Context: an optimization exercise on an open-source flow, tuned for small area, a short achievable clock period and few clock cycles per item. The choices shown serve that exercise and are no tape-out recipe. At most, simulation tests tie the RTL to the original design; equivalence was not proved. Some runs may be left out. An edit can pass the tests and still lose a function that they never use. The RTL of runs 2 to 9 and 14 to 20 was laid out without a check of its function.

Fig. 1: run 1, selected gate families
(3 px per micron)
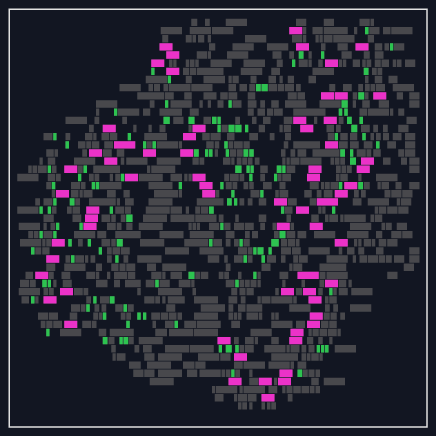
Fig. 2: run 1, where the registers sit
(4 px per micron) Other sequential cells in the stronger gray, the rest of the logic in the fainter gray.
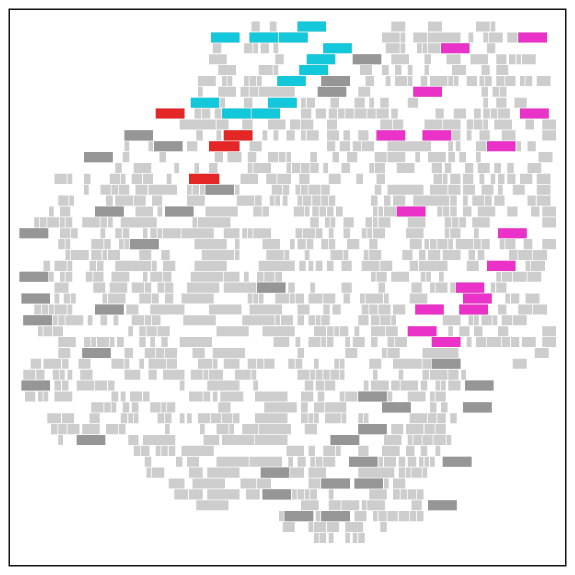
Fig. 3: run 1, metal 1
(3 px per micron)
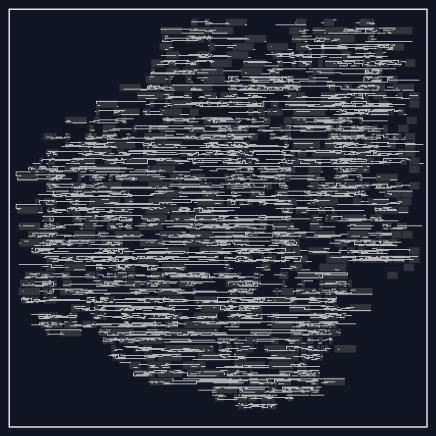
==> design/flow/design.v <==
module cordicTanh(z0, clk, rst, out, flag);	
	input wire clk, rst;
	input wire signed [15:0] z0;
	output wire signed [15:0] out;
	output reg flag;
	reg [3:0] itr;
	reg signed [15:0] zj;
	wire signed [15:0] zn, zi, zval;
	reg signed [1:0] zsel;
	wire di;
	reg m;
	wire signed [15:0] tmpOut;
	reg [1:0] extreme;
	wire signed [15:0] extremeCheckN, extremeCheckP;
	reg signed [15:0] yj, xj;
	wire signed [15:0] yn, yi, yval, xn, xi, xval; 
	reg ysel, xsel;
	reg hold, clear;
	parameter [2:0] RST = 3'b000,
					TANH = 3'b001,
					REPEAT = 3'b010,
					DIVIDE = 3'b011,
					EXTR = 3'b100;
	reg [2:0] CS, NS;
	reg signed [15:0] ROM;
	always @(*)
		case(itr)
			4'b0001: ROM = 16'h08CA;
			4'b0010: ROM = 16'h0416;
			4'b0011: ROM = 16'h0203;
			4'b0100: ROM = 16'h0100;
			4'b0101: ROM = 16'h0080;
			4'b0110: ROM = 16'h0040;
			4'b0111: ROM = 16'h0020;
			4'b1000: ROM = 16'h0010;
			4'b1001: ROM = 16'h0008;
			4'b1010: ROM = 16'h0004;
			4'b1011: ROM = 16'h0002;
			4'b1100: ROM = 16'h0001;
			4'b1101: ROM = 16'h0001;
			default: ROM = 16'h0001;
		endcase
	assign zval = (zsel == 2'b00) ? z0 :  
				  (zsel == 2'b01) ? 16'h0000:
				  (zsel == 2'b10) ? zn : 16'h0000;
	always @(posedge clk) 
		if(rst)
			zj <= 16'h0000;
		else
			zj <= zval;
	assign di = (m == 1'b0) ? zj[15] : (~yj[15]);  
	assign zi = (m == 1'b0) ? ROM : (16'h1000 >>> itr);  
	assign zn = (di == 1'b0) ? zj - zi : zi + zj;
	assign yval = (ysel == 1'b0) ? 16'h0000 : yn;
	always @(posedge clk) 
		if(rst)
			yj <= 16'h0000;
		else
			yj <= yval;
	assign yi = xj >>> itr;
	assign yn = (di == 1'b0) ? yj + yi : yj - yi;
	assign xval = (xsel == 1'b0) ? 16'h1000 : xn;  
	always @(posedge clk) 
		if(rst)
			xj <= 16'h1000;
		else
			xj <= xval;
	assign xi = yj >>> itr;
	assign xn = ({di, m} == 2'b00) ? xj + xi : 
				({di, m} == 2'b10) ? xj - xi : xj;
	always@(posedge clk)
		if(clear || rst)
			itr <= 5'b0_0001;
		else if(~hold)
			itr <= itr + 5'b0_0001;
	assign extremeCheckP = z0 - 16'h4000;
	assign extremeCheckN = z0 - 16'hC000;
	always @(*)
	case(CS)
		RST:
		begin  
		if (extremeCheckP[15] == 1'b0 || extremeCheckN[15] == 1'b1) 
			begin
			extreme = 2'b00;
			m = 1'b0;
			ysel = 1'b0;
			xsel = 1'b0;
			zsel = 2'b00;
			hold = 1'b1;
			clear = 1'b1;
			flag = 1'b0;
			NS = EXTR;				
			end
		else 
			begin
			extreme = 2'b00;
			m = 1'b0;  
			ysel = 1'b0;
			xsel = 1'b0;
			zsel = 2'b00;
			hold = 1'b1;
			clear = 1'b1;
			flag = 1'b0;
			NS = TANH;
			end
		end
		EXTR:
			if(extremeCheckP[15] == 1'b0 && z0[15] == 1'b0)  
				begin
				extreme = 2'b01;
				m = 1'b0;		
				ysel = 1'b0;
				xsel = 1'b0;
				zsel = 2'b00;
				hold = 1'b1;
				clear = 1'b1;
				flag = 1'b1;
				NS = RST;
				end
			else if(extremeCheckN[15] == 1'b1 && z0[15] == 1'b1)  
				begin
				extreme = 2'b10;
				m = 1'b0;		
				ysel = 1'b0;
				xsel = 1'b0;
				zsel = 2'b00;
				hold = 1'b1;
				clear = 1'b1;
				flag = 1'b1;
				NS = RST;
				end
			else  
				begin
				extreme = 2'b00;
				m = 1'b0;
				ysel = 1'b0;
				xsel = 1'b0;
				zsel = 2'b00;
				hold = 1'b1;
				clear = 1'b1;
				flag = 1'b0;
				NS = RST;
				end
		TANH:
			if(itr == 5'b0_1110)  
				begin
				extreme = 2'b00;	
				m = 1'b1;
				ysel = 1'b1;
				xsel = 1'b1;
				zsel = 2'b01;
				hold = 1'b1;
				clear = 1'b1;
				NS = DIVIDE;
				flag = 1'b0;
				end
			else
				begin
				extreme = 2'b00;  
				m = 1'b0;
				ysel = 1'b1;
				xsel = 1'b1;
				zsel = 2'b10;
				hold = 1'b1;
				clear = 1'b0;
				NS = REPEAT;
				flag = 1'b0;
				end
		REPEAT:  
			begin
			extreme = 2'b00;	
			m = 1'b0;
			ysel = 1'b1;
			xsel = 1'b1;
			zsel = 2'b10;
			hold = 1'b0;
			clear = 1'b0;
			NS = TANH;
			flag = 1'b0;
			end
		DIVIDE: 
		if (itr == 5'b0_1110)  
			begin              
			extreme = 2'b00;
			m = 1'b0;
			ysel = 1'b0;
			xsel = 1'b0;
			zsel = 2'b00;
			hold = 1'b1;
			clear = 1'b1;
			NS = RST;
			flag = 1'b1;
			end
		else
			begin  
			extreme = 2'b00;
			m = 1'b1;
			ysel = 1'b1;
			xsel = 1'b1;
			zsel = 2'b10;
			hold = 1'b0;
			clear = 1'b0;
			flag = 1'b0;
			NS = DIVIDE;
			end
		default:  
			begin
			extreme = 2'b00;
			m = 1'b0;
			ysel = 1'b0;
			xsel = 1'b0;
			zsel = 2'b00;
			hold = 1'b1;
			clear = 1'b1;
			flag = 1'b0;
			NS = RST;
			end
	endcase 
	always@(posedge clk)  
		if(rst)
			CS <= RST;
		else
			CS <= NS;
	assign tmpOut = (extreme == 2'b00) ? zn : 
					(extreme == 2'b01) ? 16'h1000 :
					(extreme == 2'b10) ? 16'hF000 : zn;
	assign out = tmpOut;  
endmodule
==> design/flow/run.sh <==
#!/bin/bash
# synth_recipe.tcl (not shown) runs the flow's synth.tcl, then flattens the netlist and writes it again
# the make line also repeats each setting of config.mk as NAME=value (left out here)
make -C /OpenROAD-flow-scripts/flow DESIGN_CONFIG=/design/flow/config.mk WORK_HOME=/design/flow/orfs CLKGATE_MAP_FILE= SYNTH_SCRIPT=/design/flow/synth_recipe.tcl finish
==> design/flow/config.mk <==
export PLATFORM = sky130hd
export DESIGN_NAME = cordicTanh
export DESIGN_NICKNAME = cordicTanh
export VERILOG_FILES = /design/flow/design.v
export SDC_FILE = /design/flow/constraint.sdc
export NUM_CORES = 4
export LEC_CHECK = 0
export CAP_MARGIN = 20
export CORE_MARGIN = 2
export CORE_UTILIZATION = 40
export SLEW_MARGIN = 20
==> design/flow/constraint.sdc <==
create_clock -name core_clock -period 10.0 [get_ports {clk}]
set_input_delay 2.0000 -clock core_clock [delete_from_list [all_inputs] [get_ports {clk}]]
set_output_delay 2.0000 -clock core_clock [all_outputs]
set_load 0.01 [all_outputs]
==> flow_summary.json, run 1 <==
{
  "grt-busiest-layer": "met2",
  "crit_cells": 18,
  "final.fill_count": 1803,
  "cpPeakStageDelay_ns": 1.03,
  "worst-r2r-setup-slack_ns": 3.74,
  "ys_seq_elements": 67,
  "drv_cap": 0,
  "rr_worst_depth": 17,
  "dp_slack_ns": 1.56,
  "reg2reg_from": "itr[1]",
  "dp.cells": 1131,
  "regArea_sq_um": 1340,
  "ys.flop_type": "dfxtp_1",
  "core_sq_um": 17900,
  "fin_crit_sh": 0.886,
  "fmaxAchievable_mhz": 113,
  "syn_inst": 903,
  "antenna_found_initial": 0,
  "grt.met3_usage": 0.0394,
  "cts_buffers": 9,
  "diodes": 0,
  "drtAntennaViolNets": 0,
  "path_cells": "ha_1, and3_1, xor2_1, nand2_1, o21ai_2, nor2_1, xnor2_1, ha_1, nor2b_1, o21ai_0, a21o_1, a21oi_1, o21ai_0, a21oi_1, nor3_1, nor4_1, o21ai_0, clkdlybuf4s50_1",
  "yosysTopAreaCellShare": 0.185,
  "period_minus_slack_ns": 8.86,
  "status": "finished clean",
  "synth_compound_area_frac": 0.212,
  "yosysMostFrequentCell": "nor2_1",
  "routed.top_layer": "met4",
  "grtUsageTotal": 0.203,
  "synth-edff-count": 0,
  "fin_tns_setup_ns": 0,
  "setup_viol": 0,
  "die_height_microns": 139,
  "gp_congestion": 0.895,
  "cts-root-buf": "clkbuf_16",
  "cp.required_ns": 8.00,
  "critPathKind": "flop to output port",
  "seq_area_frac_synth": 0.185,
  "drive_gt1_frac": 0.0937,
  "cp_max_fo": 42,
  "synth-xor-area-share": 0.0911,
  "holdPathEnd": "xj[0]",
  "drc": 0,
  "skew_ns": 0.0119
}
Testbench counts for the RTL of run 1, summed over its fixed seeds: cycles 80,976, items 2,048.
About Fig. 1:
Key: magenta = fa/ha/maj cells [cells 66, where widely spread]; green = nand cells [cells 127]
Finished Layout Cells: 1,147
multi-input combinational area share: 0.694
most common cell after layout, fill and taps aside: nor2_1

About Fig. 2:
Key: red = itr [placed flops 4]; cyan = ROM [placed flops 12, where top center]; magenta = zj [placed flops 16]
Another 35 sequential cells are not colored.
sequential cell area share: 0.167
Util after Layout: 0.450

About Fig. 3:
The longest straight run is 29.0 microns. The layer holds 48% of the routed length. The layer carries 9,490 microns of wire.
WL final: 19.7 mm
Vias: 6,608
met1 Use GR: 0.281

Fig. 4: run 1, routing view
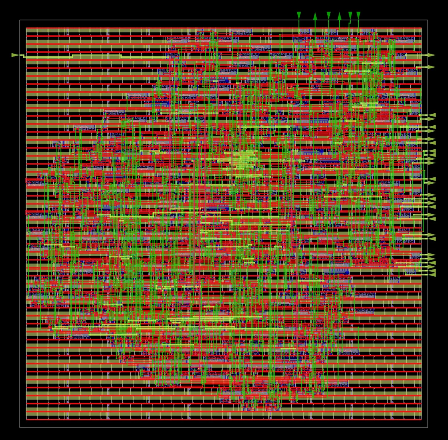

==> run 1 -> run 2 <==
==> design/flow/design.v (replaced) <==
module cordicTanh(z0, clk, rst, out, flag);
	input wire clk, rst;
	input wire signed [15:0] z0;
	output wire signed [15:0] out;
	output reg flag;
	reg [5:0] cnt;
	reg [3:0] sh;                
	reg rot;                     
	reg signed [14:0] z;         
	reg signed [14:0] y;
	reg [13:0] x;                
	wire ext = z0[15] ^ z0[14];            
	wire load = (cnt == 6'd0);
	wire last = (cnt == 6'd38);
	wire s = rot ? z[14] : ~y[14];
	reg [14:0] K;
	always @(*)
		if (rot)
			case (sh)
				4'd1:  K = 15'h08CA;
				4'd2:  K = 15'h0416;
				4'd3:  K = 15'h0203;
				4'd4:  K = 15'h0100;
				4'd5:  K = 15'h0080;
				4'd6:  K = 15'h0040;
				4'd7:  K = 15'h0020;
				4'd8:  K = 15'h0010;
				4'd9:  K = 15'h0008;
				4'd10: K = 15'h0004;
				4'd11: K = 15'h0002;
				default: K = 15'h0001;
			endcase
		else if (sh == 4'd12)
			K = (z[14] ^ y[14]) ? 15'h0002 : 15'h0000;
		else
			K = 15'h1000 >> sh;
	wire [13:0] xs = x >> sh;
	wire signed [14:0] ys = y >>> sh;
	wire [14:0] xs15 = {1'b0, xs};
	wire [14:0] zn = s ? z + K : z - K;
	wire [14:0] yn = s ? y - xs15 : y + xs15;
	wire [13:0] xn = s ? x - ys[13:0] : x + ys[13:0];
	reg [3:0] sh_n;
	always @(*)
		if (cnt <= 6'd25)
			sh_n = (cnt[4:0] + 5'd2) >> 1;
		else if (cnt <= 6'd37)
			sh_n = cnt - 6'd25;
		else
			sh_n = 4'd1;
	always @(posedge clk) begin
		if (rst) begin
			cnt <= 6'd0;
			flag <= 1'b0;
		end else if (load) begin
			cnt <= ext ? 6'd39 : 6'd1;
			flag <= ext;
		end else if (cnt == 6'd39) begin
			cnt <= 6'd0;
			flag <= 1'b0;
		end else begin
			cnt <= cnt + 6'd1;
			flag <= last;
		end
	end
	always @(posedge clk) begin
		sh <= sh_n;
		rot <= (cnt <= 6'd25);
		if (load) begin
			z <= ext ? (z0[15] ? 15'h7000 : 15'h1000) : z0[14:0];
			x <= 14'h1000;
			y <= 15'h0000;
		end else begin
			z <= (cnt == 6'd26) ? 15'h0000 : zn;
			y <= yn;
			if (rot)
				x <= xn;
		end
	end
	assign out = {z[14], z};
endmodule
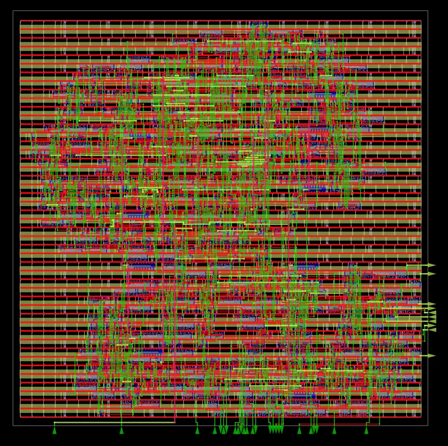
Fig. 5. Routing view (run 2).
Metal-1 WL: 7.71 mm
WL final: 16.0 mm
met2 routed WL: 7.18 mm
Overall Global Routing Usage: 0.192

==> flow_summary.json, run 2 <==
{
  "dp_slack_ns": 4.68,
  "cp.required_ns": 10.24,
  "final.fill_count": 1525,
  "fin_tns_setup_ns": 0,
  "drc": 0,
  "routed.top_layer": "met4",
  "ys_seq_elements": 68,
  "grt.met3_usage": 0.0212,
  "final_util": 0.451,
  "setup_viol": 0,
  "skew_ns": 0.00675,
  "use_met1": 0.266,
  "yosysTopAreaCellShare": 0.211,
  "die_height_microns": 131,
  "grt-busiest-layer": "met2",
  "gp_congestion": 0.862,
  "core_sq_um": 15800,
  "reg2reg_from": "sh[0]",
  "cts-root-buf": "clkbuf_16",
  "fin_crit_sh": 0.528,
  "mostFrequentLayoutCell": "nor2_1",
  "yosysMostFrequentCell": "nor2_1",
  "antenna_found_initial": 0,
  "sh_seq_area": 0.191,
  "status": "finished clean",
  "cts_buffers": 9,
  "critPathKind": "flop to flop",
  "cp_max_fo": 40,
  "holdPathEnd": "x[0]",
  "path_cells": "mux4_2, mux4_2, inv_1, ha_1, a21oi_1, ha_1, nor2b_1, o31a_1, o41a_1, o41ai_1, o21ai_0, a31oi_1, xnor2_1, a21oi_1, a31o_1",
  "rr_worst_depth": 15,
  "regArea_sq_um": 1360,
  "syn_inst": 763,
  "crit_cells": 15,
  "seq_area_frac_synth": 0.211,
  "synth-edff-count": 0,
  "diodes": 0,
  "fin_cells": 994,
  "drv_cap": 0,
  "ys.flop_type": "dfxtp_1",
  "dp.cells": 978,
  "cpPeakStageDelay_ns": 0.98
}
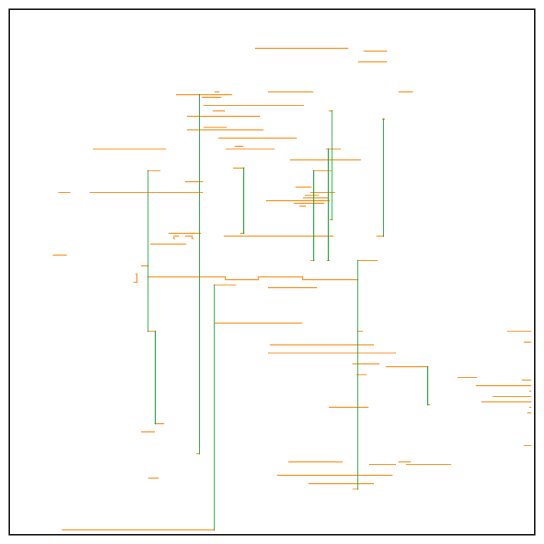
Fig. 6. Signal wires by layer (run 2).
(4 px per micron) Only two layers are drawn.
Key: green = metal 4 [wire length 404 microns]; orange = metal 3 [wire length 724 microns]
Vias: 5,583
DR WL/cell: 16.1 microns

Fig. 7: run 2, where the registers sit
(4 px per micron) Other sequential cells in the stronger gray, the rest of the logic in the fainter gray.
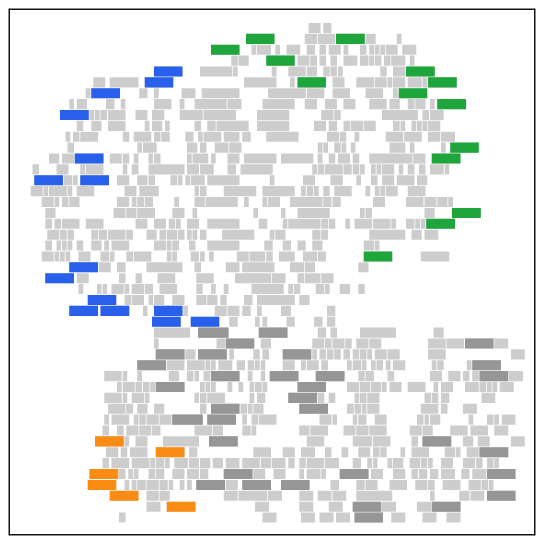

==> run 2 -> run 3 <==
--- a/design/flow/design.v
+++ b/design/flow/design.v
@@ -14,31 +14,26 @@
 	wire last = (cnt == 6'd38);
 	wire s = rot ? z[14] : ~y[14];
-	reg [14:0] K;
-	always @(*)
-		if (rot)
-			case (sh)
-				4'd1:  K = 15'h08CA;
-				4'd2:  K = 15'h0416;
-				4'd3:  K = 15'h0203;
-				4'd4:  K = 15'h0100;
-				4'd5:  K = 15'h0080;
-				4'd6:  K = 15'h0040;
-				4'd7:  K = 15'h0020;
-				4'd8:  K = 15'h0010;
-				4'd9:  K = 15'h0008;
-				4'd10: K = 15'h0004;
-				4'd11: K = 15'h0002;
-				default: K = 15'h0001;
-			endcase
-		else if (sh == 4'd12)
-			K = (z[14] ^ y[14]) ? 15'h0002 : 15'h0000;
-		else
-			K = 15'h1000 >> sh;
+	wire [14:0] K =
+		!rot ? ((sh == 4'd12) ? {13'd0, z[14] ^ y[14], 1'b0} : (15'h1000 >> sh)) :
+		(sh == 4'd1)  ? 15'h08CA :
+		(sh == 4'd2)  ? 15'h0416 :
+		(sh == 4'd3)  ? 15'h0203 :
+		(sh == 4'd4)  ? 15'h0100 :
+		(sh == 4'd5)  ? 15'h0080 :
+		(sh == 4'd6)  ? 15'h0040 :
+		(sh == 4'd7)  ? 15'h0020 :
+		(sh == 4'd8)  ? 15'h0010 :
+		(sh == 4'd9)  ? 15'h0008 :
+		(sh == 4'd10) ? 15'h0004 :
+		(sh == 4'd11) ? 15'h0002 : 15'h0001;
 	wire [13:0] xs = x >> sh;
 	wire signed [14:0] ys = y >>> sh;
 	wire [14:0] xs15 = {1'b0, xs};
-	wire [14:0] zn = s ? z + K : z - K;
-	wire [14:0] yn = s ? y - xs15 : y + xs15;
-	wire [13:0] xn = s ? x - ys[13:0] : x + ys[13:0];
+	wire [15:0] zsum = {z, 1'b1} + {K ^ {15{~s}}, ~s};
+	wire [15:0] ysum = {y, 1'b1} + {xs15 ^ {15{s}}, s};
+	wire [14:0] xsum = {x, 1'b1} + {ys[13:0] ^ {14{s}}, s};
+	wire [14:0] zn = zsum[15:1];
+	wire [14:0] yn = ysum[15:1];
+	wire [13:0] xn = xsum[14:1];
 	reg [3:0] sh_n;
 	always @(*)
--- a/design/flow/config.mk
+++ b/design/flow/config.mk
@@ -6,6 +6,8 @@
 export NUM_CORES = 4
 export LEC_CHECK = 0
+export ABC_CLOCK_PERIOD_IN_PS = 2500
 export CAP_MARGIN = 20
 export CORE_MARGIN = 2
 export CORE_UTILIZATION = 40
+export SETUP_SLACK_MARGIN = 5
 export SLEW_MARGIN = 20
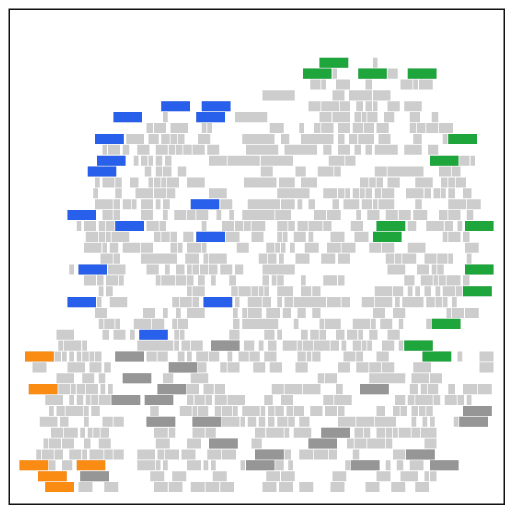
Fig. 8. Where the registers sit (run 3).
(4 px per micron) Other sequential cells in the stronger gray, the rest of the logic in the fainter gray.
Key: orange = cnt [placed flops 6, where lower left]; green = x [placed flops 14]; blue = y [placed flops 15]
Another 21 sequential cells are not colored.
sequential cell area share: 0.178
FF/Latch Area: 1120 sq um

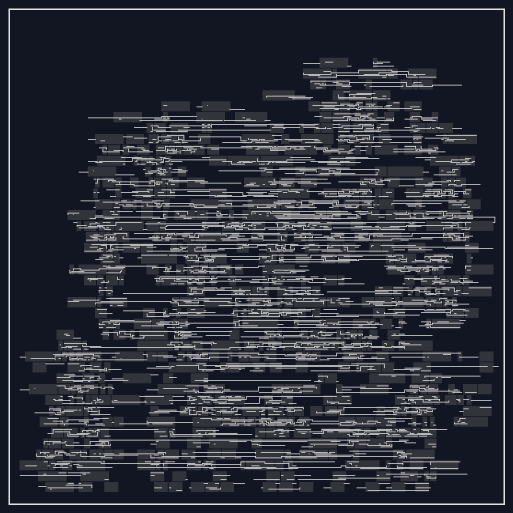
Fig. 9. Metal 1 (run 3).
(4 px per micron)
The layer carries 7,320 microns of wire. The layer holds 48% of the routed length. The longest straight run is 45.1 microns. The wires run mostly horizontal. 734 nets have wire on it.
Vias: 5,161
met1 Use GR: 0.295

==> flow_summary.json, run 3 <==
{
  "status": "finished clean",
  "cts-root-buf": "clkbuf_16",
  "drtAntennaViolNets": 0,
  "mostFrequentLayoutCell": "nor2_1",
  "core_sq_um": 13900,
  "grtUsageTotal": 0.209,
  "gp_congestion": 0.929,
  "wl_met1_mm": 7.32,
  "routed.top_layer": "met4",
  "synth-xor-area-share": 0.132,
  "fin_crit_sh": 0.404,
  "antenna_found_initial": 0,
  "period_minus_slack_ns": 4.04,
  "setup_viol": 0,
  "fin_cells": 890,
  "syn_inst": 700,
  "cp_max_fo": 26,
  "drive_gt1_frac": 0.0831,
  "worst-r2r-setup-slack_ns": 5.96,
  "wire_per_inst_microns": 17.3,
  "synth_compound_area_frac": 0.208,
  "grt.met3_usage": 0.0277,
  "drc": 0,
  "ys.flop_type": "dfxtp_1",
  "cpPeakStageDelay_ns": 0.61,
  "ys_seq_elements": 56,
  "dp_slack_ns": 5.99,
  "final.fill_count": 1401,
  "seq_area_frac_synth": 0.197,
  "path_cells": "buf_4, inv_1, nor2_1, mux2i_1, or3_1, xnor2_1, ha_1, a21o_1, a21oi_1, a21boi_0, a31oi_2, nor4b_2, o41ai_1, a21o_1, a21oi_1, xnor2_1, o21ai_1",
  "rr_worst_depth": 17,
  "drv_cap": 0,
  "yosysMostFrequentCell": "nor2_1",
  "dp.cells": 882,
  "diodes": 0,
  "crit_cells": 17,
  "yosysTopAreaCellShare": 0.197
}
==> run 3 -> run 4 <==
--- a/design/flow/config.mk
+++ b/design/flow/config.mk
@@ -6,8 +6,6 @@
 export NUM_CORES = 4
 export LEC_CHECK = 0
-export ABC_CLOCK_PERIOD_IN_PS = 2500
 export CAP_MARGIN = 20
 export CORE_MARGIN = 2
 export CORE_UTILIZATION = 40
-export SETUP_SLACK_MARGIN = 5
 export SLEW_MARGIN = 20
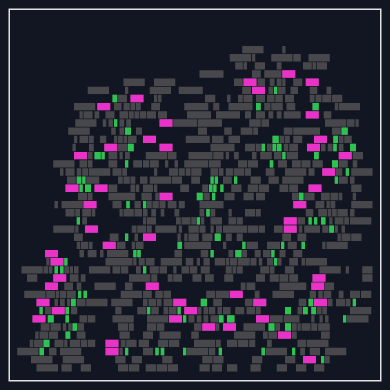
Fig. 10. Selected gate families (run 4).
(3 px per micron)
Key: magenta = fa/ha/maj cells [cells 50]; green = nand cells [cells 95]
Finished Layout Cells: 890
multi-input combinational area share: 0.688

==> flow_summary.json, run 4 <==
{
  "status": "finished clean",
  "synth-edff-count": 0,
  "synth_compound_area_frac": 0.208,
  "syn_inst": 700,
  "wl_met1_mm": 7.32,
  "gp_congestion": 0.929,
  "cts_buffers": 5,
  "fmaxAchievable_mhz": 247,
  "drv_cap": 0,
  "dp.cells": 882,
  "cpPeakStageDelay_ns": 0.61,
  "sh_seq_area": 0.178,
  "rr_worst_depth": 17,
  "drc": 0,
  "final_util": 0.454,
  "antenna_found_initial": 0,
  "worst-r2r-setup-slack_ns": 5.96,
  "regArea_sq_um": 1120,
  "skew_ns": 0.0119,
  "grtUsageTotal": 0.209,
  "crit_cells": 17,
  "dp_slack_ns": 5.99,
  "critPathKind": "flop to flop",
  "cp_max_fo": 26,
  "diodes": 0,
  "path_cells": "buf_4, inv_1, nor2_1, mux2i_1, or3_1, xnor2_1, ha_1, a21o_1, a21oi_1, a21boi_0, a31oi_2, nor4b_2, o41ai_1, a21o_1, a21oi_1, xnor2_1, o21ai_1",
  "synth-xor-area-share": 0.132,
  "core_sq_um": 13900,
  "fin_crit_sh": 0.404,
  "seq_area_frac_synth": 0.197,
  "use_met1": 0.295,
  "drive_gt1_frac": 0.0831,
  "reg2reg_from": "rot",
  "setup_viol": 0,
  "dr_wl_met2_mm": 7.02,
  "period_minus_slack_ns": 4.04,
  "mostFrequentLayoutCell": "nor2_1",
  "grt-busiest-layer": "met2",
  "cts-root-buf": "clkbuf_16",
  "fin_tns_setup_ns": 0,
  "vias": 5161,
  "grt.met3_usage": 0.0277,
  "ys.flop_type": "dfxtp_1"
}
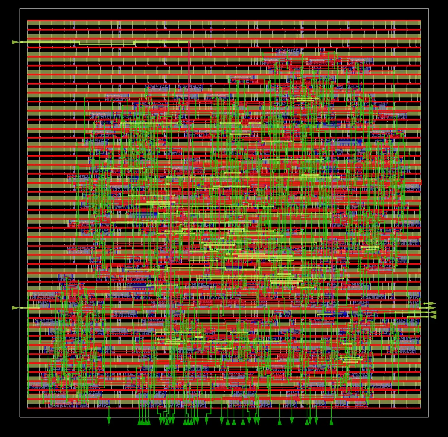
Fig. 11. Routing view (run 4).
DR WL/cell: 17.3 microns
WL final: 15.4 mm
met3 wire length: 865 microns
highest routed layer: met4

Fig. 12: run 4, signal wires by layer
(6 px per micron) Only two layers are drawn.
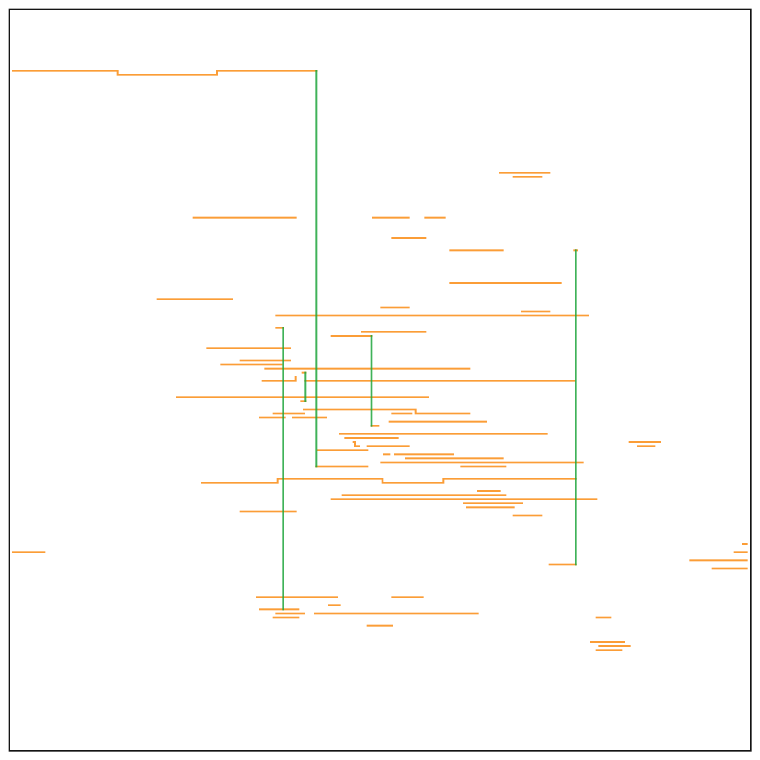

==> run 4 -> run 5 <==
--- a/design/flow/config.mk
+++ b/design/flow/config.mk
@@ -6,4 +6,5 @@
 export NUM_CORES = 4
 export LEC_CHECK = 0
+export ABC_AREA = 1
 export CAP_MARGIN = 20
 export CORE_MARGIN = 2
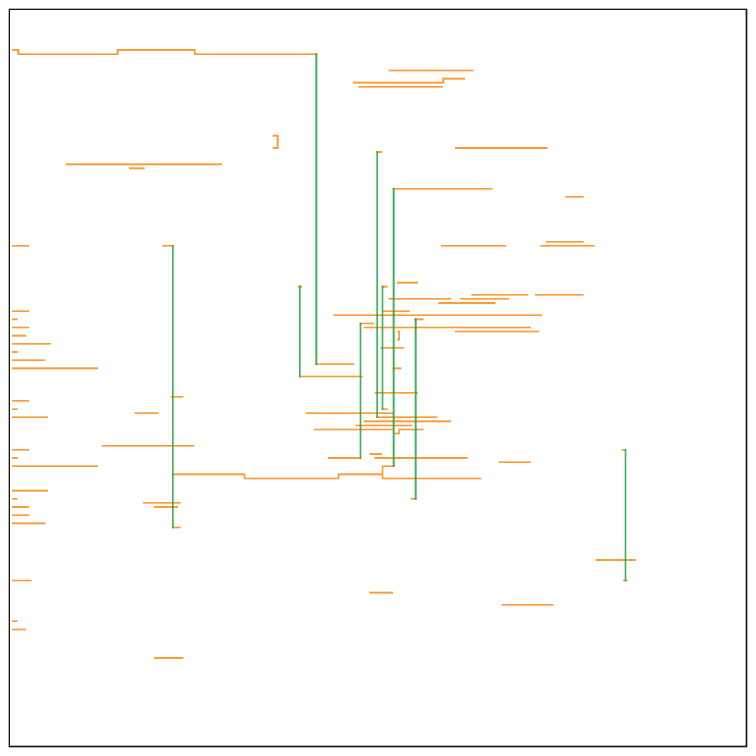
Fig. 13. Signal wires by layer (run 5).
(6 px per micron) Only two layers are drawn.
Key: green = metal 4 [wire length 299 microns]; orange = metal 3 [wire length 646 microns]
Vias: 5,744
WL final: 15.7 mm
Overall Global Routing Usage: 0.215
DR WL/cell: 14.4 microns

==> flow_summary.json, run 5 <==
{
  "cts_buffers": 5,
  "async_reset_ff_frac": 0,
  "skew_ns": 0.0136,
  "synth-xor-area-share": 0.0840,
  "syn_inst": 897,
  "path_common_cell": "nand2_1",
  "final.fill_count": 1500,
  "fmaxAchievable_mhz": 249,
  "yosysTopAreaCellShare": 0.199,
  "core_sq_um": 13800,
  "crit_cells": 17,
  "status": "finished clean",
  "wl_met3_microns": 645,
  "cts-root-buf": "clkbuf_16",
  "ys_seq_elements": 56,
  "num-nonclk-inverters": 82,
  "setup_viol": 0,
  "drive_gt1_frac": 0.0395,
  "drtAntennaViolNets": 0,
  "die_height_microns": 123,
  "worst-r2r-setup-slack_ns": 5.99,
  "routed.top_layer": "met4",
  "rr_worst_depth": 17,
  "path_cells": "inv_2, o21ai_2, buf_4, nand2_1, nand2_1, inv_1, ha_1, nand2_1, o21bai_1, a21o_1, nand3_1, o21bai_1, nand3_1, nand2_1, nand2_1, nand3_1, nand2_1",
  "syn2layout_area_growth_pct": 10.6,
  "dp.cells": 1084,
  "fin_tns_setup_ns": 0,
  "fin_crit_sh": 0.401,
  "regArea_sq_um": 1120,
  "antenna_found_initial": 0,
  "cp.required_ns": 10.21,
  "synth-edff-count": 0,
  "period_minus_slack_ns": 4.01,
  "critPathKind": "flop to flop",
  "cpPeakStageDelay_ns": 1.00,
  "sh_seq_area": 0.180,
  "diodes": 0,
  "synth_compound_area_frac": 0.235,
  "cp_max_fo": 26,
  "drv_cap": 0,
  "grt.met3_usage": 0.0349,
  "dr_wl_met2_mm": 7.05,
  "seq_area_frac_synth": 0.199,
  "cpMaxStageDelayCell": "dfxtp_1",
  "final_util": 0.450,
  "wl_met1_mm": 7.69,
  "grt-busiest-layer": "met2",
  "reg2reg_from": "rot"
}
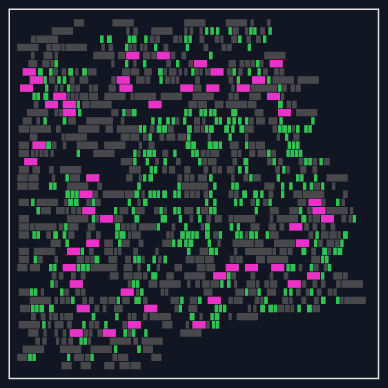
Fig. 14. Selected gate families (run 5).
(3 px per micron)
Key: magenta = fa/ha/maj cells [cells 50, where widely spread]; green = nand cells [cells 318, where widely spread]
multi-input combinational area share: 0.649
most common cell after layout, fill and taps aside: nand2_1
Finished Layout Cells: 1,092

Fig. 15: run 5, metal 1
(4 px per micron)
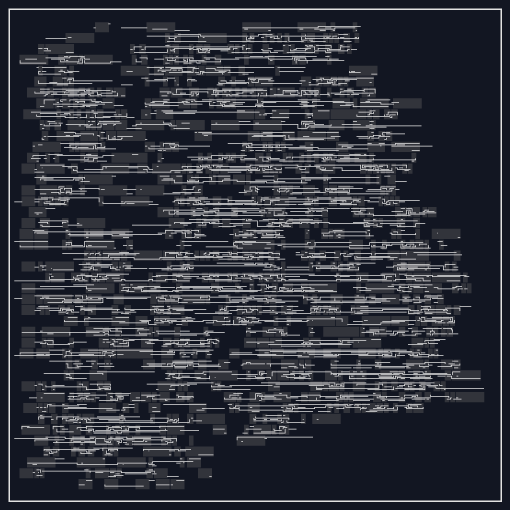

==> run 5 -> run 6 <==
--- a/design/flow/config.mk
+++ b/design/flow/config.mk
@@ -7,6 +7,6 @@
 export LEC_CHECK = 0
 export ABC_AREA = 1
-export CAP_MARGIN = 20
+export CAP_MARGIN = 70
 export CORE_MARGIN = 2
 export CORE_UTILIZATION = 40
-export SLEW_MARGIN = 20
+export SLEW_MARGIN = 70
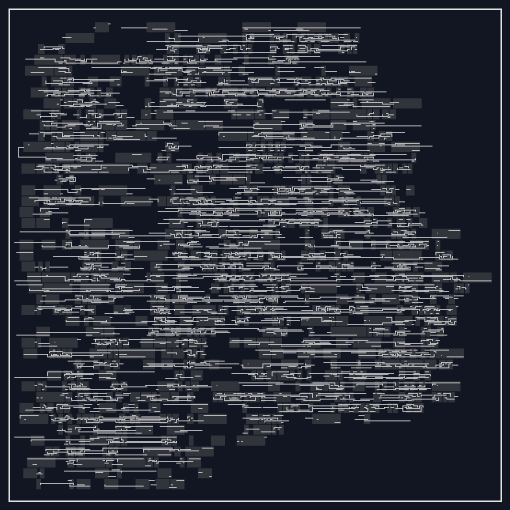
Fig. 16. Metal 1 (run 6).
(4 px per micron)
The longest straight run is 39.1 microns. The layer carries 7,680 microns of wire.
met1 Use GR: 0.291
Vias: 5,819
WL final: 15.8 mm

==> flow_summary.json, run 6 <==
{
  "status": "finished clean",
  "die_height_microns": 123,
  "grt.met3_usage": 0.0335,
  "ys_seq_elements": 56,
  "diodes": 0,
  "holdPathEnd": "x[13]",
  "fin_crit_sh": 0.348,
  "path_cells": "buf_4, inv_4, nand2_1, nand2_1, o21ai_0, o21ai_0, nand2_1, nand3_1, xor2_1, ha_1, a21oi_1, nand2_1, nand2_1, nand2_1, a21oi_1, o21ai_1, a21boi_0, o21ai_0, a21oi_1",
  "synth_compound_area_frac": 0.235,
  "fmaxAchievable_mhz": 288,
  "async_reset_ff_frac": 0,
  "fin_tns_setup_ns": 0,
  "final_util": 0.454,
  "syn_inst": 897,
  "worst-r2r-setup-slack_ns": 6.52,
  "cp.required_ns": 10.25,
  "drc": 0,
  "period_minus_slack_ns": 3.48,
  "yosysMostFrequentCell": "nand2_1",
  "setup_viol": 0,
  "reg2reg_from": "sh[0]",
  "grt-busiest-layer": "met2",
  "mostFrequentLayoutCell": "nand2_1",
  "drtAntennaViolNets": 0,
  "crit_cells": 19,
  "drv_cap": 0
}
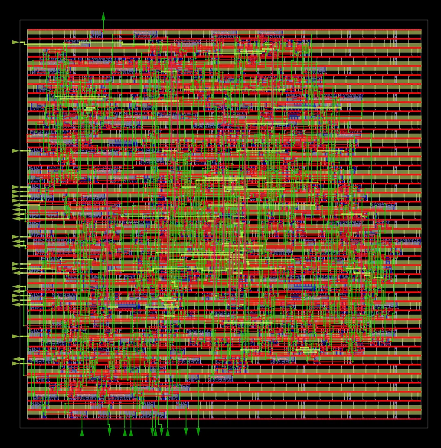
Fig. 17. Routing view (run 6).
met3 wire length: 696 microns
met2 routed WL: 7.02 mm
Overall Global Routing Usage: 0.215
Metal-1 WL: 7.68 mm
DR WL/cell: 14.4 microns

==> run 6 -> run 7 <==
--- a/design/flow/config.mk
+++ b/design/flow/config.mk
@@ -7,6 +7,6 @@
 export LEC_CHECK = 0
 export ABC_AREA = 1
-export CAP_MARGIN = 70
+export CAP_MARGIN = 90
 export CORE_MARGIN = 2
 export CORE_UTILIZATION = 40
-export SLEW_MARGIN = 70
+export SLEW_MARGIN = 90
==> flow_summary.json, run 7 <==
{
  "clock_path_buffers": 2,
  "ys.flop_type": "dfxtp_1",
  "tool.error": "[ERROR GRT-0232] Routing congestion too high. Check the congestion heatmap in the GUI.",
  "io_pins": 35,
  "yosys_warnings": 1,
  "ys_seq_elements": 56,
  "synth_area_sq_um": 5630,
  "cts_resized": 4,
  "yosysTopAreaCellShare": 0.199,
  "grt_max_degree": 21,
  "synth-xor-area-share": 0.0840,
  "yosys.area.top_type": "dfxtp_1",
  "io_buffers": 34,
  "cts_buffers": 5,
  "synth-edff-count": 0,
  "synth_cell_types": 47,
  "syn_inst": 897,
  "yosys-top-cells-count": "nand2_1 (254), o21ai_0 (80), a21oi_1 (78)",
  "synth_compound_area_frac": 0.235,
  "post_cts_buffers": 1,
  "avgSynthCellArea_sq_um": 6.27,
  "dp.cells": 1332,
  "synth_adder_area_share": 0.111,
  "dp_slack_ns": -2.41,
  "grt.met2_usage": 0.908,
  "placed_cell_area_sq_um": 10800,
  "status": "stopped before the end",
  "grt.met3_usage": 0.539,
  "die_height_microns": 123,
  "grt-busiest-layer": "met2",
  "hold_buffers": 0,
  "lastStage": "global routing (5_1_grt)",
  "seq_area_frac_synth": 0.199,
  "cts-root-buf": "clkbuf_16",
  "gp_congestion": 0.906,
  "overflow": 15,
  "yosysMostFrequentCell": "nand2_1",
  "async_reset_ff_frac": 0,
  "grtUsageTotal": 0.706,
  "synth_nets": 965,
  "htreeDepth": 2,
  "use_met1": 0.674
}
==> run 7 -> run 8 <==
==> design/flow/flow/run.sh (new file) <==
#!/bin/bash
# Standard synthesis, then the standard layout steps with repair_timing
# asked for a larger setup margin (the SDC and clock period are unchanged).
set -eo pipefail
bash standard.sh synth > synth.log 2>&1
bash standard.sh SETUP_SLACK_MARGIN=7 finish > layout.log 2>&1
==> design/flow/standard.sh (new file) <==
#!/bin/bash
# synth_recipe.tcl (not shown) runs the flow's synth.tcl, then flattens the netlist and writes it again
# the make line also repeats each setting of config.mk as NAME=value (left out here)
make -C /OpenROAD-flow-scripts/flow DESIGN_CONFIG=/design/flow/config.mk WORK_HOME=/design/flow/orfs CLKGATE_MAP_FILE= SYNTH_SCRIPT=/design/flow/synth_recipe.tcl "${@:-finish}"
--- a/design/flow/config.mk
+++ b/design/flow/config.mk
@@ -7,6 +7,6 @@
 export LEC_CHECK = 0
 export ABC_AREA = 1
-export CAP_MARGIN = 90
+export CAP_MARGIN = 70
 export CORE_MARGIN = 2
 export CORE_UTILIZATION = 40
-export SLEW_MARGIN = 90
+export SLEW_MARGIN = 70
removed: design/flow/run.sh
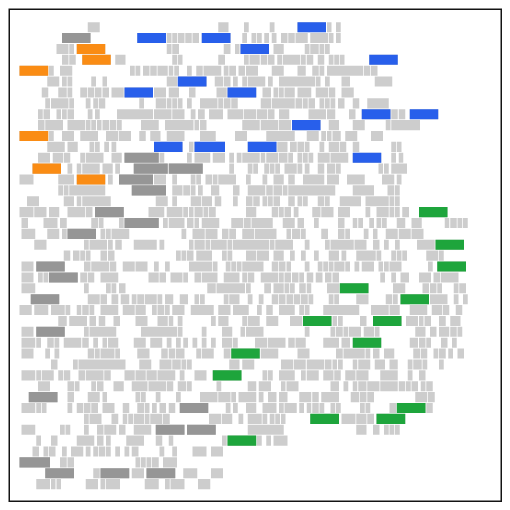
Fig. 18. Where the registers sit (run 8).
(4 px per micron) Other sequential cells in the stronger gray, the rest of the logic in the fainter gray.
Key: orange = cnt [placed flops 6, where upper left]; blue = y [placed flops 15, where top center]; green = x [placed flops 14]
Another 21 sequential cells are not colored.
sequential cell area share: 0.161
FF/Latch Area: 1150 sq um

==> flow_summary.json, run 8 <==
{
  "post_cts_buffers": 10,
  "placed_cell_area_sq_um": 6120,
  "holdPathEnd": "x[13]",
  "synth-xor-area-share": 0.0840,
  "rr_worst_depth": 19,
  "worst-r2r-setup-slack_ns": 7.09,
  "clock_path_buffers": 2,
  "die_height_microns": 123,
  "io_pins": 35,
  "grt.met2_usage": 0.386,
  "cp_max_fo": 5,
  "cts-root-buf": "clkbuf_16",
  "skew_ns": 0.00761,
  "synth_nets": 965,
  "avgSynthCellArea_sq_um": 6.27,
  "htreeDepth": 2,
  "multi_input_area_share": 0.625,
  "fin_cells": 1135,
  "drtAntennaViolNets": 0,
  "yosysMostFrequentCell": "nand2_1",
  "ys.flop_type": "dfxtp_1",
  "gp_congestion": 0.940,
  "dp_slack_ns": 6.45,
  "cts_resized": 47,
  "ys_seq_elements": 56,
  "yosysTopAreaCellShare": 0.199,
  "yosys_warnings": 1,
  "grt_max_degree": 29,
  "cts_buffers": 5,
  "io_buffers": 34,
  "yosys.area.top_type": "dfxtp_1",
  "syn2layout_area_growth_pct": 26.8,
  "status": "finished clean",
  "antenna_found_initial": 0,
  "crit_cells": 1,
  "core_sq_um": 13800,
  "cpPeakStageDelay_ns": 0.40,
  "yosys-top-cells-count": "nand2_1 (254), o21ai_0 (80), a21oi_1 (78)",
  "seq_area_frac_synth": 0.199,
  "path_cells": "clkdlybuf4s15_1",
  "synth_compound_area_frac": 0.235,
  "mostFrequentLayoutCell": "nand2_1",
  "dp.cells": 1086,
  "cp.required_ns": 8.00,
  "setup_viol": 0,
  "synth_area_sq_um": 5630
}
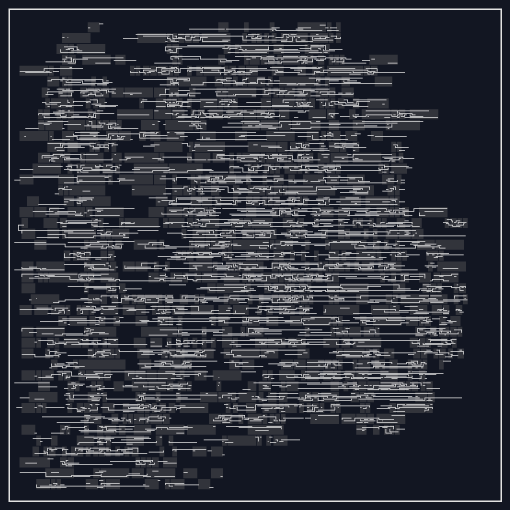
Fig. 19. Metal 1 (run 8).
(4 px per micron)
The layer holds 47% of the routed length. The longest straight run is 29.9 microns. The wires run mostly horizontal.
met1 Use GR: 0.316
WL final: 17.7 mm
Vias: 6,121

Fig. 20: run 8, routing view
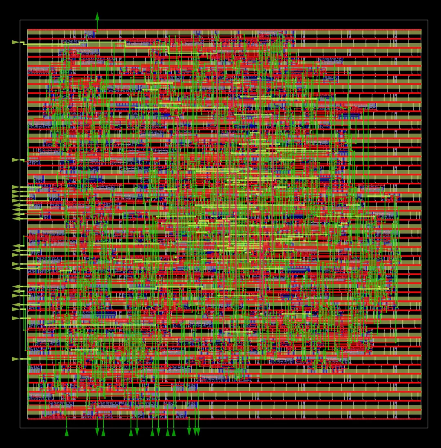

==> run 8 -> run 9 <==
==> design/flow/design.v (replaced) <==
module cordicTanh(z0, clk, rst, out, flag);
	input wire clk, rst;
	input wire signed [15:0] z0;
	output wire signed [15:0] out;
	output reg flag;
	reg ld;                      
	reg rot;                     
	reg half;                    
	reg [3:0] sh;                
	reg signed [14:0] z;         
	reg signed [14:0] y;
	reg [13:0] x;                
	wire ext = z0[15] ^ z0[14];            
	wire div = ~(ld | rot | flag);
	wire rot_end = rot & half & (sh == 4'd13);
	wire s = rot ? z[14] : ~y[14];
	wire [14:0] K =
		!rot ? ((sh == 4'd12) ? {13'd0, z[14] ^ y[14], 1'b0} : (15'h1000 >> sh)) :
		(sh == 4'd1)  ? 15'h08CA :
		(sh == 4'd2)  ? 15'h0416 :
		(sh == 4'd3)  ? 15'h0203 :
		(sh == 4'd4)  ? 15'h0100 :
		(sh == 4'd5)  ? 15'h0080 :
		(sh == 4'd6)  ? 15'h0040 :
		(sh == 4'd7)  ? 15'h0020 :
		(sh == 4'd8)  ? 15'h0010 :
		(sh == 4'd9)  ? 15'h0008 :
		(sh == 4'd10) ? 15'h0004 :
		(sh == 4'd11) ? 15'h0002 : 15'h0001;
	wire [13:0] xs = x >> sh;
	wire signed [14:0] ys = y >>> sh;
	wire [15:0] zsum = {z, 1'b1} + {K ^ {15{~s}}, ~s};
	wire [15:0] ysum = {y, 1'b1} + {{1'b0, xs} ^ {15{s}}, s};
	wire [14:0] xsum = {x, 1'b1} + {ys[13:0] ^ {14{s}}, s};
	always @(posedge clk) begin
		if (rst) begin
			ld <= 1'b1;
			rot <= 1'b0;
			flag <= 1'b0;
		end else begin
			ld <= flag;
			rot <= (ld & ~ext) | (rot & ~rot_end);
			flag <= (ld & ext) | (div & (sh == 4'd12));
		end
	end
	always @(posedge clk) begin
		half <= rot & ~half;
		if (ld | rot_end)
			sh <= 4'd1;
		else if (~rot | half)
			sh <= sh + 4'd1;
	end
	always @(posedge clk) begin
		if (ld) begin
			z <= ext ? {z0[15], z0[15], 13'h1000} : z0[14:0];
			x <= 14'h1000;
			y <= 15'h0000;
		end else begin
			z <= rot_end ? 15'h0000 : zsum[15:1];
			y <= ysum[15:1];
			if (rot)
				x <= xsum[14:1];
		end
	end
	assign out = {z[14], z};
endmodule
==> design/flow/run.sh (new file) <==
#!/bin/bash
# synth_recipe.tcl (not shown) runs the flow's synth.tcl, then flattens the netlist and writes it again
# the make line also repeats each setting of config.mk as NAME=value (left out here)
make -C /OpenROAD-flow-scripts/flow DESIGN_CONFIG=/design/flow/config.mk WORK_HOME=/design/flow/orfs CLKGATE_MAP_FILE= SYNTH_SCRIPT=/design/flow/synth_recipe.tcl finish
removed: design/flow/flow/run.sh
removed: design/flow/standard.sh
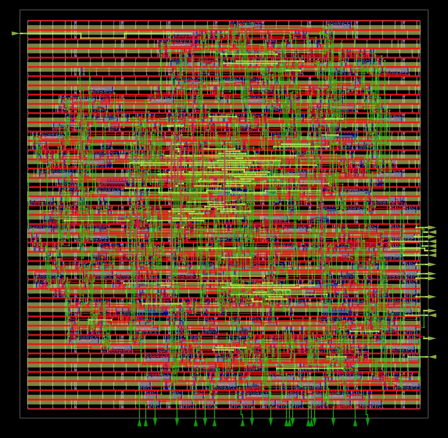
Fig. 21. Routing view (run 9).
Overall Global Routing Usage: 0.225
Metal-1 WL: 7.88 mm

==> flow_summary.json, run 9 <==
{
  "status": "finished clean",
  "cp_max_fo": 32,
  "hold_buffers": 0,
  "synth_nets": 932,
  "period_minus_slack_ns": 3.64,
  "overflow": 0,
  "synth_adder_area_share": 0.114,
  "dr_wl_met2_mm": 6.55,
  "synth-xor-area-share": 0.0747,
  "regArea_sq_um": 1050,
  "dp_slack_ns": 6.33,
  "worst-r2r-setup-slack_ns": 6.36,
  "seq_area_frac_synth": 0.193,
  "ys.flop_type": "dfxtp_1",
  "io_buffers": 34,
  "yosys-top-cells-count": "nand2_1 (230), a21oi_1 (88), o21ai_0 (71)",
  "wire_per_inst_microns": 14.8,
  "mostFrequentLayoutCell": "nand2_1",
  "final.fill_count": 1418,
  "yosys_warnings": 1,
  "grt_max_degree": 44,
  "grt.met3_usage": 0.0385,
  "synth_cell_types": 47,
  "grt.met2_usage": 0.352,
  "avgSynthCellArea_sq_um": 6.24,
  "vias": 5634,
  "clock_path_buffers": 2,
  "use_met1": 0.322,
  "ys_seq_elements": 52,
  "fin_crit_sh": 0.364,
  "path_cells": "inv_4, ha_1, nand2_2, nand2_1, inv_2, nand2_2, o31ai_1, xor2_1, ha_1, nand2_1, o21bai_1, a21o_1, nand3_1, o21bai_1, nand3_1, nand2_1, nand2_1, nand3_1, nand2_1",
  "critPathKind": "flop to flop",
  "gp_congestion": 0.945,
  "placed_cell_area_sq_um": 5870,
  "skew_ns": 0.0112,
  "post_cts_buffers": 0,
  "htreeDepth": 2
}
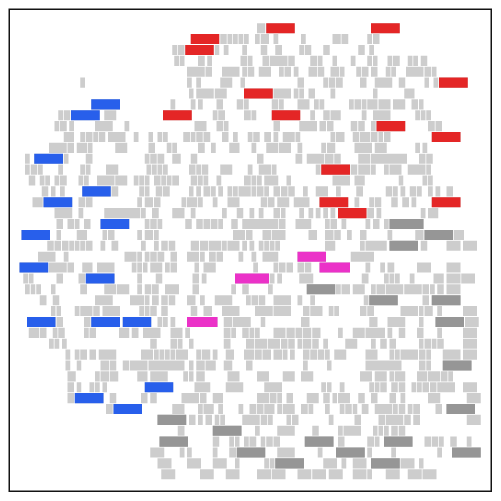
Fig. 22. Where the registers sit (run 9).
(4 px per micron) Other sequential cells in the stronger gray, the rest of the logic in the fainter gray.
Key: blue = y [placed flops 15]; red = x [placed flops 14]; magenta = sh [placed flops 4, where center]
Another 19 sequential cells are not colored.
sequential cell area share: 0.174

Fig. 23: run 9, selected gate families
(3 px per micron)
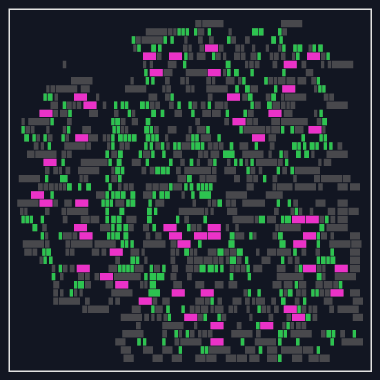

==> run 9 -> run 10 <==
--- a/design/flow/design.v
+++ b/design/flow/design.v
@@ -15,17 +15,25 @@
 	wire rot_end = rot & half & (sh == 4'd13);
 	wire s = rot ? z[14] : ~y[14];
-	wire [14:0] K =
-		!rot ? ((sh == 4'd12) ? {13'd0, z[14] ^ y[14], 1'b0} : (15'h1000 >> sh)) :
-		(sh == 4'd1)  ? 15'h08CA :
-		(sh == 4'd2)  ? 15'h0416 :
-		(sh == 4'd3)  ? 15'h0203 :
-		(sh == 4'd4)  ? 15'h0100 :
-		(sh == 4'd5)  ? 15'h0080 :
-		(sh == 4'd6)  ? 15'h0040 :
-		(sh == 4'd7)  ? 15'h0020 :
-		(sh == 4'd8)  ? 15'h0010 :
-		(sh == 4'd9)  ? 15'h0008 :
-		(sh == 4'd10) ? 15'h0004 :
-		(sh == 4'd11) ? 15'h0002 : 15'h0001;
+	wire [13:1] d;
+	genvar n;
+	generate
+		for (n = 1; n <= 13; n = n + 1) begin : dec
+			assign d[n] = (sh == n);
+		end
+	endgenerate
+	wire [14:0] K;
+	assign K[14:12] = 3'b000;
+	assign K[11] = d[1];
+	assign K[10] = d[2];
+	assign K[9]  = d[3];
+	assign K[8]  = d[4];
+	assign K[7]  = d[5] | (rot & d[1]);
+	assign K[6]  = d[6] | (rot & d[1]);
+	assign K[5]  = d[7];
+	assign K[4]  = d[8] | (rot & d[2]);
+	assign K[3]  = d[9] | (rot & d[1]);
+	assign K[2]  = d[10] | (rot & d[2]);
+	assign K[1]  = d[11] | (rot & (d[1] | d[2] | d[3])) | (~rot & d[12] & (z[14] ^ y[14]));
+	assign K[0]  = rot & (d[3] | d[12] | d[13]);
 	wire [13:0] xs = x >> sh;
 	wire signed [14:0] ys = y >>> sh;
==> design/flow/flow/run.sh (new file) <==
#!/bin/bash
# Standard synthesis, then the standard layout steps with repair_timing
# asked for a larger setup margin (the SDC and clock period are unchanged).
set -eo pipefail
bash standard.sh synth > synth.log 2>&1
bash standard.sh SETUP_SLACK_MARGIN=7 finish > layout.log 2>&1
==> design/flow/standard.sh (new file) <==
#!/bin/bash
# synth_recipe.tcl (not shown) runs the flow's synth.tcl, then flattens the netlist and writes it again
# the make line also repeats each setting of config.mk as NAME=value (left out here)
make -C /OpenROAD-flow-scripts/flow DESIGN_CONFIG=/design/flow/config.mk WORK_HOME=/design/flow/orfs CLKGATE_MAP_FILE= SYNTH_SCRIPT=/design/flow/synth_recipe.tcl "${@:-finish}"
--- a/design/flow/config.mk
+++ b/design/flow/config.mk
@@ -6,5 +6,5 @@
 export NUM_CORES = 4
 export LEC_CHECK = 0
-export ABC_AREA = 1
+export ABC_AREA = 0
 export CAP_MARGIN = 70
 export CORE_MARGIN = 2
removed: design/flow/run.sh
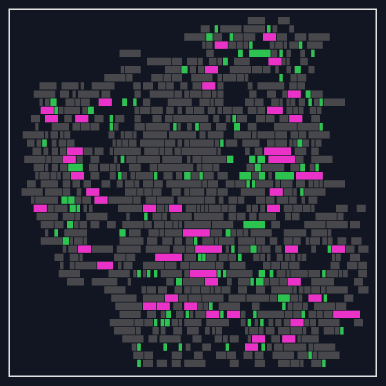
Fig. 24. Selected gate families (run 10).
(3 px per micron)
Key: magenta = fa/ha/maj cells [cells 47, where widely spread]; green = nand cells [cells 102, where widely spread]
Finished Layout Cells: 971
multi-input combinational area share: 0.649

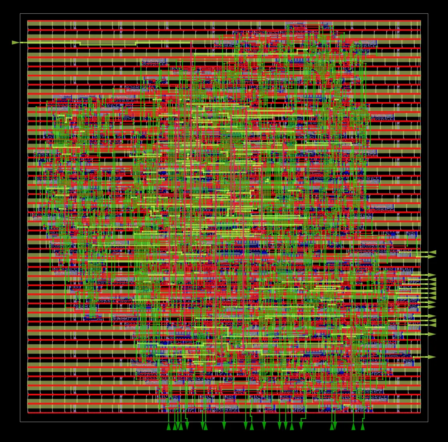
Fig. 25. Routing view (run 10).
Vias: 5,842
met3 wire length: 1.29 mm
Overall Global Routing Usage: 0.233
WL final: 18.9 mm

==> flow_summary.json, run 10 <==
{
  "status": "finished clean",
  "routed.top_layer": "met4",
  "synth_nets": 777,
  "skew_ns": 0.00760,
  "synth_area_sq_um": 5560,
  "cts-root-buf": "clkbuf_16",
  "cp_max_fo": 7,
  "fmaxAchievable_mhz": 276,
  "synth_compound_area_frac": 0.223,
  "crit_cells": 12,
  "dr_wl_met2_mm": 8.93,
  "cpMaxStageDelayCell": "mux4_2",
  "fin_crit_sh": 0.363,
  "drtAntennaViolNets": 0,
  "yosys-top-cells-count": "nand2_1 (74), nor2_1 (65), a21oi_1 (58)",
  "avgSynthCellArea_sq_um": 7.81,
  "core_sq_um": 13700,
  "gp_congestion": 0.848,
  "yosysTopAreaCellShare": 0.187,
  "dp.cells": 893,
  "yosys.area.top_type": "dfxtp_1",
  "yosysMostFrequentCell": "nand2_1",
  "mostFrequentLayoutCell": "nand2_1",
  "sh_seq_area": 0.138,
  "synth_cell_types": 71,
  "drv_cap": 0,
  "async_reset_ff_frac": 0,
  "regArea_sq_um": 1060,
  "clock_path_buffers": 2,
  "overflow": 0,
  "wl_met1_mm": 8.16,
  "setup_viol": 0,
  "hold_buffers": 0,
  "path_cells": "buf_12, mux4_2, mux4_2, xnor2_2, ha_4, a21oi_2, nor2b_2, o31ai_4, and2_4, o21a_4, o211ai_2, mux2_4",
  "synth_adder_area_share": 0.106,
  "ys.flop_type": "dfxtp_1"
}
Testbench counts for the RTL of run 10, summed over its fixed seeds: cycles 77,132, items 2,048.
Fig. 26: run 10, metal 1
(4 px per micron)
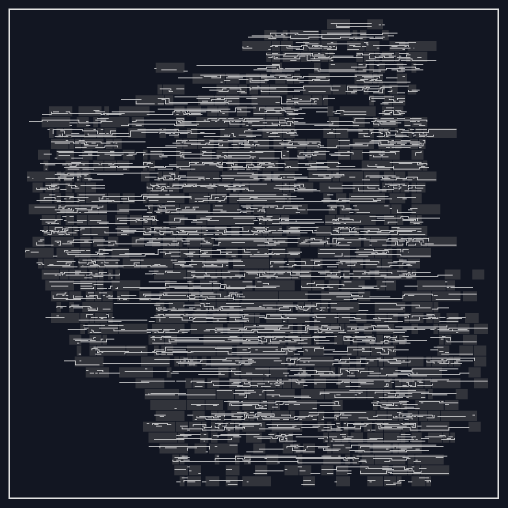

==> run 10 -> run 11 <==
--- a/design/flow/config.mk
+++ b/design/flow/config.mk
@@ -6,5 +6,5 @@
 export NUM_CORES = 4
 export LEC_CHECK = 0
-export ABC_AREA = 0
+export ABC_AREA = 1
 export CAP_MARGIN = 70
 export CORE_MARGIN = 2
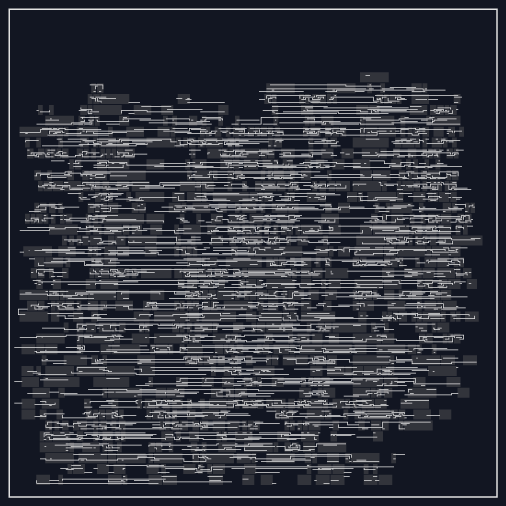
Fig. 27. Metal 1 (run 11).
(4 px per micron)
The layer carries 8,870 microns of wire. 921 nets have wire on it. The longest straight run is 45.5 microns. The layer holds 51% of the routed length. The wires run mostly horizontal.
WL final: 17.6 mm
met1 Use GR: 0.355
Vias: 5,900

==> flow_summary.json, run 11 <==
{
  "synth-xor-area-share": 0.0777,
  "yosysMostFrequentCell": "nand2_1",
  "dr_wl_met2_mm": 7.38,
  "grt_max_degree": 32,
  "fin_crit_sh": 0.297,
  "diodes": 0,
  "sh_seq_area": 0.156,
  "drv_cap": 0,
  "avgSynthCellArea_sq_um": 6.46,
  "rr_worst_depth": 17,
  "final_util": 0.510,
  "grt.met3_usage": 0.0281,
  "holdPathEnd": "half",
  "final.fill_count": 1370,
  "wl_met3_microns": 984,
  "io_buffers": 34,
  "io_pins": 35,
  "dp_slack_ns": 6.44,
  "crit_cells": 1,
  "clock_path_buffers": 2,
  "async_reset_ff_frac": 0,
  "mostFrequentLayoutCell": "nand2_1",
  "regArea_sq_um": 1060,
  "cp_max_fo": 5,
  "reg2reg_from": "sh[0]",
  "die_height_microns": 122,
  "yosysTopAreaCellShare": 0.188,
  "period_minus_slack_ns": 2.97,
  "dp.cells": 1040,
  "grt-busiest-layer": "met1",
  "syn2layout_area_growth_pct": 23.1,
  "status": "finished clean",
  "post_cts_buffers": 11,
  "cpPeakStageDelay_ns": 0.41
}
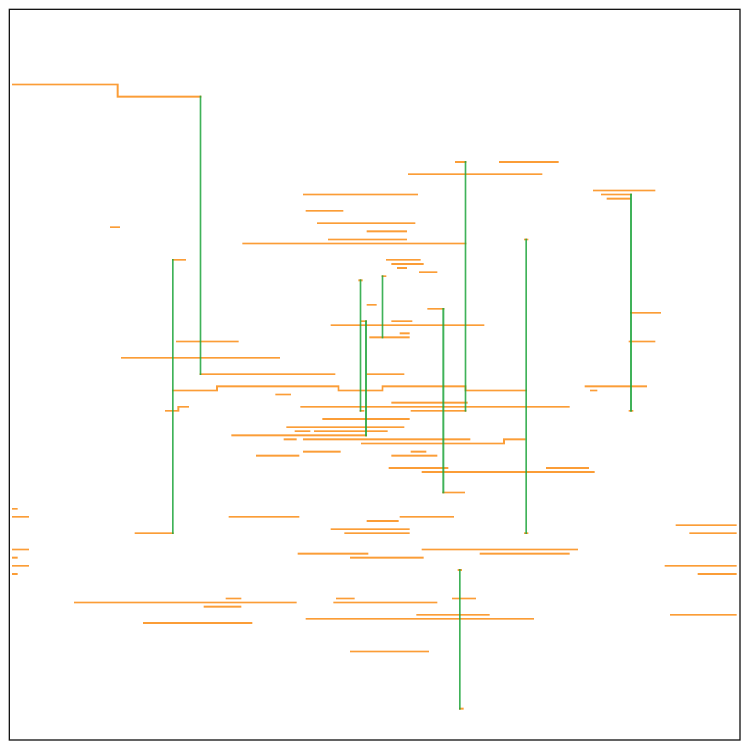
Fig. 28. Signal wires by layer (run 11).
(6 px per micron) Only two layers are drawn.
Key: green = metal 4 [wire length 323 microns]; orange = metal 3 [wire length 985 microns]
Overall Global Routing Usage: 0.232
DR WL/cell: 16.2 microns

Fig. 29: run 11, where the registers sit
(4 px per micron) Other sequential cells in the stronger gray, the rest of the logic in the fainter gray.
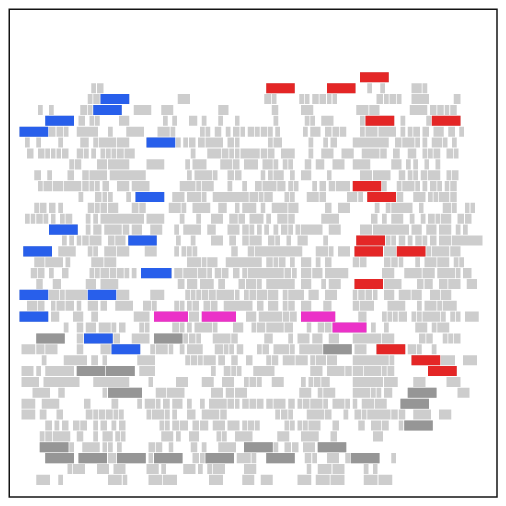

==> run 11 -> run 12 <==
==> design/flow/flow/run.sh (replaced) <==
#!/bin/bash
# Standard synthesis, then the standard layout steps with repair_timing
# asked for a larger setup margin and plain buffers on the ports (the SDC
# and clock period are unchanged).
set -eo pipefail
bash standard.sh synth > synth.log 2>&1
bash standard.sh SETUP_SLACK_MARGIN=7 "BUFFER_PORTS_ARGS=-buffer_cell sky130_fd_sc_hd__buf_1" finish > layout.log 2>&1
--- a/design/flow/config.mk
+++ b/design/flow/config.mk
@@ -9,4 +9,4 @@
 export CAP_MARGIN = 70
 export CORE_MARGIN = 2
-export CORE_UTILIZATION = 40
+export CORE_UTILIZATION = 60
 export SLEW_MARGIN = 70
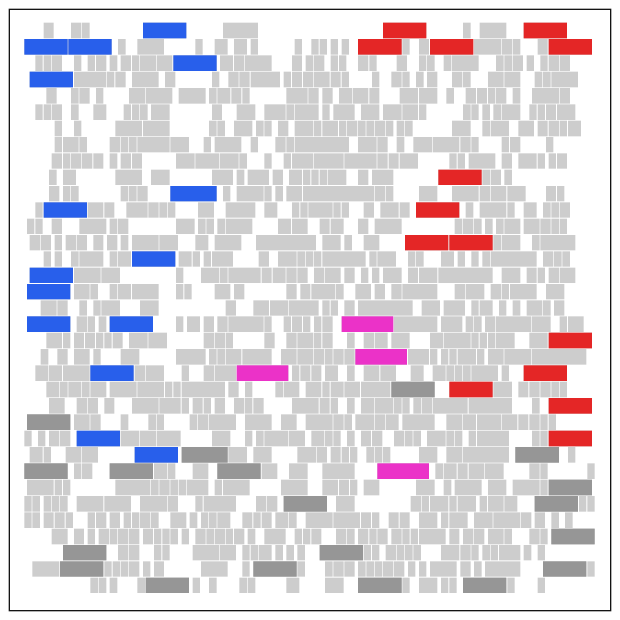
Fig. 30. Where the registers sit (run 12).
(6 px per micron) Other sequential cells in the stronger gray, the rest of the logic in the fainter gray.
Key: red = x [placed flops 14]; magenta = sh [placed flops 4, where center]; blue = y [placed flops 15]
Util after Layout: 0.716

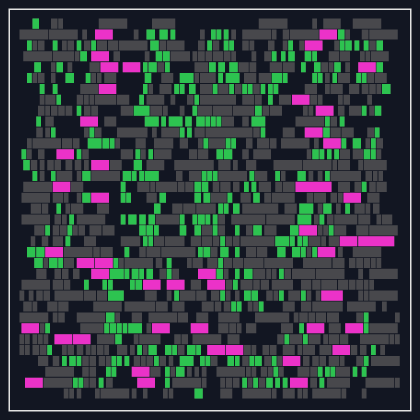
Fig. 31. Selected gate families (run 12).
(4 px per micron)
Key: green = nand cells [cells 291, where widely spread]; magenta = fa/ha/maj cells [cells 47, where widely spread]
Finished Layout Cells: 1,016
multi-input combinational area share: 0.666

==> flow_summary.json, run 12 <==
{
  "cp_max_fo": 25,
  "wl_met3_mm": 1.30,
  "fin_tns_setup_ns": 0,
  "avgSynthCellArea_sq_um": 6.46,
  "drv_cap": 0,
  "skew_ns": 0.0124,
  "yosys.area.top_type": "dfxtp_1",
  "wl_met1_mm": 7.84,
  "synth_adder_area_share": 0.106,
  "diodes": 0,
  "fmaxAchievable_mhz": 332,
  "cp.required_ns": 10.21,
  "holdPathEnd": "half",
  "drc": 0,
  "grtUsageTotal": 0.336,
  "worst-r2r-setup-slack_ns": 6.98,
  "antenna_found_initial": 0,
  "htreeDepth": 2,
  "routed.top_layer": "met4",
  "yosysTopAreaCellShare": 0.188,
  "yosys_warnings": 1,
  "setup_viol": 0,
  "cts-root-buf": "clkbuf_8",
  "yosys-top-cells-count": "nand2_1 (196), a21oi_1 (83), inv_1 (72)",
  "io_pins": 35,
  "syn2layout_area_growth_pct": 17.5,
  "path_common_cell": "o21ai_1",
  "sh_seq_area": 0.163,
  "synth-xor-area-share": 0.0777,
  "hold_buffers": 0,
  "grt_max_degree": 33,
  "overflow": 0,
  "die_height_microns": 100,
  "ys_seq_elements": 52,
  "regArea_sq_um": 1060,
  "synth_nets": 921,
  "post_cts_buffers": 6,
  "core_sq_um": 9060,
  "status": "finished clean",
  "critPathKind": "flop to flop",
  "fin_crit_sh": 0.302,
  "path_cells": "buf_12, inv_16, nand2_2, o21ai_4, mux2i_2, o21ai_2, nand2_1, nand3_1, xor2_1, ha_1, a21oi_2, o21ai_1, a21oi_2, buf_4, o21ai_1, xor2_1, o21ai_1, inv_1"
}
Fig. 32: run 12, metal 1
(4 px per micron)
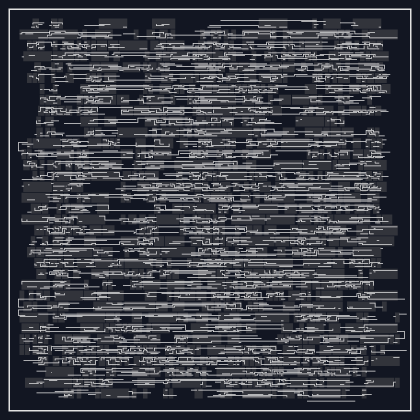

==> run 12 -> run 13 <==
--- a/design/flow/config.mk
+++ b/design/flow/config.mk
@@ -9,4 +9,5 @@
 export CAP_MARGIN = 70
 export CORE_MARGIN = 2
-export CORE_UTILIZATION = 60
+export CORE_UTILIZATION = 45
 export SLEW_MARGIN = 70
+export TNS_END_PERCENT = 5
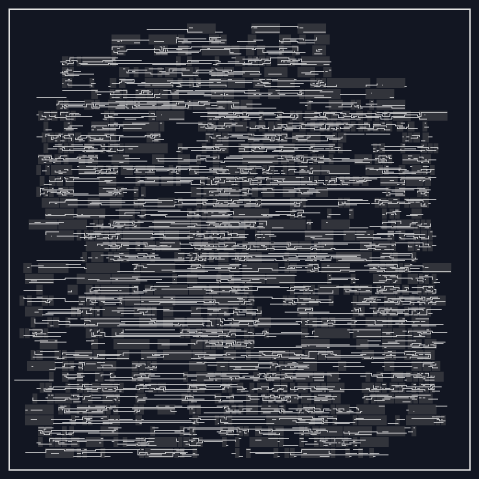
Fig. 33. Metal 1 (run 13).
(4 px per micron)
The longest straight run is 32.2 microns. The wires run mostly horizontal. The layer holds 47% of the routed length. The layer carries 8,760 microns of wire. 919 nets have wire on it.
met1 Use GR: 0.387
Vias: 6,111
WL final: 18.5 mm

==> flow_summary.json, run 13 <==
{
  "async_reset_ff_frac": 0,
  "final.fill_count": 1206,
  "cp_max_fo": 14,
  "seq_area_frac_synth": 0.188,
  "skew_ns": 0.00959,
  "dp.cells": 1011,
  "wire_per_inst_microns": 17.5,
  "setup_viol": 0,
  "dp_slack_ns": 6.47,
  "mostFrequentLayoutCell": "nand2_1",
  "grt.met2_usage": 0.432,
  "worst-r2r-setup-slack_ns": 6.95,
  "core_sq_um": 12000,
  "yosysTopAreaCellShare": 0.188,
  "grtUsageTotal": 0.272,
  "synth_adder_area_share": 0.106,
  "cts_resized": 23,
  "wl_met3_mm": 1.24,
  "avgSynthCellArea_sq_um": 6.46,
  "yosys-top-cells-count": "nand2_1 (196), a21oi_1 (83), inv_1 (72)",
  "fin_cells": 1056,
  "hold_buffers": 0,
  "syn2layout_area_growth_pct": 19.6,
  "grt_max_degree": 33,
  "status": "finished clean"
}
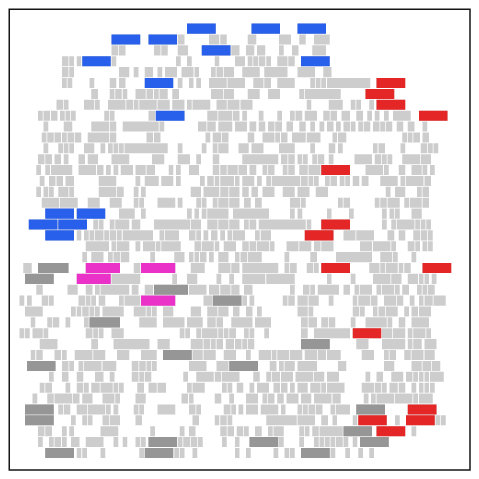
Fig. 34. Where the registers sit (run 13).
(4 px per micron) Other sequential cells in the stronger gray, the rest of the logic in the fainter gray.
Key: red = x [placed flops 14]; blue = y [placed flops 15]; magenta = sh [placed flops 4, where middle left]
Another 19 sequential cells are not colored.
FF/Latch Area: 1060 sq um
sequential cell area share: 0.161
Util after Layout: 0.550

Fig. 35: run 13, selected gate families
(3 px per micron)
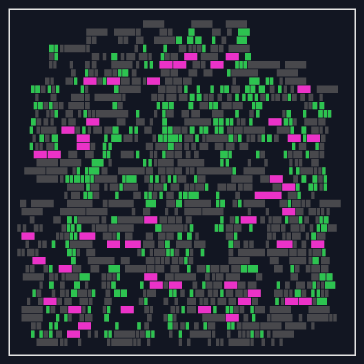

==> run 13 -> run 14 <==
--- a/design/flow/design.v
+++ b/design/flow/design.v
@@ -38,7 +38,11 @@
 	wire [13:0] xs = x >> sh;
 	wire signed [14:0] ys = y >>> sh;
-	wire [15:0] zsum = {z, 1'b1} + {K ^ {15{~s}}, ~s};
-	wire [15:0] ysum = {y, 1'b1} + {{1'b0, xs} ^ {15{s}}, s};
-	wire [14:0] xsum = {x, 1'b1} + {ys[13:0] ^ {14{s}}, s};
+	wire [14:0] zn, yn; wire [13:0] xn;
+	padd #(15,1) uz(z, K ^ {15{~s}}, ~s, zn);
+	padd #(15,1) uy(y, {1'b0, xs} ^ {15{s}}, s, yn);
+	padd #(14,1) ux(x, ys[13:0] ^ {14{s}}, s, xn);
+	wire [15:0] zsum = {zn, 1'b0};
+	wire [15:0] ysum = {yn, 1'b0};
+	wire [14:0] xsum = {xn, 1'b0};
 	always @(posedge clk) begin
 		if (rst) begin
@@ -73,2 +77,45 @@
 	assign out = {z[14], z};
 endmodule
+module padd #(parameter N = 15, parameter KIND = 0) (input [N-1:0] a, input [N-1:0] b, input cin, output [N-1:0] sum);
+	wire [N-1:0] p = a ^ b;
+	wire [N-1:0] g0 = a & b;
+	reg [N:0] G, P;
+	reg [N:0] Gn, Pn;
+	integer l, i, st;
+	always @(*) begin
+		G = {g0, cin};
+		P = {p, 1'b0};
+		if (KIND == 3) begin
+			for (i = 1; i <= N; i = i + 1) begin
+				G[i] = G[i] | (P[i] & G[i-1]);
+			end
+		end else if (KIND == 2) begin
+			for (i = 1; i <= N; i = i + 2) begin G[i] = G[i] | (P[i] & G[i-1]); P[i] = P[i] & P[i-1]; end
+			for (i = 3; i <= N; i = i + 4) begin G[i] = G[i] | (P[i] & G[i-2]); P[i] = P[i] & P[i-2]; end
+			for (i = 7; i <= N; i = i + 8) begin G[i] = G[i] | (P[i] & G[i-4]); P[i] = P[i] & P[i-4]; end
+			for (i = 15; i <= N; i = i + 16) begin G[i] = G[i] | (P[i] & G[i-8]); P[i] = P[i] & P[i-8]; end
+			for (i = 11; i <= N; i = i + 8) begin G[i] = G[i] | (P[i] & G[i-4]); P[i] = P[i] & P[i-4]; end
+			for (i = 5; i <= N; i = i + 4) begin G[i] = G[i] | (P[i] & G[i-2]); P[i] = P[i] & P[i-2]; end
+			for (i = 2; i <= N; i = i + 2) begin G[i] = G[i] | (P[i] & G[i-1]); P[i] = P[i] & P[i-1]; end
+		end else begin
+			for (l = 1; l <= N; l = l * 2) begin
+				Gn = G; Pn = P;
+				for (i = 0; i <= N; i = i + 1) begin
+					if (KIND == 0) begin
+						if (i >= l) begin
+							Gn[i] = G[i] | (P[i] & G[i-l]);
+							Pn[i] = P[i] & P[i-l];
+						end
+					end else begin
+						if ((i / l) % 2 == 1) begin
+							Gn[i] = G[i] | (P[i] & G[(i / l) * l - 1]);
+							Pn[i] = P[i] & P[(i / l) * l - 1];
+						end
+					end
+				end
+				G = Gn; P = Pn;
+			end
+		end
+	end
+	assign sum = p ^ G[N-1:0];
+endmodule
--- a/design/flow/config.mk
+++ b/design/flow/config.mk
@@ -11,3 +11,2 @@
 export CORE_UTILIZATION = 45
 export SLEW_MARGIN = 70
-export TNS_END_PERCENT = 5
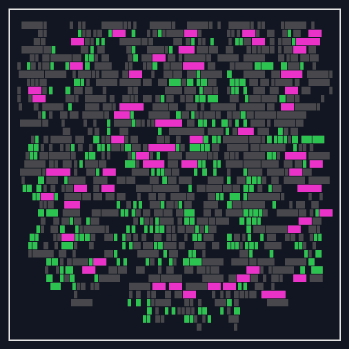
Fig. 36. Selected gate families (run 14).
(3 px per micron)
Key: magenta = fa/ha/maj cells [cells 53, where widely spread]; green = nand cells [cells 253, where widely spread]
Finished Layout Cells: 983
multi-input combinational area share: 0.605

==> flow_summary.json, run 14 <==
{
  "rr_worst_depth": 19,
  "syn2layout_area_growth_pct": 30.9,
  "io_buffers": 34,
  "period_minus_slack_ns": 3.12,
  "use_met1": 0.359,
  "crit_cells": 19,
  "synth_adder_area_share": 0.145,
  "cpPeakStageDelay_ns": 0.38,
  "status": "finished clean",
  "syn_inst": 759,
  "reg2reg_from": "sh[0]",
  "grt_max_degree": 25,
  "seq_area_frac_synth": 0.207,
  "cp.required_ns": 10.22,
  "synth-edff-count": 0,
  "grtUsageTotal": 0.261,
  "yosys.area.top_type": "dfxtp_1",
  "synth_nets": 830,
  "grt-busiest-layer": "met2",
  "drv_cap": 0,
  "mostFrequentLayoutCell": "nand2_1",
  "overflow": 0,
  "synth_cell_types": 45,
  "worst-r2r-setup-slack_ns": 6.88,
  "wl_met1_mm": 7.31,
  "gp_congestion": 0.914,
  "post_cts_buffers": 42,
  "grt.met2_usage": 0.420,
  "placed_cell_area_sq_um": 5250,
  "wl_met3_microns": 948,
  "holdPathEnd": "half",
  "drive_gt1_frac": 0.259
}
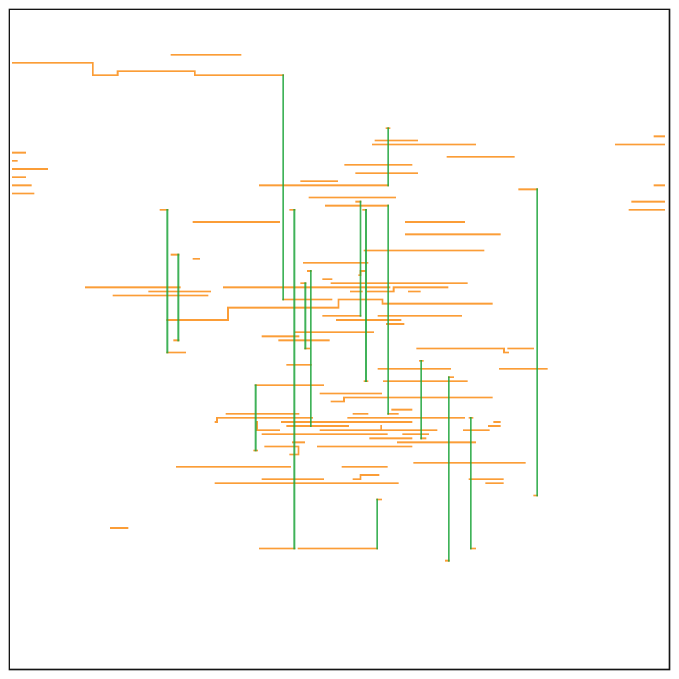
Fig. 37. Signal wires by layer (run 14).
(6 px per micron) Only two layers are drawn.
Key: orange = metal 3 [wire length 949 microns]; green = metal 4 [wire length 396 microns]
WL final: 16.0 mm
Vias: 5,330

Fig. 38: run 14, routing view
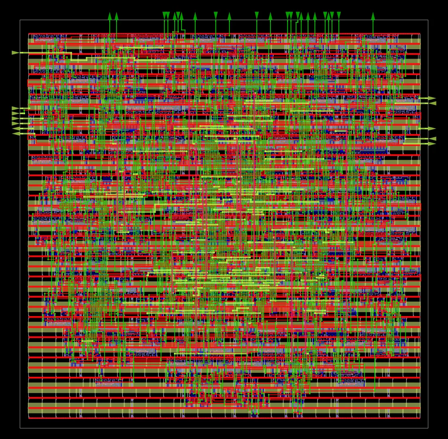

==> run 14 -> run 15 <==
--- a/design/flow/config.mk
+++ b/design/flow/config.mk
@@ -11,2 +11,3 @@
 export CORE_UTILIZATION = 45
 export SLEW_MARGIN = 70
+export TNS_END_PERCENT = 5
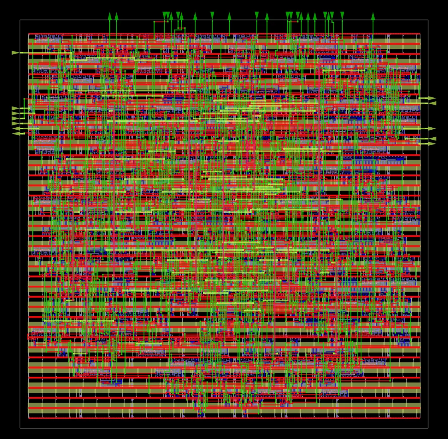
Fig. 39. Routing view (run 15).
met3 wire length: 841 microns
Overall Global Routing Usage: 0.260
WL final: 15.7 mm
Vias: 5,267

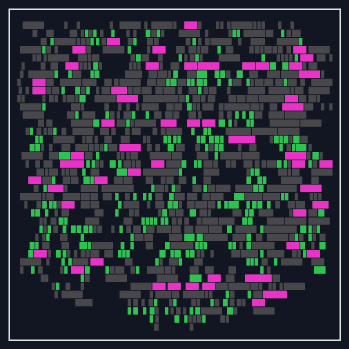
Fig. 40. Selected gate families (run 15).
(3 px per micron)
Key: green = nand cells [cells 253]; magenta = fa/ha/maj cells [cells 53, where widely spread]
multi-input combinational area share: 0.602
Finished Layout Cells: 979

==> flow_summary.json, run 15 <==
{
  "cts_buffers": 5,
  "path_common_cell": "nor2_1",
  "hold_buffers": 0,
  "fin_crit_sh": 0.310,
  "placed_cell_area_sq_um": 5250,
  "yosys.area.top_type": "dfxtp_1",
  "drtAntennaViolNets": 0,
  "period_minus_slack_ns": 3.10,
  "cpMaxStageDelayCell": "fa_2",
  "synth_compound_area_frac": 0.173,
  "wl_met1_mm": 7.43,
  "io_buffers": 34,
  "skew_ns": 0.0137,
  "status": "finished clean",
  "wire_per_inst_microns": 16.1,
  "dp_slack_ns": 6.17,
  "die_height_microns": 110,
  "worst-r2r-setup-slack_ns": 6.90,
  "cpPeakStageDelay_ns": 0.41,
  "rr_worst_depth": 16,
  "cts_resized": 61,
  "syn2layout_area_growth_pct": 29.0,
  "drc": 0,
  "grt.met2_usage": 0.396
}
Fig. 41: run 15, where the registers sit
(4 px per micron) Other sequential cells in the stronger gray, the rest of the logic in the fainter gray.
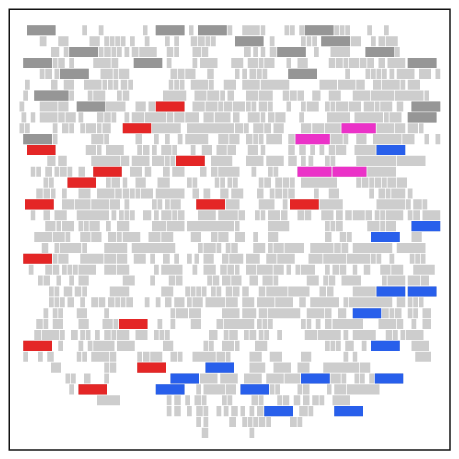

==> run 15 -> run 16 <==
--- a/design/flow/design.v
+++ b/design/flow/design.v
@@ -41,5 +41,5 @@
 	padd #(15,1) uz(z, K ^ {15{~s}}, ~s, zn);
 	padd #(15,1) uy(y, {1'b0, xs} ^ {15{s}}, s, yn);
-	padd #(14,1) ux(x, ys[13:0] ^ {14{s}}, s, xn);
+	padd #(14,1) ux(x, (ys[13:0] ^ {14{s}}) & {14{rot}}, s & rot, xn);    
 	wire [15:0] zsum = {zn, 1'b0};
 	wire [15:0] ysum = {yn, 1'b0};
@@ -71,6 +71,5 @@
 			z <= rot_end ? 15'h0000 : zsum[15:1];
 			y <= ysum[15:1];
-			if (rot)
-				x <= xsum[14:1];
+			x <= xsum[14:1];
 		end
 	end
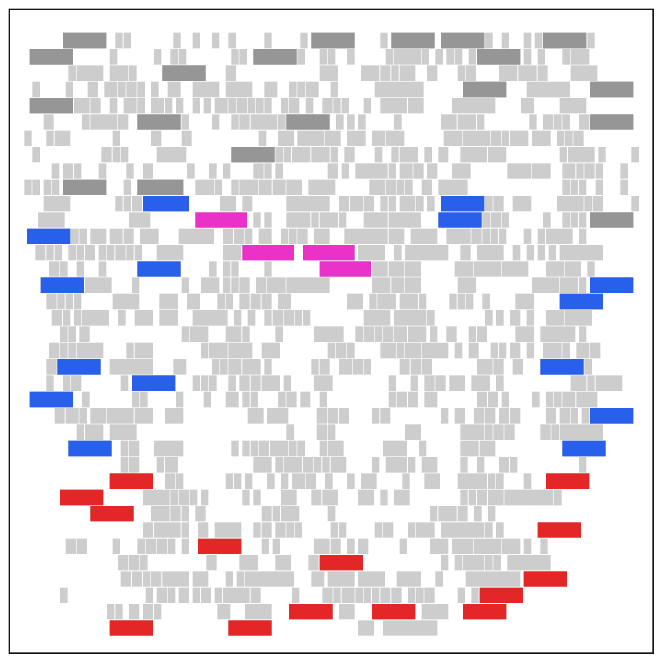
Fig. 42. Where the registers sit (run 16).
(6 px per micron) Other sequential cells in the stronger gray, the rest of the logic in the fainter gray.
Key: magenta = sh [placed flops 4]; red = x [placed flops 14]; blue = y [placed flops 15]
Util after Layout: 0.543
sequential cell area share: 0.189

==> flow_summary.json, run 16 <==
{
  "ys.flop_type": "dfxtp_1",
  "yosys_warnings": 3,
  "overflow": 0,
  "fin_crit_sh": 0.314,
  "synth_adder_area_share": 0.157,
  "drive_gt1_frac": 0.160,
  "multi_input_area_share": 0.625,
  "cpPeakStageDelay_ns": 0.42,
  "synth_nets": 803,
  "dr_wl_met2_mm": 5.89,
  "drv_cap": 0,
  "synth_cell_types": 46,
  "io_pins": 35,
  "gp_congestion": 0.917,
  "diodes": 0,
  "grt-busiest-layer": "met2",
  "synth-xor-area-share": 0.0641,
  "holdPathEnd": "half",
  "rr_worst_depth": 19,
  "grt.met2_usage": 0.377,
  "dp.cells": 876,
  "num-nonclk-inverters": 84,
  "post_cts_buffers": 24,
  "worst-r2r-setup-slack_ns": 6.86,
  "critPathKind": "flop to flop",
  "regArea_sq_um": 1060,
  "fin_cells": 916,
  "wl_met3_microns": 633,
  "cpMaxStageDelayCell": "dfxtp_4",
  "syn2layout_area_growth_pct": 17.2,
  "status": "finished clean",
  "mostFrequentLayoutCell": "nand2_1",
  "synth_compound_area_frac": 0.165,
  "cts_buffers": 5,
  "synth_area_sq_um": 4780,
  "yosys.area.top_type": "dfxtp_1",
  "path_common_cell": "nand2_1",
  "ys_seq_elements": 52,
  "io_buffers": 34,
  "antenna_found_initial": 0,
  "fmaxAchievable_mhz": 319,
  "grt.met3_usage": 0.0365
}
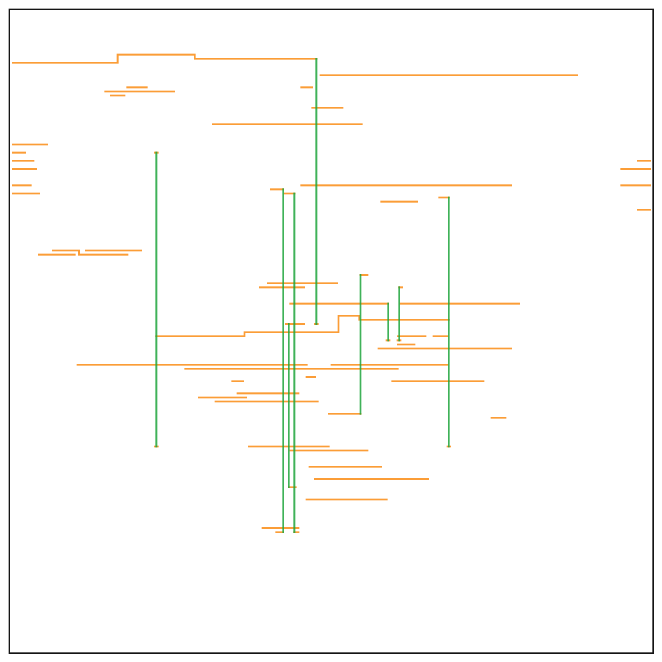
Fig. 43. Signal wires by layer (run 16).
(6 px per micron) Only two layers are drawn.
Key: green = metal 4 [wire length 314 microns]; orange = metal 3 [wire length 633 microns]
DR WL/cell: 14.6 microns
Overall Global Routing Usage: 0.246
Vias: 4,857
WL final: 13.4 mm

Fig. 44: run 16, metal 1
(4 px per micron)
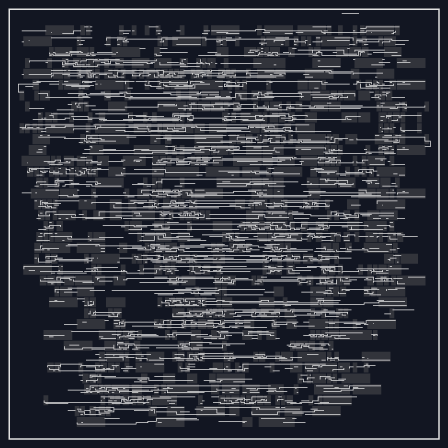

==> run 16 -> run 17 <==
--- a/design/flow/design.v
+++ b/design/flow/design.v
@@ -39,7 +39,7 @@
 	wire signed [14:0] ys = y >>> sh;
 	wire [14:0] zn, yn; wire [13:0] xn;
-	padd #(15,1) uz(z, K ^ {15{~s}}, ~s, zn);
-	padd #(15,1) uy(y, {1'b0, xs} ^ {15{s}}, s, yn);
-	padd #(14,1) ux(x, (ys[13:0] ^ {14{s}}) & {14{rot}}, s & rot, xn);    
+	padd #(15,2) uz(z, K ^ {15{~s}}, ~s, zn);
+	padd #(15,2) uy(y, {1'b0, xs} ^ {15{s}}, s, yn);
+	padd #(14,2) ux(x, (ys[13:0] ^ {14{s}}) & {14{rot}}, s & rot, xn);    
 	wire [15:0] zsum = {zn, 1'b0};
 	wire [15:0] ysum = {yn, 1'b0};
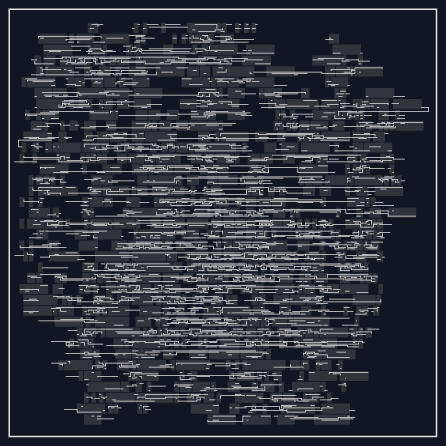
Fig. 45. Metal 1 (run 17).
(4 px per micron)
774 nets have wire on it. The layer carries 5,850 microns of wire.
met1 Use GR: 0.321
WL final: 14.0 mm
Vias: 4,816

==> flow_summary.json, run 17 <==
{
  "status": "finished clean",
  "yosys.area.top_type": "dfxtp_1",
  "cts-root-buf": "clkbuf_8",
  "period_minus_slack_ns": 3.21,
  "dp.cells": 808,
  "drv_cap": 0,
  "die_height_microns": 106,
  "ys.flop_type": "dfxtp_1",
  "num-nonclk-inverters": 69,
  "grt_max_degree": 45,
  "seq_area_frac_synth": 0.220,
  "io_pins": 35,
  "drive_gt1_frac": 0.247,
  "multi_input_area_share": 0.602,
  "synth_adder_area_share": 0.200,
  "holdPathEnd": "half",
  "rr_worst_depth": 22,
  "grt.met3_usage": 0.0380,
  "fmaxAchievable_mhz": 312,
  "diodes": 0,
  "wl_met1_mm": 5.85,
  "fin_crit_sh": 0.321,
  "core_sq_um": 10300,
  "skew_ns": 0.0150,
  "overflow": 0,
  "cp_max_fo": 5,
  "setup_viol": 0,
  "cts_resized": 85,
  "htreeDepth": 2,
  "reg2reg_from": "sh[0]",
  "syn_inst": 662
}
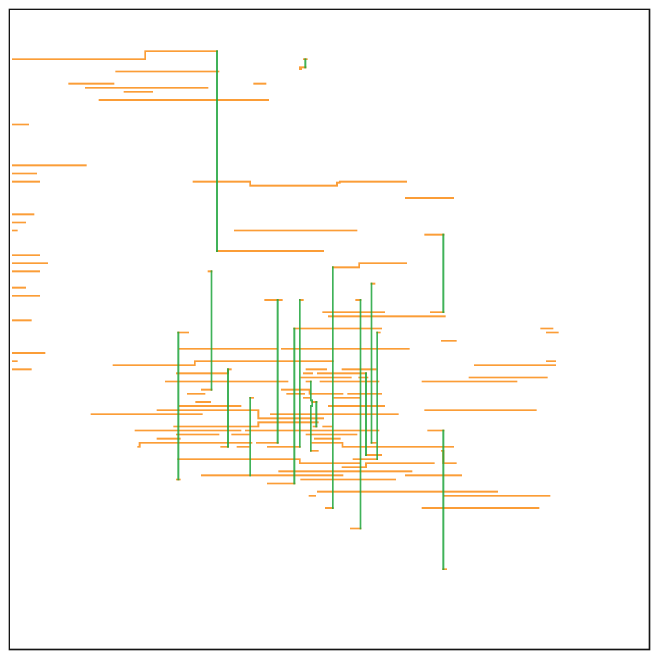
Fig. 46. Signal wires by layer (run 17).
(6 px per micron) Only two layers are drawn.
Key: green = metal 4 [wire length 370 microns]; orange = metal 3 [wire length 1,010 microns]
DR WL/cell: 15.8 microns
Overall Global Routing Usage: 0.246

Fig. 47: run 17, where the registers sit
(6 px per micron) Other sequential cells in the stronger gray, the rest of the logic in the fainter gray.
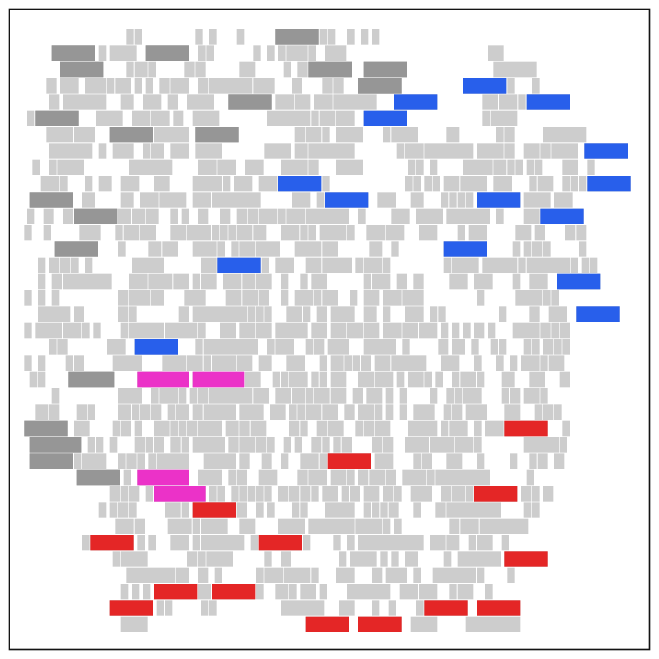

==> run 17 -> run 18 <==
--- a/design/flow/design.v
+++ b/design/flow/design.v
@@ -36,13 +36,13 @@
 	assign K[1]  = d[11] | (rot & (d[1] | d[2] | d[3])) | (~rot & d[12] & (z[14] ^ y[14]));
 	assign K[0]  = rot & (d[3] | d[12] | d[13]);
-	wire [13:0] xs = x >> sh;
-	wire signed [14:0] ys = y >>> sh;
-	wire [14:0] zn, yn; wire [13:0] xn;
-	padd #(15,2) uz(z, K ^ {15{~s}}, ~s, zn);
-	padd #(15,2) uy(y, {1'b0, xs} ^ {15{s}}, s, yn);
-	padd #(14,2) ux(x, (ys[13:0] ^ {14{s}}) & {14{rot}}, s & rot, xn);    
-	wire [15:0] zsum = {zn, 1'b0};
-	wire [15:0] ysum = {yn, 1'b0};
-	wire [14:0] xsum = {xn, 1'b0};
+	wire [14:0] xneg = {1'b0, x} ^ {15{s}};
+	wire [14:0] yneg = (y ^ {15{s}}) & {15{rot}};
+	wire [14:0] xs = $signed(xneg) >>> sh;
+	wire [14:0] ys = $signed(yneg) >>> sh;
+	wire [14:0] zn, yn;
+	wire [13:0] xn;
+	padd #(15, 2) uz(z, K ^ {15{~s}}, ~s, zn);
+	padd #(15, 2) uy(y, xs, s, yn);
+	padd #(14, 2) ux(x, ys[13:0], s & rot, xn);
 	always @(posedge clk) begin
 		if (rst) begin
@@ -69,7 +69,7 @@
 			y <= 15'h0000;
 		end else begin
-			z <= rot_end ? 15'h0000 : zsum[15:1];
-			y <= ysum[15:1];
-			x <= xsum[14:1];
+			z <= rot_end ? 15'h0000 : zn;
+			y <= yn;
+			x <= xn;
 		end
 	end
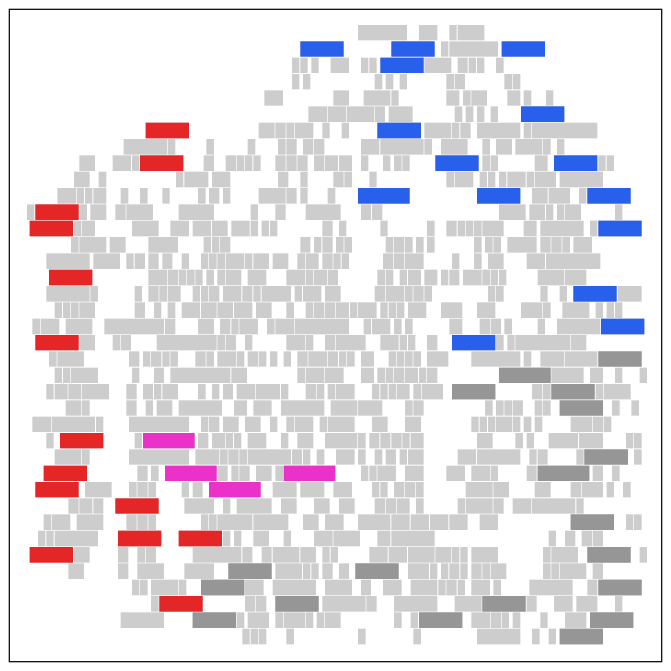
Fig. 48. Where the registers sit (run 18).
(6 px per micron) Other sequential cells in the stronger gray, the rest of the logic in the fainter gray.
Key: magenta = sh [placed flops 4]; blue = y [placed flops 15]; red = x [placed flops 14]
FF/Latch Area: 1070 sq um
sequential cell area share: 0.178

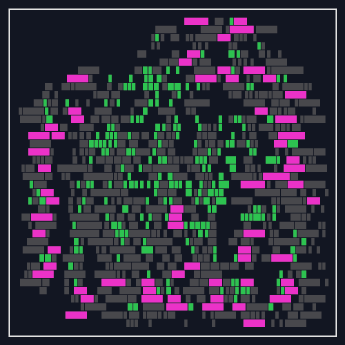
Fig. 49. Selected gate families (run 18).
(3 px per micron)
Key: magenta = fa/ha/maj cells [cells 64, where widely spread]; green = nand cells [cells 213]
multi-input combinational area share: 0.628
Finished Layout Cells: 898

==> flow_summary.json, run 18 <==
{
  "io_buffers": 34,
  "clock_path_buffers": 2,
  "synth_compound_area_frac": 0.170,
  "synth_nets": 789,
  "wl_met1_mm": 6.38,
  "synth_adder_area_share": 0.197,
  "dp_slack_ns": 6.19,
  "setup_viol": 0,
  "final_util": 0.557,
  "period_minus_slack_ns": 3.30,
  "cts_resized": 60,
  "grt_max_degree": 46,
  "hold_buffers": 0,
  "status": "finished clean",
  "path_common_cell": "nand3_2",
  "cts-root-buf": "clkbuf_8",
  "final.fill_count": 1042,
  "syn_inst": 707,
  "yosys.area.top_type": "dfxtp_1",
  "wl_met3_microns": 919,
  "io_pins": 35,
  "critPathKind": "flop to flop",
  "path_cells": "o21ai_4, buf_12, xor2_4, mux2i_2, nand2_1, o21ai_2, nand2_2, nand3_2, nand3_2, fa_2, inv_2, nand3_2, nand3_2, a221o_1, inv_2, o21a_1, fa_2, nor2_1",
  "avgSynthCellArea_sq_um": 6.95,
  "fin_tns_setup_ns": 0,
  "yosysMostFrequentCell": "nand2_1",
  "ys.flop_type": "dfxtp_1",
  "grt-busiest-layer": "met2",
  "fmaxAchievable_mhz": 303,
  "synth-edff-count": 0
}
Fig. 50: run 18, signal wires by layer
(6 px per micron) Only two layers are drawn.
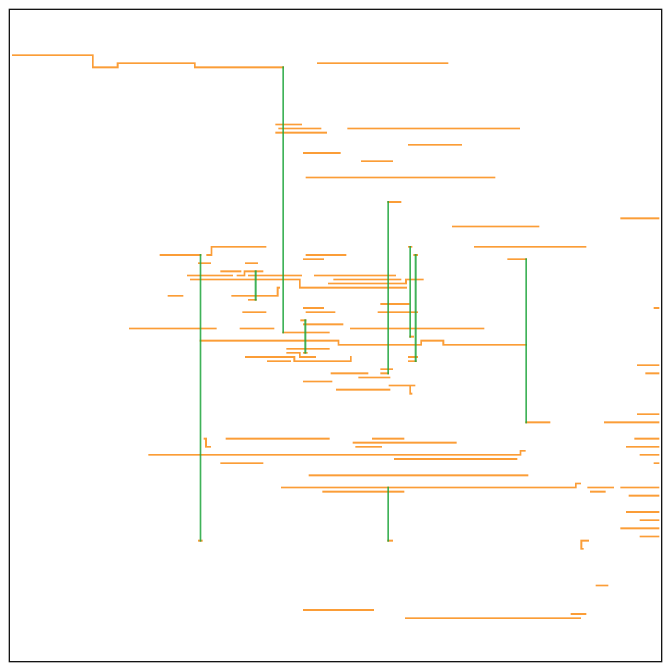

==> run 18 -> run 19 <==
==> design/flow/design.v (replaced) <==
module cordicTanh(z0, clk, rst, out, flag);
	input wire clk, rst;
	input wire signed [15:0] z0;
	output wire signed [15:0] out;
	output reg flag;
	reg ld;                      
	reg rot;                     
	reg half;                    
	reg [13:1] d;                
	reg signed [14:0] z;         
	reg signed [14:0] y;
	reg [13:0] x;                
	wire ext = z0[15] ^ z0[14];            
	wire div = ~(ld | rot | flag);
	wire rot_end = rot & half & d[13];
	wire s = rot ? z[14] : ~y[14];
	wire [14:0] K;
	assign K[14:12] = 3'b000;
	assign K[11] = d[1];
	assign K[10] = d[2];
	assign K[9]  = d[3];
	assign K[8]  = d[4];
	assign K[7]  = d[5] | (rot & d[1]);
	assign K[6]  = d[6] | (rot & d[1]);
	assign K[5]  = d[7];
	assign K[4]  = d[8] | (rot & d[2]);
	assign K[3]  = d[9] | (rot & d[1]);
	assign K[2]  = d[10] | (rot & d[2]);
	assign K[1]  = d[11] | (rot & (d[1] | d[2] | d[3])) | (~rot & d[12] & (z[14] ^ y[14]));
	assign K[0]  = rot & (d[3] | d[12] | d[13]);
	reg [13:0] xs;
	reg [14:0] ys;
	integer i, j;
	always @(*) begin
		for (j = 0; j < 14; j = j + 1) begin
			xs[j] = 1'b0;
			for (i = 1; i <= 13; i = i + 1)
				if (j + i <= 13)
					xs[j] = xs[j] | (d[i] & x[j + i]);
		end
		for (j = 0; j < 15; j = j + 1) begin
			ys[j] = 1'b0;
			for (i = 1; i <= 13; i = i + 1)
				ys[j] = ys[j] | (d[i] & y[(j + i <= 14) ? j + i : 14]);
		end
	end
	wire [14:0] zn, yn; wire [13:0] xn;
	padd #(15,1) uz(z, K ^ {15{~s}}, ~s, zn);
	padd #(15,1) uy(y, {1'b0, xs} ^ {15{s}}, s, yn);
	padd #(14,1) ux(x, ys[13:0] ^ {14{s}}, s, xn);
	wire [15:0] zsum = {zn, 1'b0};
	wire [15:0] ysum = {yn, 1'b0};
	wire [14:0] xsum = {xn, 1'b0};
	always @(posedge clk) begin
		if (rst) begin
			ld <= 1'b1;
			rot <= 1'b0;
			flag <= 1'b0;
		end else begin
			ld <= flag;
			rot <= (ld & ~ext) | (rot & ~rot_end);
			flag <= (ld & ext) | (div & d[12]);
		end
	end
	always @(posedge clk) begin
		half <= rot & ~half;
		if (ld | rot_end)
			d <= 13'd1;
		else if (~rot | half)
			d <= {d[12:1], 1'b0};
	end
	always @(posedge clk) begin
		if (ld) begin
			z <= ext ? {z0[15], z0[15], 13'h1000} : z0[14:0];
			x <= 14'h1000;
			y <= 15'h0000;
		end else begin
			z <= rot_end ? 15'h0000 : zsum[15:1];
			y <= ysum[15:1];
			if (rot)
				x <= xsum[14:1];
		end
	end
	assign out = {z[14], z};
endmodule
module padd #(parameter N = 15, parameter KIND = 0) (input [N-1:0] a, input [N-1:0] b, input cin, output [N-1:0] sum);
	wire [N-1:0] p = a ^ b;
	wire [N-1:0] g0 = a & b;
	reg [N:0] G, P;
	reg [N:0] Gn, Pn;
	integer l, i, st;
	always @(*) begin
		G = {g0, cin};
		P = {p, 1'b0};
		if (KIND == 3) begin
			for (i = 1; i <= N; i = i + 1) begin
				G[i] = G[i] | (P[i] & G[i-1]);
			end
		end else if (KIND == 2) begin
			for (st = 1; st <= N; st = st * 2)
				for (i = 2*st - 1; i <= N; i = i + 2*st) begin
					G[i] = G[i] | (P[i] & G[i-st]);
					P[i] = P[i] & P[i-st];
				end
			for (st = st / 2; st >= 1; st = st / 2)
				for (i = 3*st - 1; i <= N; i = i + 2*st) begin
					G[i] = G[i] | (P[i] & G[i-st]);
					P[i] = P[i] & P[i-st];
				end
		end else begin
			for (l = 1; l <= N; l = l * 2) begin
				Gn = G; Pn = P;
				for (i = 0; i <= N; i = i + 1) begin
					if (KIND == 0) begin
						if (i >= l) begin
							Gn[i] = G[i] | (P[i] & G[i-l]);
							Pn[i] = P[i] & P[i-l];
						end
					end else begin
						if ((i / l) % 2 == 1) begin
							Gn[i] = G[i] | (P[i] & G[(i / l) * l - 1]);
							Pn[i] = P[i] & P[(i / l) * l - 1];
						end
					end
				end
				G = Gn; P = Pn;
			end
		end
	end
	assign sum = p ^ G[N-1:0];
endmodule
--- a/design/flow/config.mk
+++ b/design/flow/config.mk
@@ -11,3 +11,2 @@
 export CORE_UTILIZATION = 45
 export SLEW_MARGIN = 70
-export TNS_END_PERCENT = 5
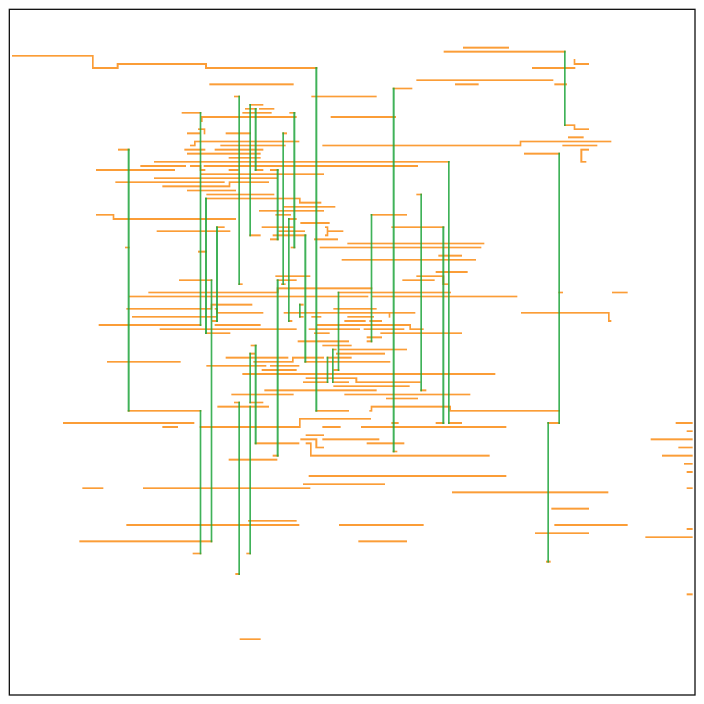
Fig. 51. Signal wires by layer (run 19).
(6 px per micron) Only two layers are drawn.
Key: green = metal 4 [wire length 804 microns]; orange = metal 3 [wire length 1,790 microns]
DR WL/cell: 18.4 microns
Vias: 6,036

==> flow_summary.json, run 19 <==
{
  "grt.met2_usage": 0.430,
  "holdPathEnd": "y[0]",
  "skew_ns": 0.00979,
  "avgSynthCellArea_sq_um": 6.61,
  "num-nonclk-inverters": 101,
  "use_met1": 0.390,
  "critPathKind": "flop to flop",
  "reg2reg_from": "y[14]",
  "antenna_found_initial": 0,
  "synth-xor-area-share": 0.0785,
  "synth_adder_area_share": 0.120,
  "fmaxAchievable_mhz": 329,
  "fin_tns_setup_ns": 0,
  "cp.required_ns": 10.28,
  "drc": 0,
  "dp_slack_ns": 6.54,
  "synth_cell_types": 45,
  "io_buffers": 34,
  "regArea_sq_um": 1280,
  "syn_inst": 825,
  "cts_buffers": 9,
  "final_util": 0.566,
  "hold_buffers": 0,
  "fin_crit_sh": 0.304,
  "drtAntennaViolNets": 0,
  "period_minus_slack_ns": 3.04,
  "sh_seq_area": 0.190,
  "yosys.area.top_type": "dfxtp_1",
  "setup_viol": 0,
  "post_cts_buffers": 13,
  "diodes": 0,
  "worst-r2r-setup-slack_ns": 6.96,
  "routed.top_layer": "met4",
  "cpPeakStageDelay_ns": 0.43,
  "synth-edff-count": 0,
  "yosys-top-cells-count": "nand2_1 (194), inv_1 (90), a21oi_1 (80)",
  "cts-root-buf": "clkbuf_16",
  "status": "finished clean",
  "wl_met3_mm": 1.79
}
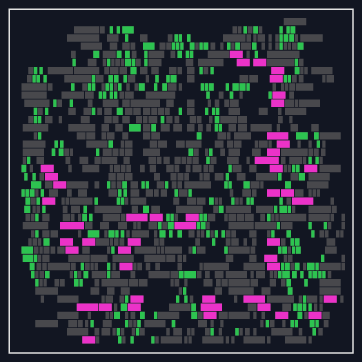
Fig. 52. Selected gate families (run 19).
(3 px per micron)
Key: magenta = fa/ha/maj cells [cells 47, where widely spread]; green = nand cells [cells 268, where widely spread]
multi-input combinational area share: 0.578
Finished Layout Cells: 1,041

Fig. 53: run 19, where the registers sit
(4 px per micron) Other sequential cells in the stronger gray, the rest of the logic in the fainter gray.
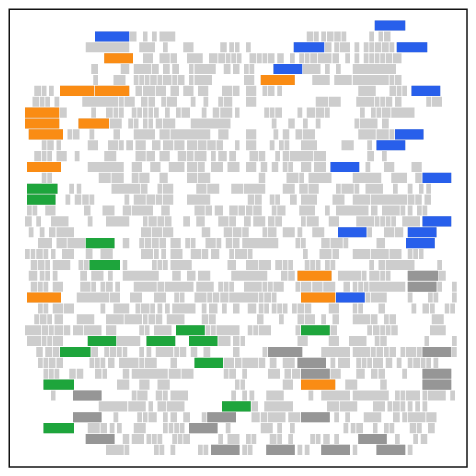

==> run 19 -> run 20 <==
==> design/flow/design.v (replaced) <==
module cordicTanh(z0, clk, rst, out, flag);
	input wire clk, rst;
	input wire signed [15:0] z0;
	output wire signed [15:0] out;
	output reg flag;
	reg ld;                      
	reg rot;                     
	reg half;                    
	reg [3:0] sh;                
	reg signed [14:0] z;         
	reg signed [14:0] y;
	reg [13:0] x;                
	wire ext = z0[15] ^ z0[14];            
	wire div = ~(ld | rot | flag);
	wire rot_end = rot & half & (sh == 4'd13);
	wire s = rot ? z[14] : ~y[14];
	wire [13:1] d;
	genvar n;
	generate
		for (n = 1; n <= 13; n = n + 1) begin : dec
			assign d[n] = (sh == n);
		end
	endgenerate
	wire [14:0] K;
	assign K[14:12] = 3'b000;
	assign K[11] = d[1];
	assign K[10] = d[2];
	assign K[9]  = d[3];
	assign K[8]  = d[4];
	assign K[7]  = d[5] | (rot & d[1]);
	assign K[6]  = d[6] | (rot & d[1]);
	assign K[5]  = d[7];
	assign K[4]  = d[8] | (rot & d[2]);
	assign K[3]  = d[9] | (rot & d[1]);
	assign K[2]  = d[10] | (rot & d[2]);
	assign K[1]  = d[11] | (rot & (d[1] | d[2] | d[3])) | (~rot & d[12] & (z[14] ^ y[14]));
	assign K[0]  = rot & (d[3] | d[12] | d[13]);
	wire [13:0] xs = x >> sh;
	wire signed [14:0] ys = y >>> sh;
	wire [14:0] zn, yn;
	wire [13:0] xn;
	addsub #(15, 2) uz(z, K, ~s, zn);
	addsub #(15, 2) uy(y, {1'b0, xs}, s, yn);
	addsub #(14, 2) ux(x, ys[13:0], s, xn);
	always @(posedge clk) begin
		if (rst) begin
			ld <= 1'b1;
			rot <= 1'b0;
			flag <= 1'b0;
		end else begin
			ld <= flag;
			rot <= (ld & ~ext) | (rot & ~rot_end);
			flag <= (ld & ext) | (div & (sh == 4'd12));
		end
	end
	always @(posedge clk) begin
		half <= rot & ~half;
		if (ld | rot_end)
			sh <= 4'd1;
		else if (~rot | half)
			sh <= sh + 4'd1;
	end
	always @(posedge clk) begin
		if (ld) begin
			z <= ext ? {z0[15], z0[15], 13'h1000} : z0[14:0];
			x <= 14'h1000;
			y <= 15'h0000;
		end else begin
			z <= rot_end ? 15'h0000 : zn;
			y <= yn;
			if (rot)
				x <= xn;
		end
	end
	assign out = {z[14], z};
endmodule
module addsub #(parameter N = 15, parameter KIND = 1) (input [N-1:0] a, input [N-1:0] b, input sub, output [N-1:0] out);
	wire [N-1:0] ai = a ^ {N{sub}};
	reg [N-1:0] G, P, Gn, Pn;
	integer l, i;
	always @(*) begin
		G = ai & b;
		P = ai ^ b;
		if (KIND == 3) begin
			for (i = 1; i < N; i = i + 1)
				G[i] = G[i] | (P[i] & G[i-1]);
		end else if (KIND == 2) begin
			for (i = 1; i < N; i = i + 2) begin G[i] = G[i] | (P[i] & G[i-1]); P[i] = P[i] & P[i-1]; end
			for (i = 3; i < N; i = i + 4) begin G[i] = G[i] | (P[i] & G[i-2]); P[i] = P[i] & P[i-2]; end
			for (i = 7; i < N; i = i + 8) begin G[i] = G[i] | (P[i] & G[i-4]); P[i] = P[i] & P[i-4]; end
			for (i = 11; i < N; i = i + 8) begin G[i] = G[i] | (P[i] & G[i-4]); P[i] = P[i] & P[i-4]; end
			for (i = 5; i < N; i = i + 4) begin G[i] = G[i] | (P[i] & G[i-2]); P[i] = P[i] & P[i-2]; end
			for (i = 2; i < N; i = i + 2) begin G[i] = G[i] | (P[i] & G[i-1]); P[i] = P[i] & P[i-1]; end
		end else begin
			for (l = 1; l < N; l = l * 2) begin
				Gn = G; Pn = P;
				for (i = 0; i < N; i = i + 1)
					if ((i / l) % 2 == 1) begin
						Gn[i] = G[i] | (P[i] & G[(i / l) * l - 1]);
						Pn[i] = P[i] & P[(i / l) * l - 1];
					end
				G = Gn; P = Pn;
			end
		end
	end
	assign out = a ^ b ^ {G[N-2:0], 1'b0};
endmodule
==> design/flow/flow/run.sh (replaced) <==
#!/bin/bash
# Standard synthesis, then the standard layout steps with repair_timing
# asked for a larger setup margin and plain buffers on the ports (the SDC
# and clock period are unchanged).
set -eo pipefail
bash standard.sh synth > synth.log 2>&1
bash standard.sh SETUP_SLACK_MARGIN=5 "BUFFER_PORTS_ARGS=-buffer_cell sky130_fd_sc_hd__buf_1" finish > layout.log 2>&1
--- a/design/flow/config.mk
+++ b/design/flow/config.mk
@@ -11,2 +11,3 @@
 export CORE_UTILIZATION = 45
 export SLEW_MARGIN = 70
+export TNS_END_PERCENT = 5
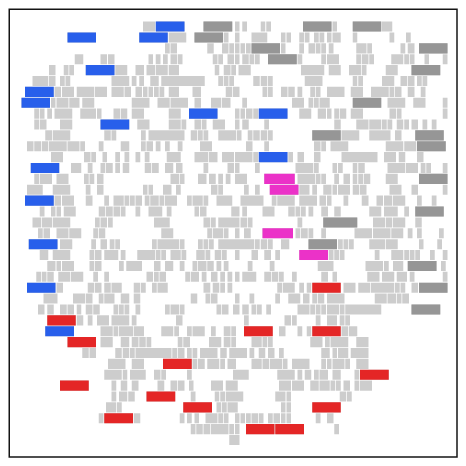
Fig. 54. Where the registers sit (run 20).
(4 px per micron) Other sequential cells in the stronger gray, the rest of the logic in the fainter gray.
Key: blue = y [placed flops 15]; magenta = sh [placed flops 4, where center]; red = x [placed flops 14]
sequential cell area share: 0.186
FF/Latch Area: 1050 sq um

==> flow_summary.json, run 20 <==
{
  "synth-edff-count": 0,
  "final_util": 0.495,
  "core_sq_um": 11400,
  "synth-xor-area-share": 0.135,
  "worst-r2r-setup-slack_ns": 6.51,
  "cp_max_fo": 33,
  "cts_buffers": 5,
  "synth_area_sq_um": 5210,
  "ys.flop_type": "dfxtp_1",
  "grt_max_degree": 53,
  "path_cells": "buf_4, clkinv_2, ha_1, inv_1, nor2_1, o21ai_0, o2111ai_1, ha_1, inv_1, o21ai_4, nand3_2, nand2_2, a21o_4, nand2_2, o21ai_4, nand3_1, nand3_1, nand2_1",
  "drive_gt1_frac": 0.0977,
  "final.fill_count": 1176,
  "htreeDepth": 2,
  "drtAntennaViolNets": 0,
  "totalWireLength_mm": 13.2,
  "ys_seq_elements": 52,
  "status": "finished clean",
  "post_cts_buffers": 0,
  "io_buffers": 34,
  "seq_area_frac_synth": 0.200,
  "rr_worst_depth": 18,
  "num-nonclk-inverters": 80,
  "grt.met3_usage": 0.0272,
  "crit_cells": 18,
  "antenna_found_initial": 0,
  "vias": 5009,
  "yosys.area.top_type": "dfxtp_1",
  "synth_cell_types": 48,
  "dp_slack_ns": 6.60,
  "wire_per_inst_microns": 13.9,
  "fmaxAchievable_mhz": 287,
  "routed.top_layer": "met4",
  "synth_adder_area_share": 0.0961
}
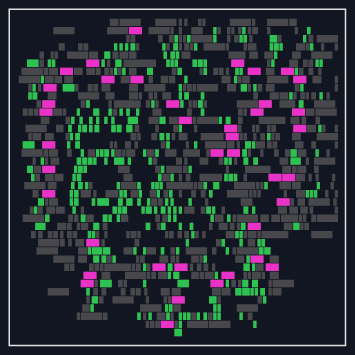
Fig. 55. Selected gate families (run 20).
(3 px per micron)
Key: green = nand cells [cells 280]; magenta = fa/ha/maj cells [cells 40, where widely spread]
Finished Layout Cells: 952
multi-input combinational area share: 0.664


==> gallery <==
Metal 1.
(4 px per micron)
image #1
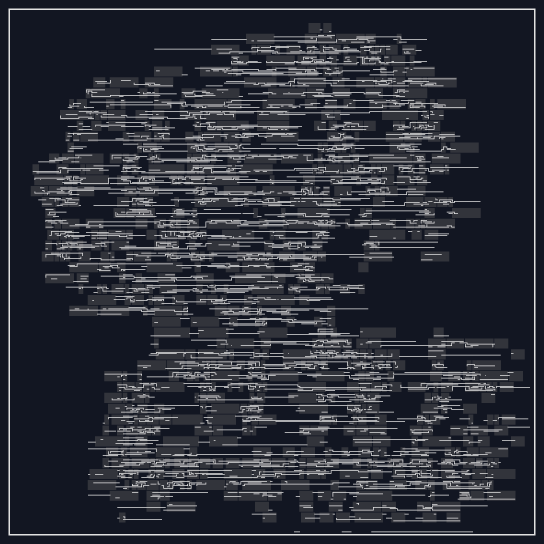
image #2
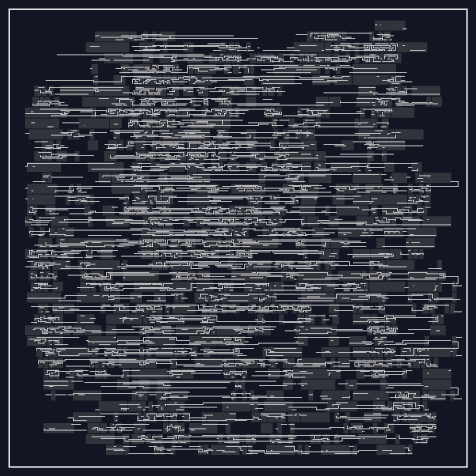
image #3
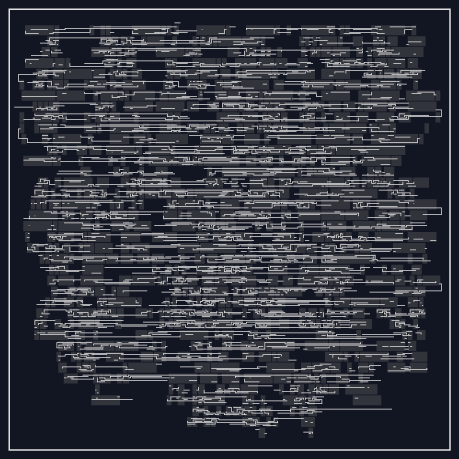
image #4
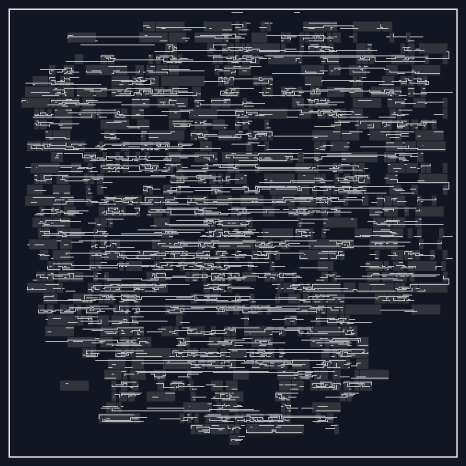
image #5
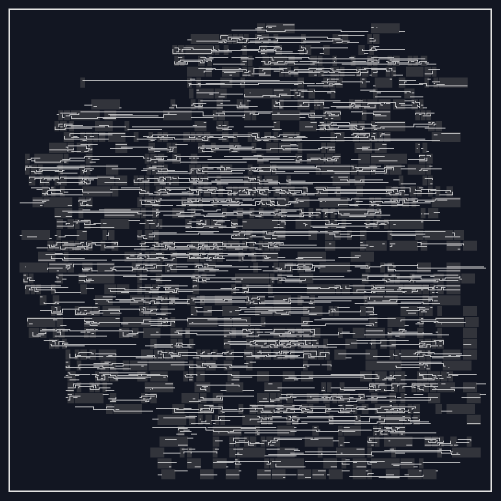
image #6
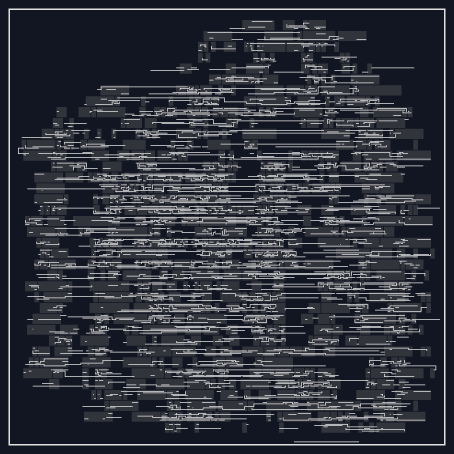
- image #2 = run 19
- image #4 = run 20
- image #1 = run 2
- image #6 = run 18
- image #3 = run 14
- image #5 = run 9
Of these, largest die: image #1

Key to image #4:
818 nets have wire on it. The layer carries 6,180 microns of wire.


## Gallery

Routing view.
picture 1
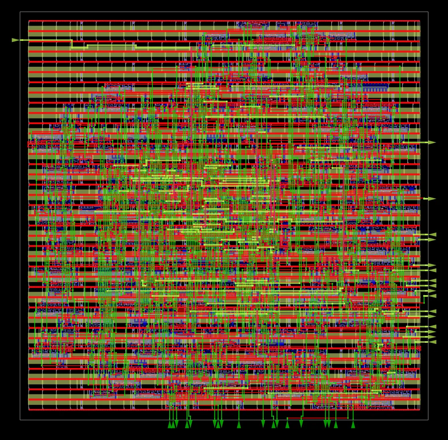
picture 2
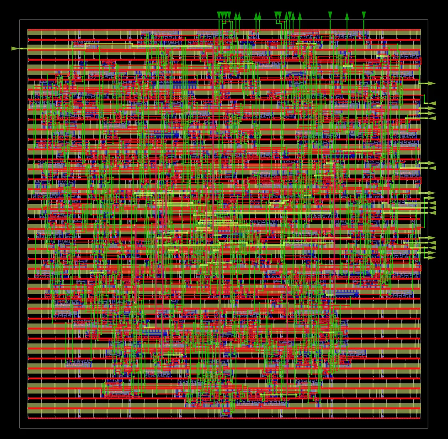
picture 3
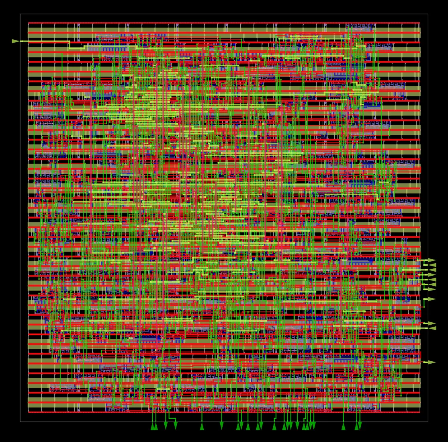
picture 4
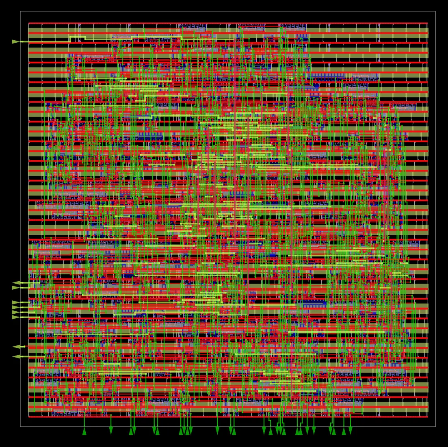
picture 5
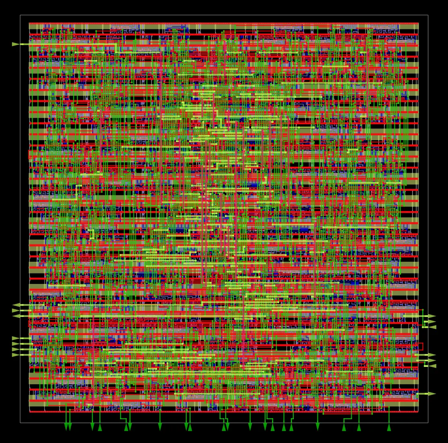
picture 6
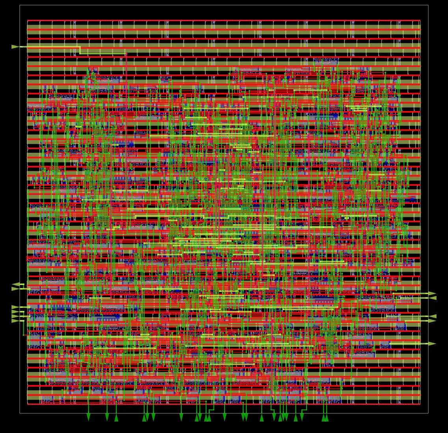
Of these, highest track usage: picture 5
picture 5: run 12
picture 3: run 19
picture 4: run 13
picture 2: run 20
picture 1: run 18
picture 6: run 11

-- separate check: timing with driven ports --
How much do the figures lean on ideal ports? The routed layouts below were timed once more, with nothing changed but the port constraints. Step 1 sets driving cells, clkbuf_16 on the clock port and buf_2 on the other inputs (assumed; they add their load-dependent delay and slew). Step 2 adds t to the input delays and takes it off the output delays; t is the mean of the earliest and latest rising clock arrival at the registers after step 1. Input paths then give back, and output paths get back, about the clock's delay inside the block. Three values: no drivers, after step 1, after step 2; two values: the first two.
run	t, ns	setup WS [ns]	worst setup path at the end	latest minus earliest clock arrival (ns)
run 1	0.386	1.144 / 1.104 / 1.490	register to output	0.012 / 0.012
run 2	0.380	4.725 / 4.725 / 4.725	register to register	0.006 / 0.007
run 3	0.350	5.958 / 5.958 / 5.958	register to register	0.013 / 0.013
run 4	0.350	5.958 / 5.958 / 5.958	register to register	0.013 / 0.013
run 5	0.356	5.990 / 5.990 / 5.990	register to register	0.014 / 0.013
run 6	0.358	6.523 / 6.509 / 6.477	input to register	0.012 / 0.012
run 8	0.354	7.037 / 6.996 / 6.756	input to register	0.008 / 0.008
run 9	0.350	6.357 / 6.357 / 6.357	register to register	0.012 / 0.011
run 10	0.356	6.373 / 6.373 / 6.373	register to register	0.009 / 0.008
run 11	0.345	7.025 / 6.986 / 6.915	input to register	0.005 / 0.005
run 12	0.352	6.984 / 6.984 / 6.926	input to register	0.013 / 0.013
run 13	0.350	6.953 / 6.953 / 6.886	input to register	0.011 / 0.011
run 14	0.355	6.875 / 6.875 / 6.875	register to register	0.011 / 0.010
run 15	0.370	6.905 / 6.905 / 6.905	register to register	0.014 / 0.014
run 16	0.367	6.861 / 6.861 / 6.861	register to register	0.010 / 0.010
run 17	0.362	6.794 / 6.794 / 6.794	register to register	0.015 / 0.014
run 18	0.372	6.705 / 6.705 / 6.705	register to register	0.007 / 0.007
run 19	0.383	6.964 / 6.964 / 6.964	register to register	0.010 / 0.010
run 20	0.348	6.512 / 6.512 / 6.512	register to register	0.011 / 0.011
After both steps setup and hold are still met in every run listed. For run 8, which loses most, drivers alone change the setup slack by -0.041 ns; drivers and shift together by -0.281 ns.
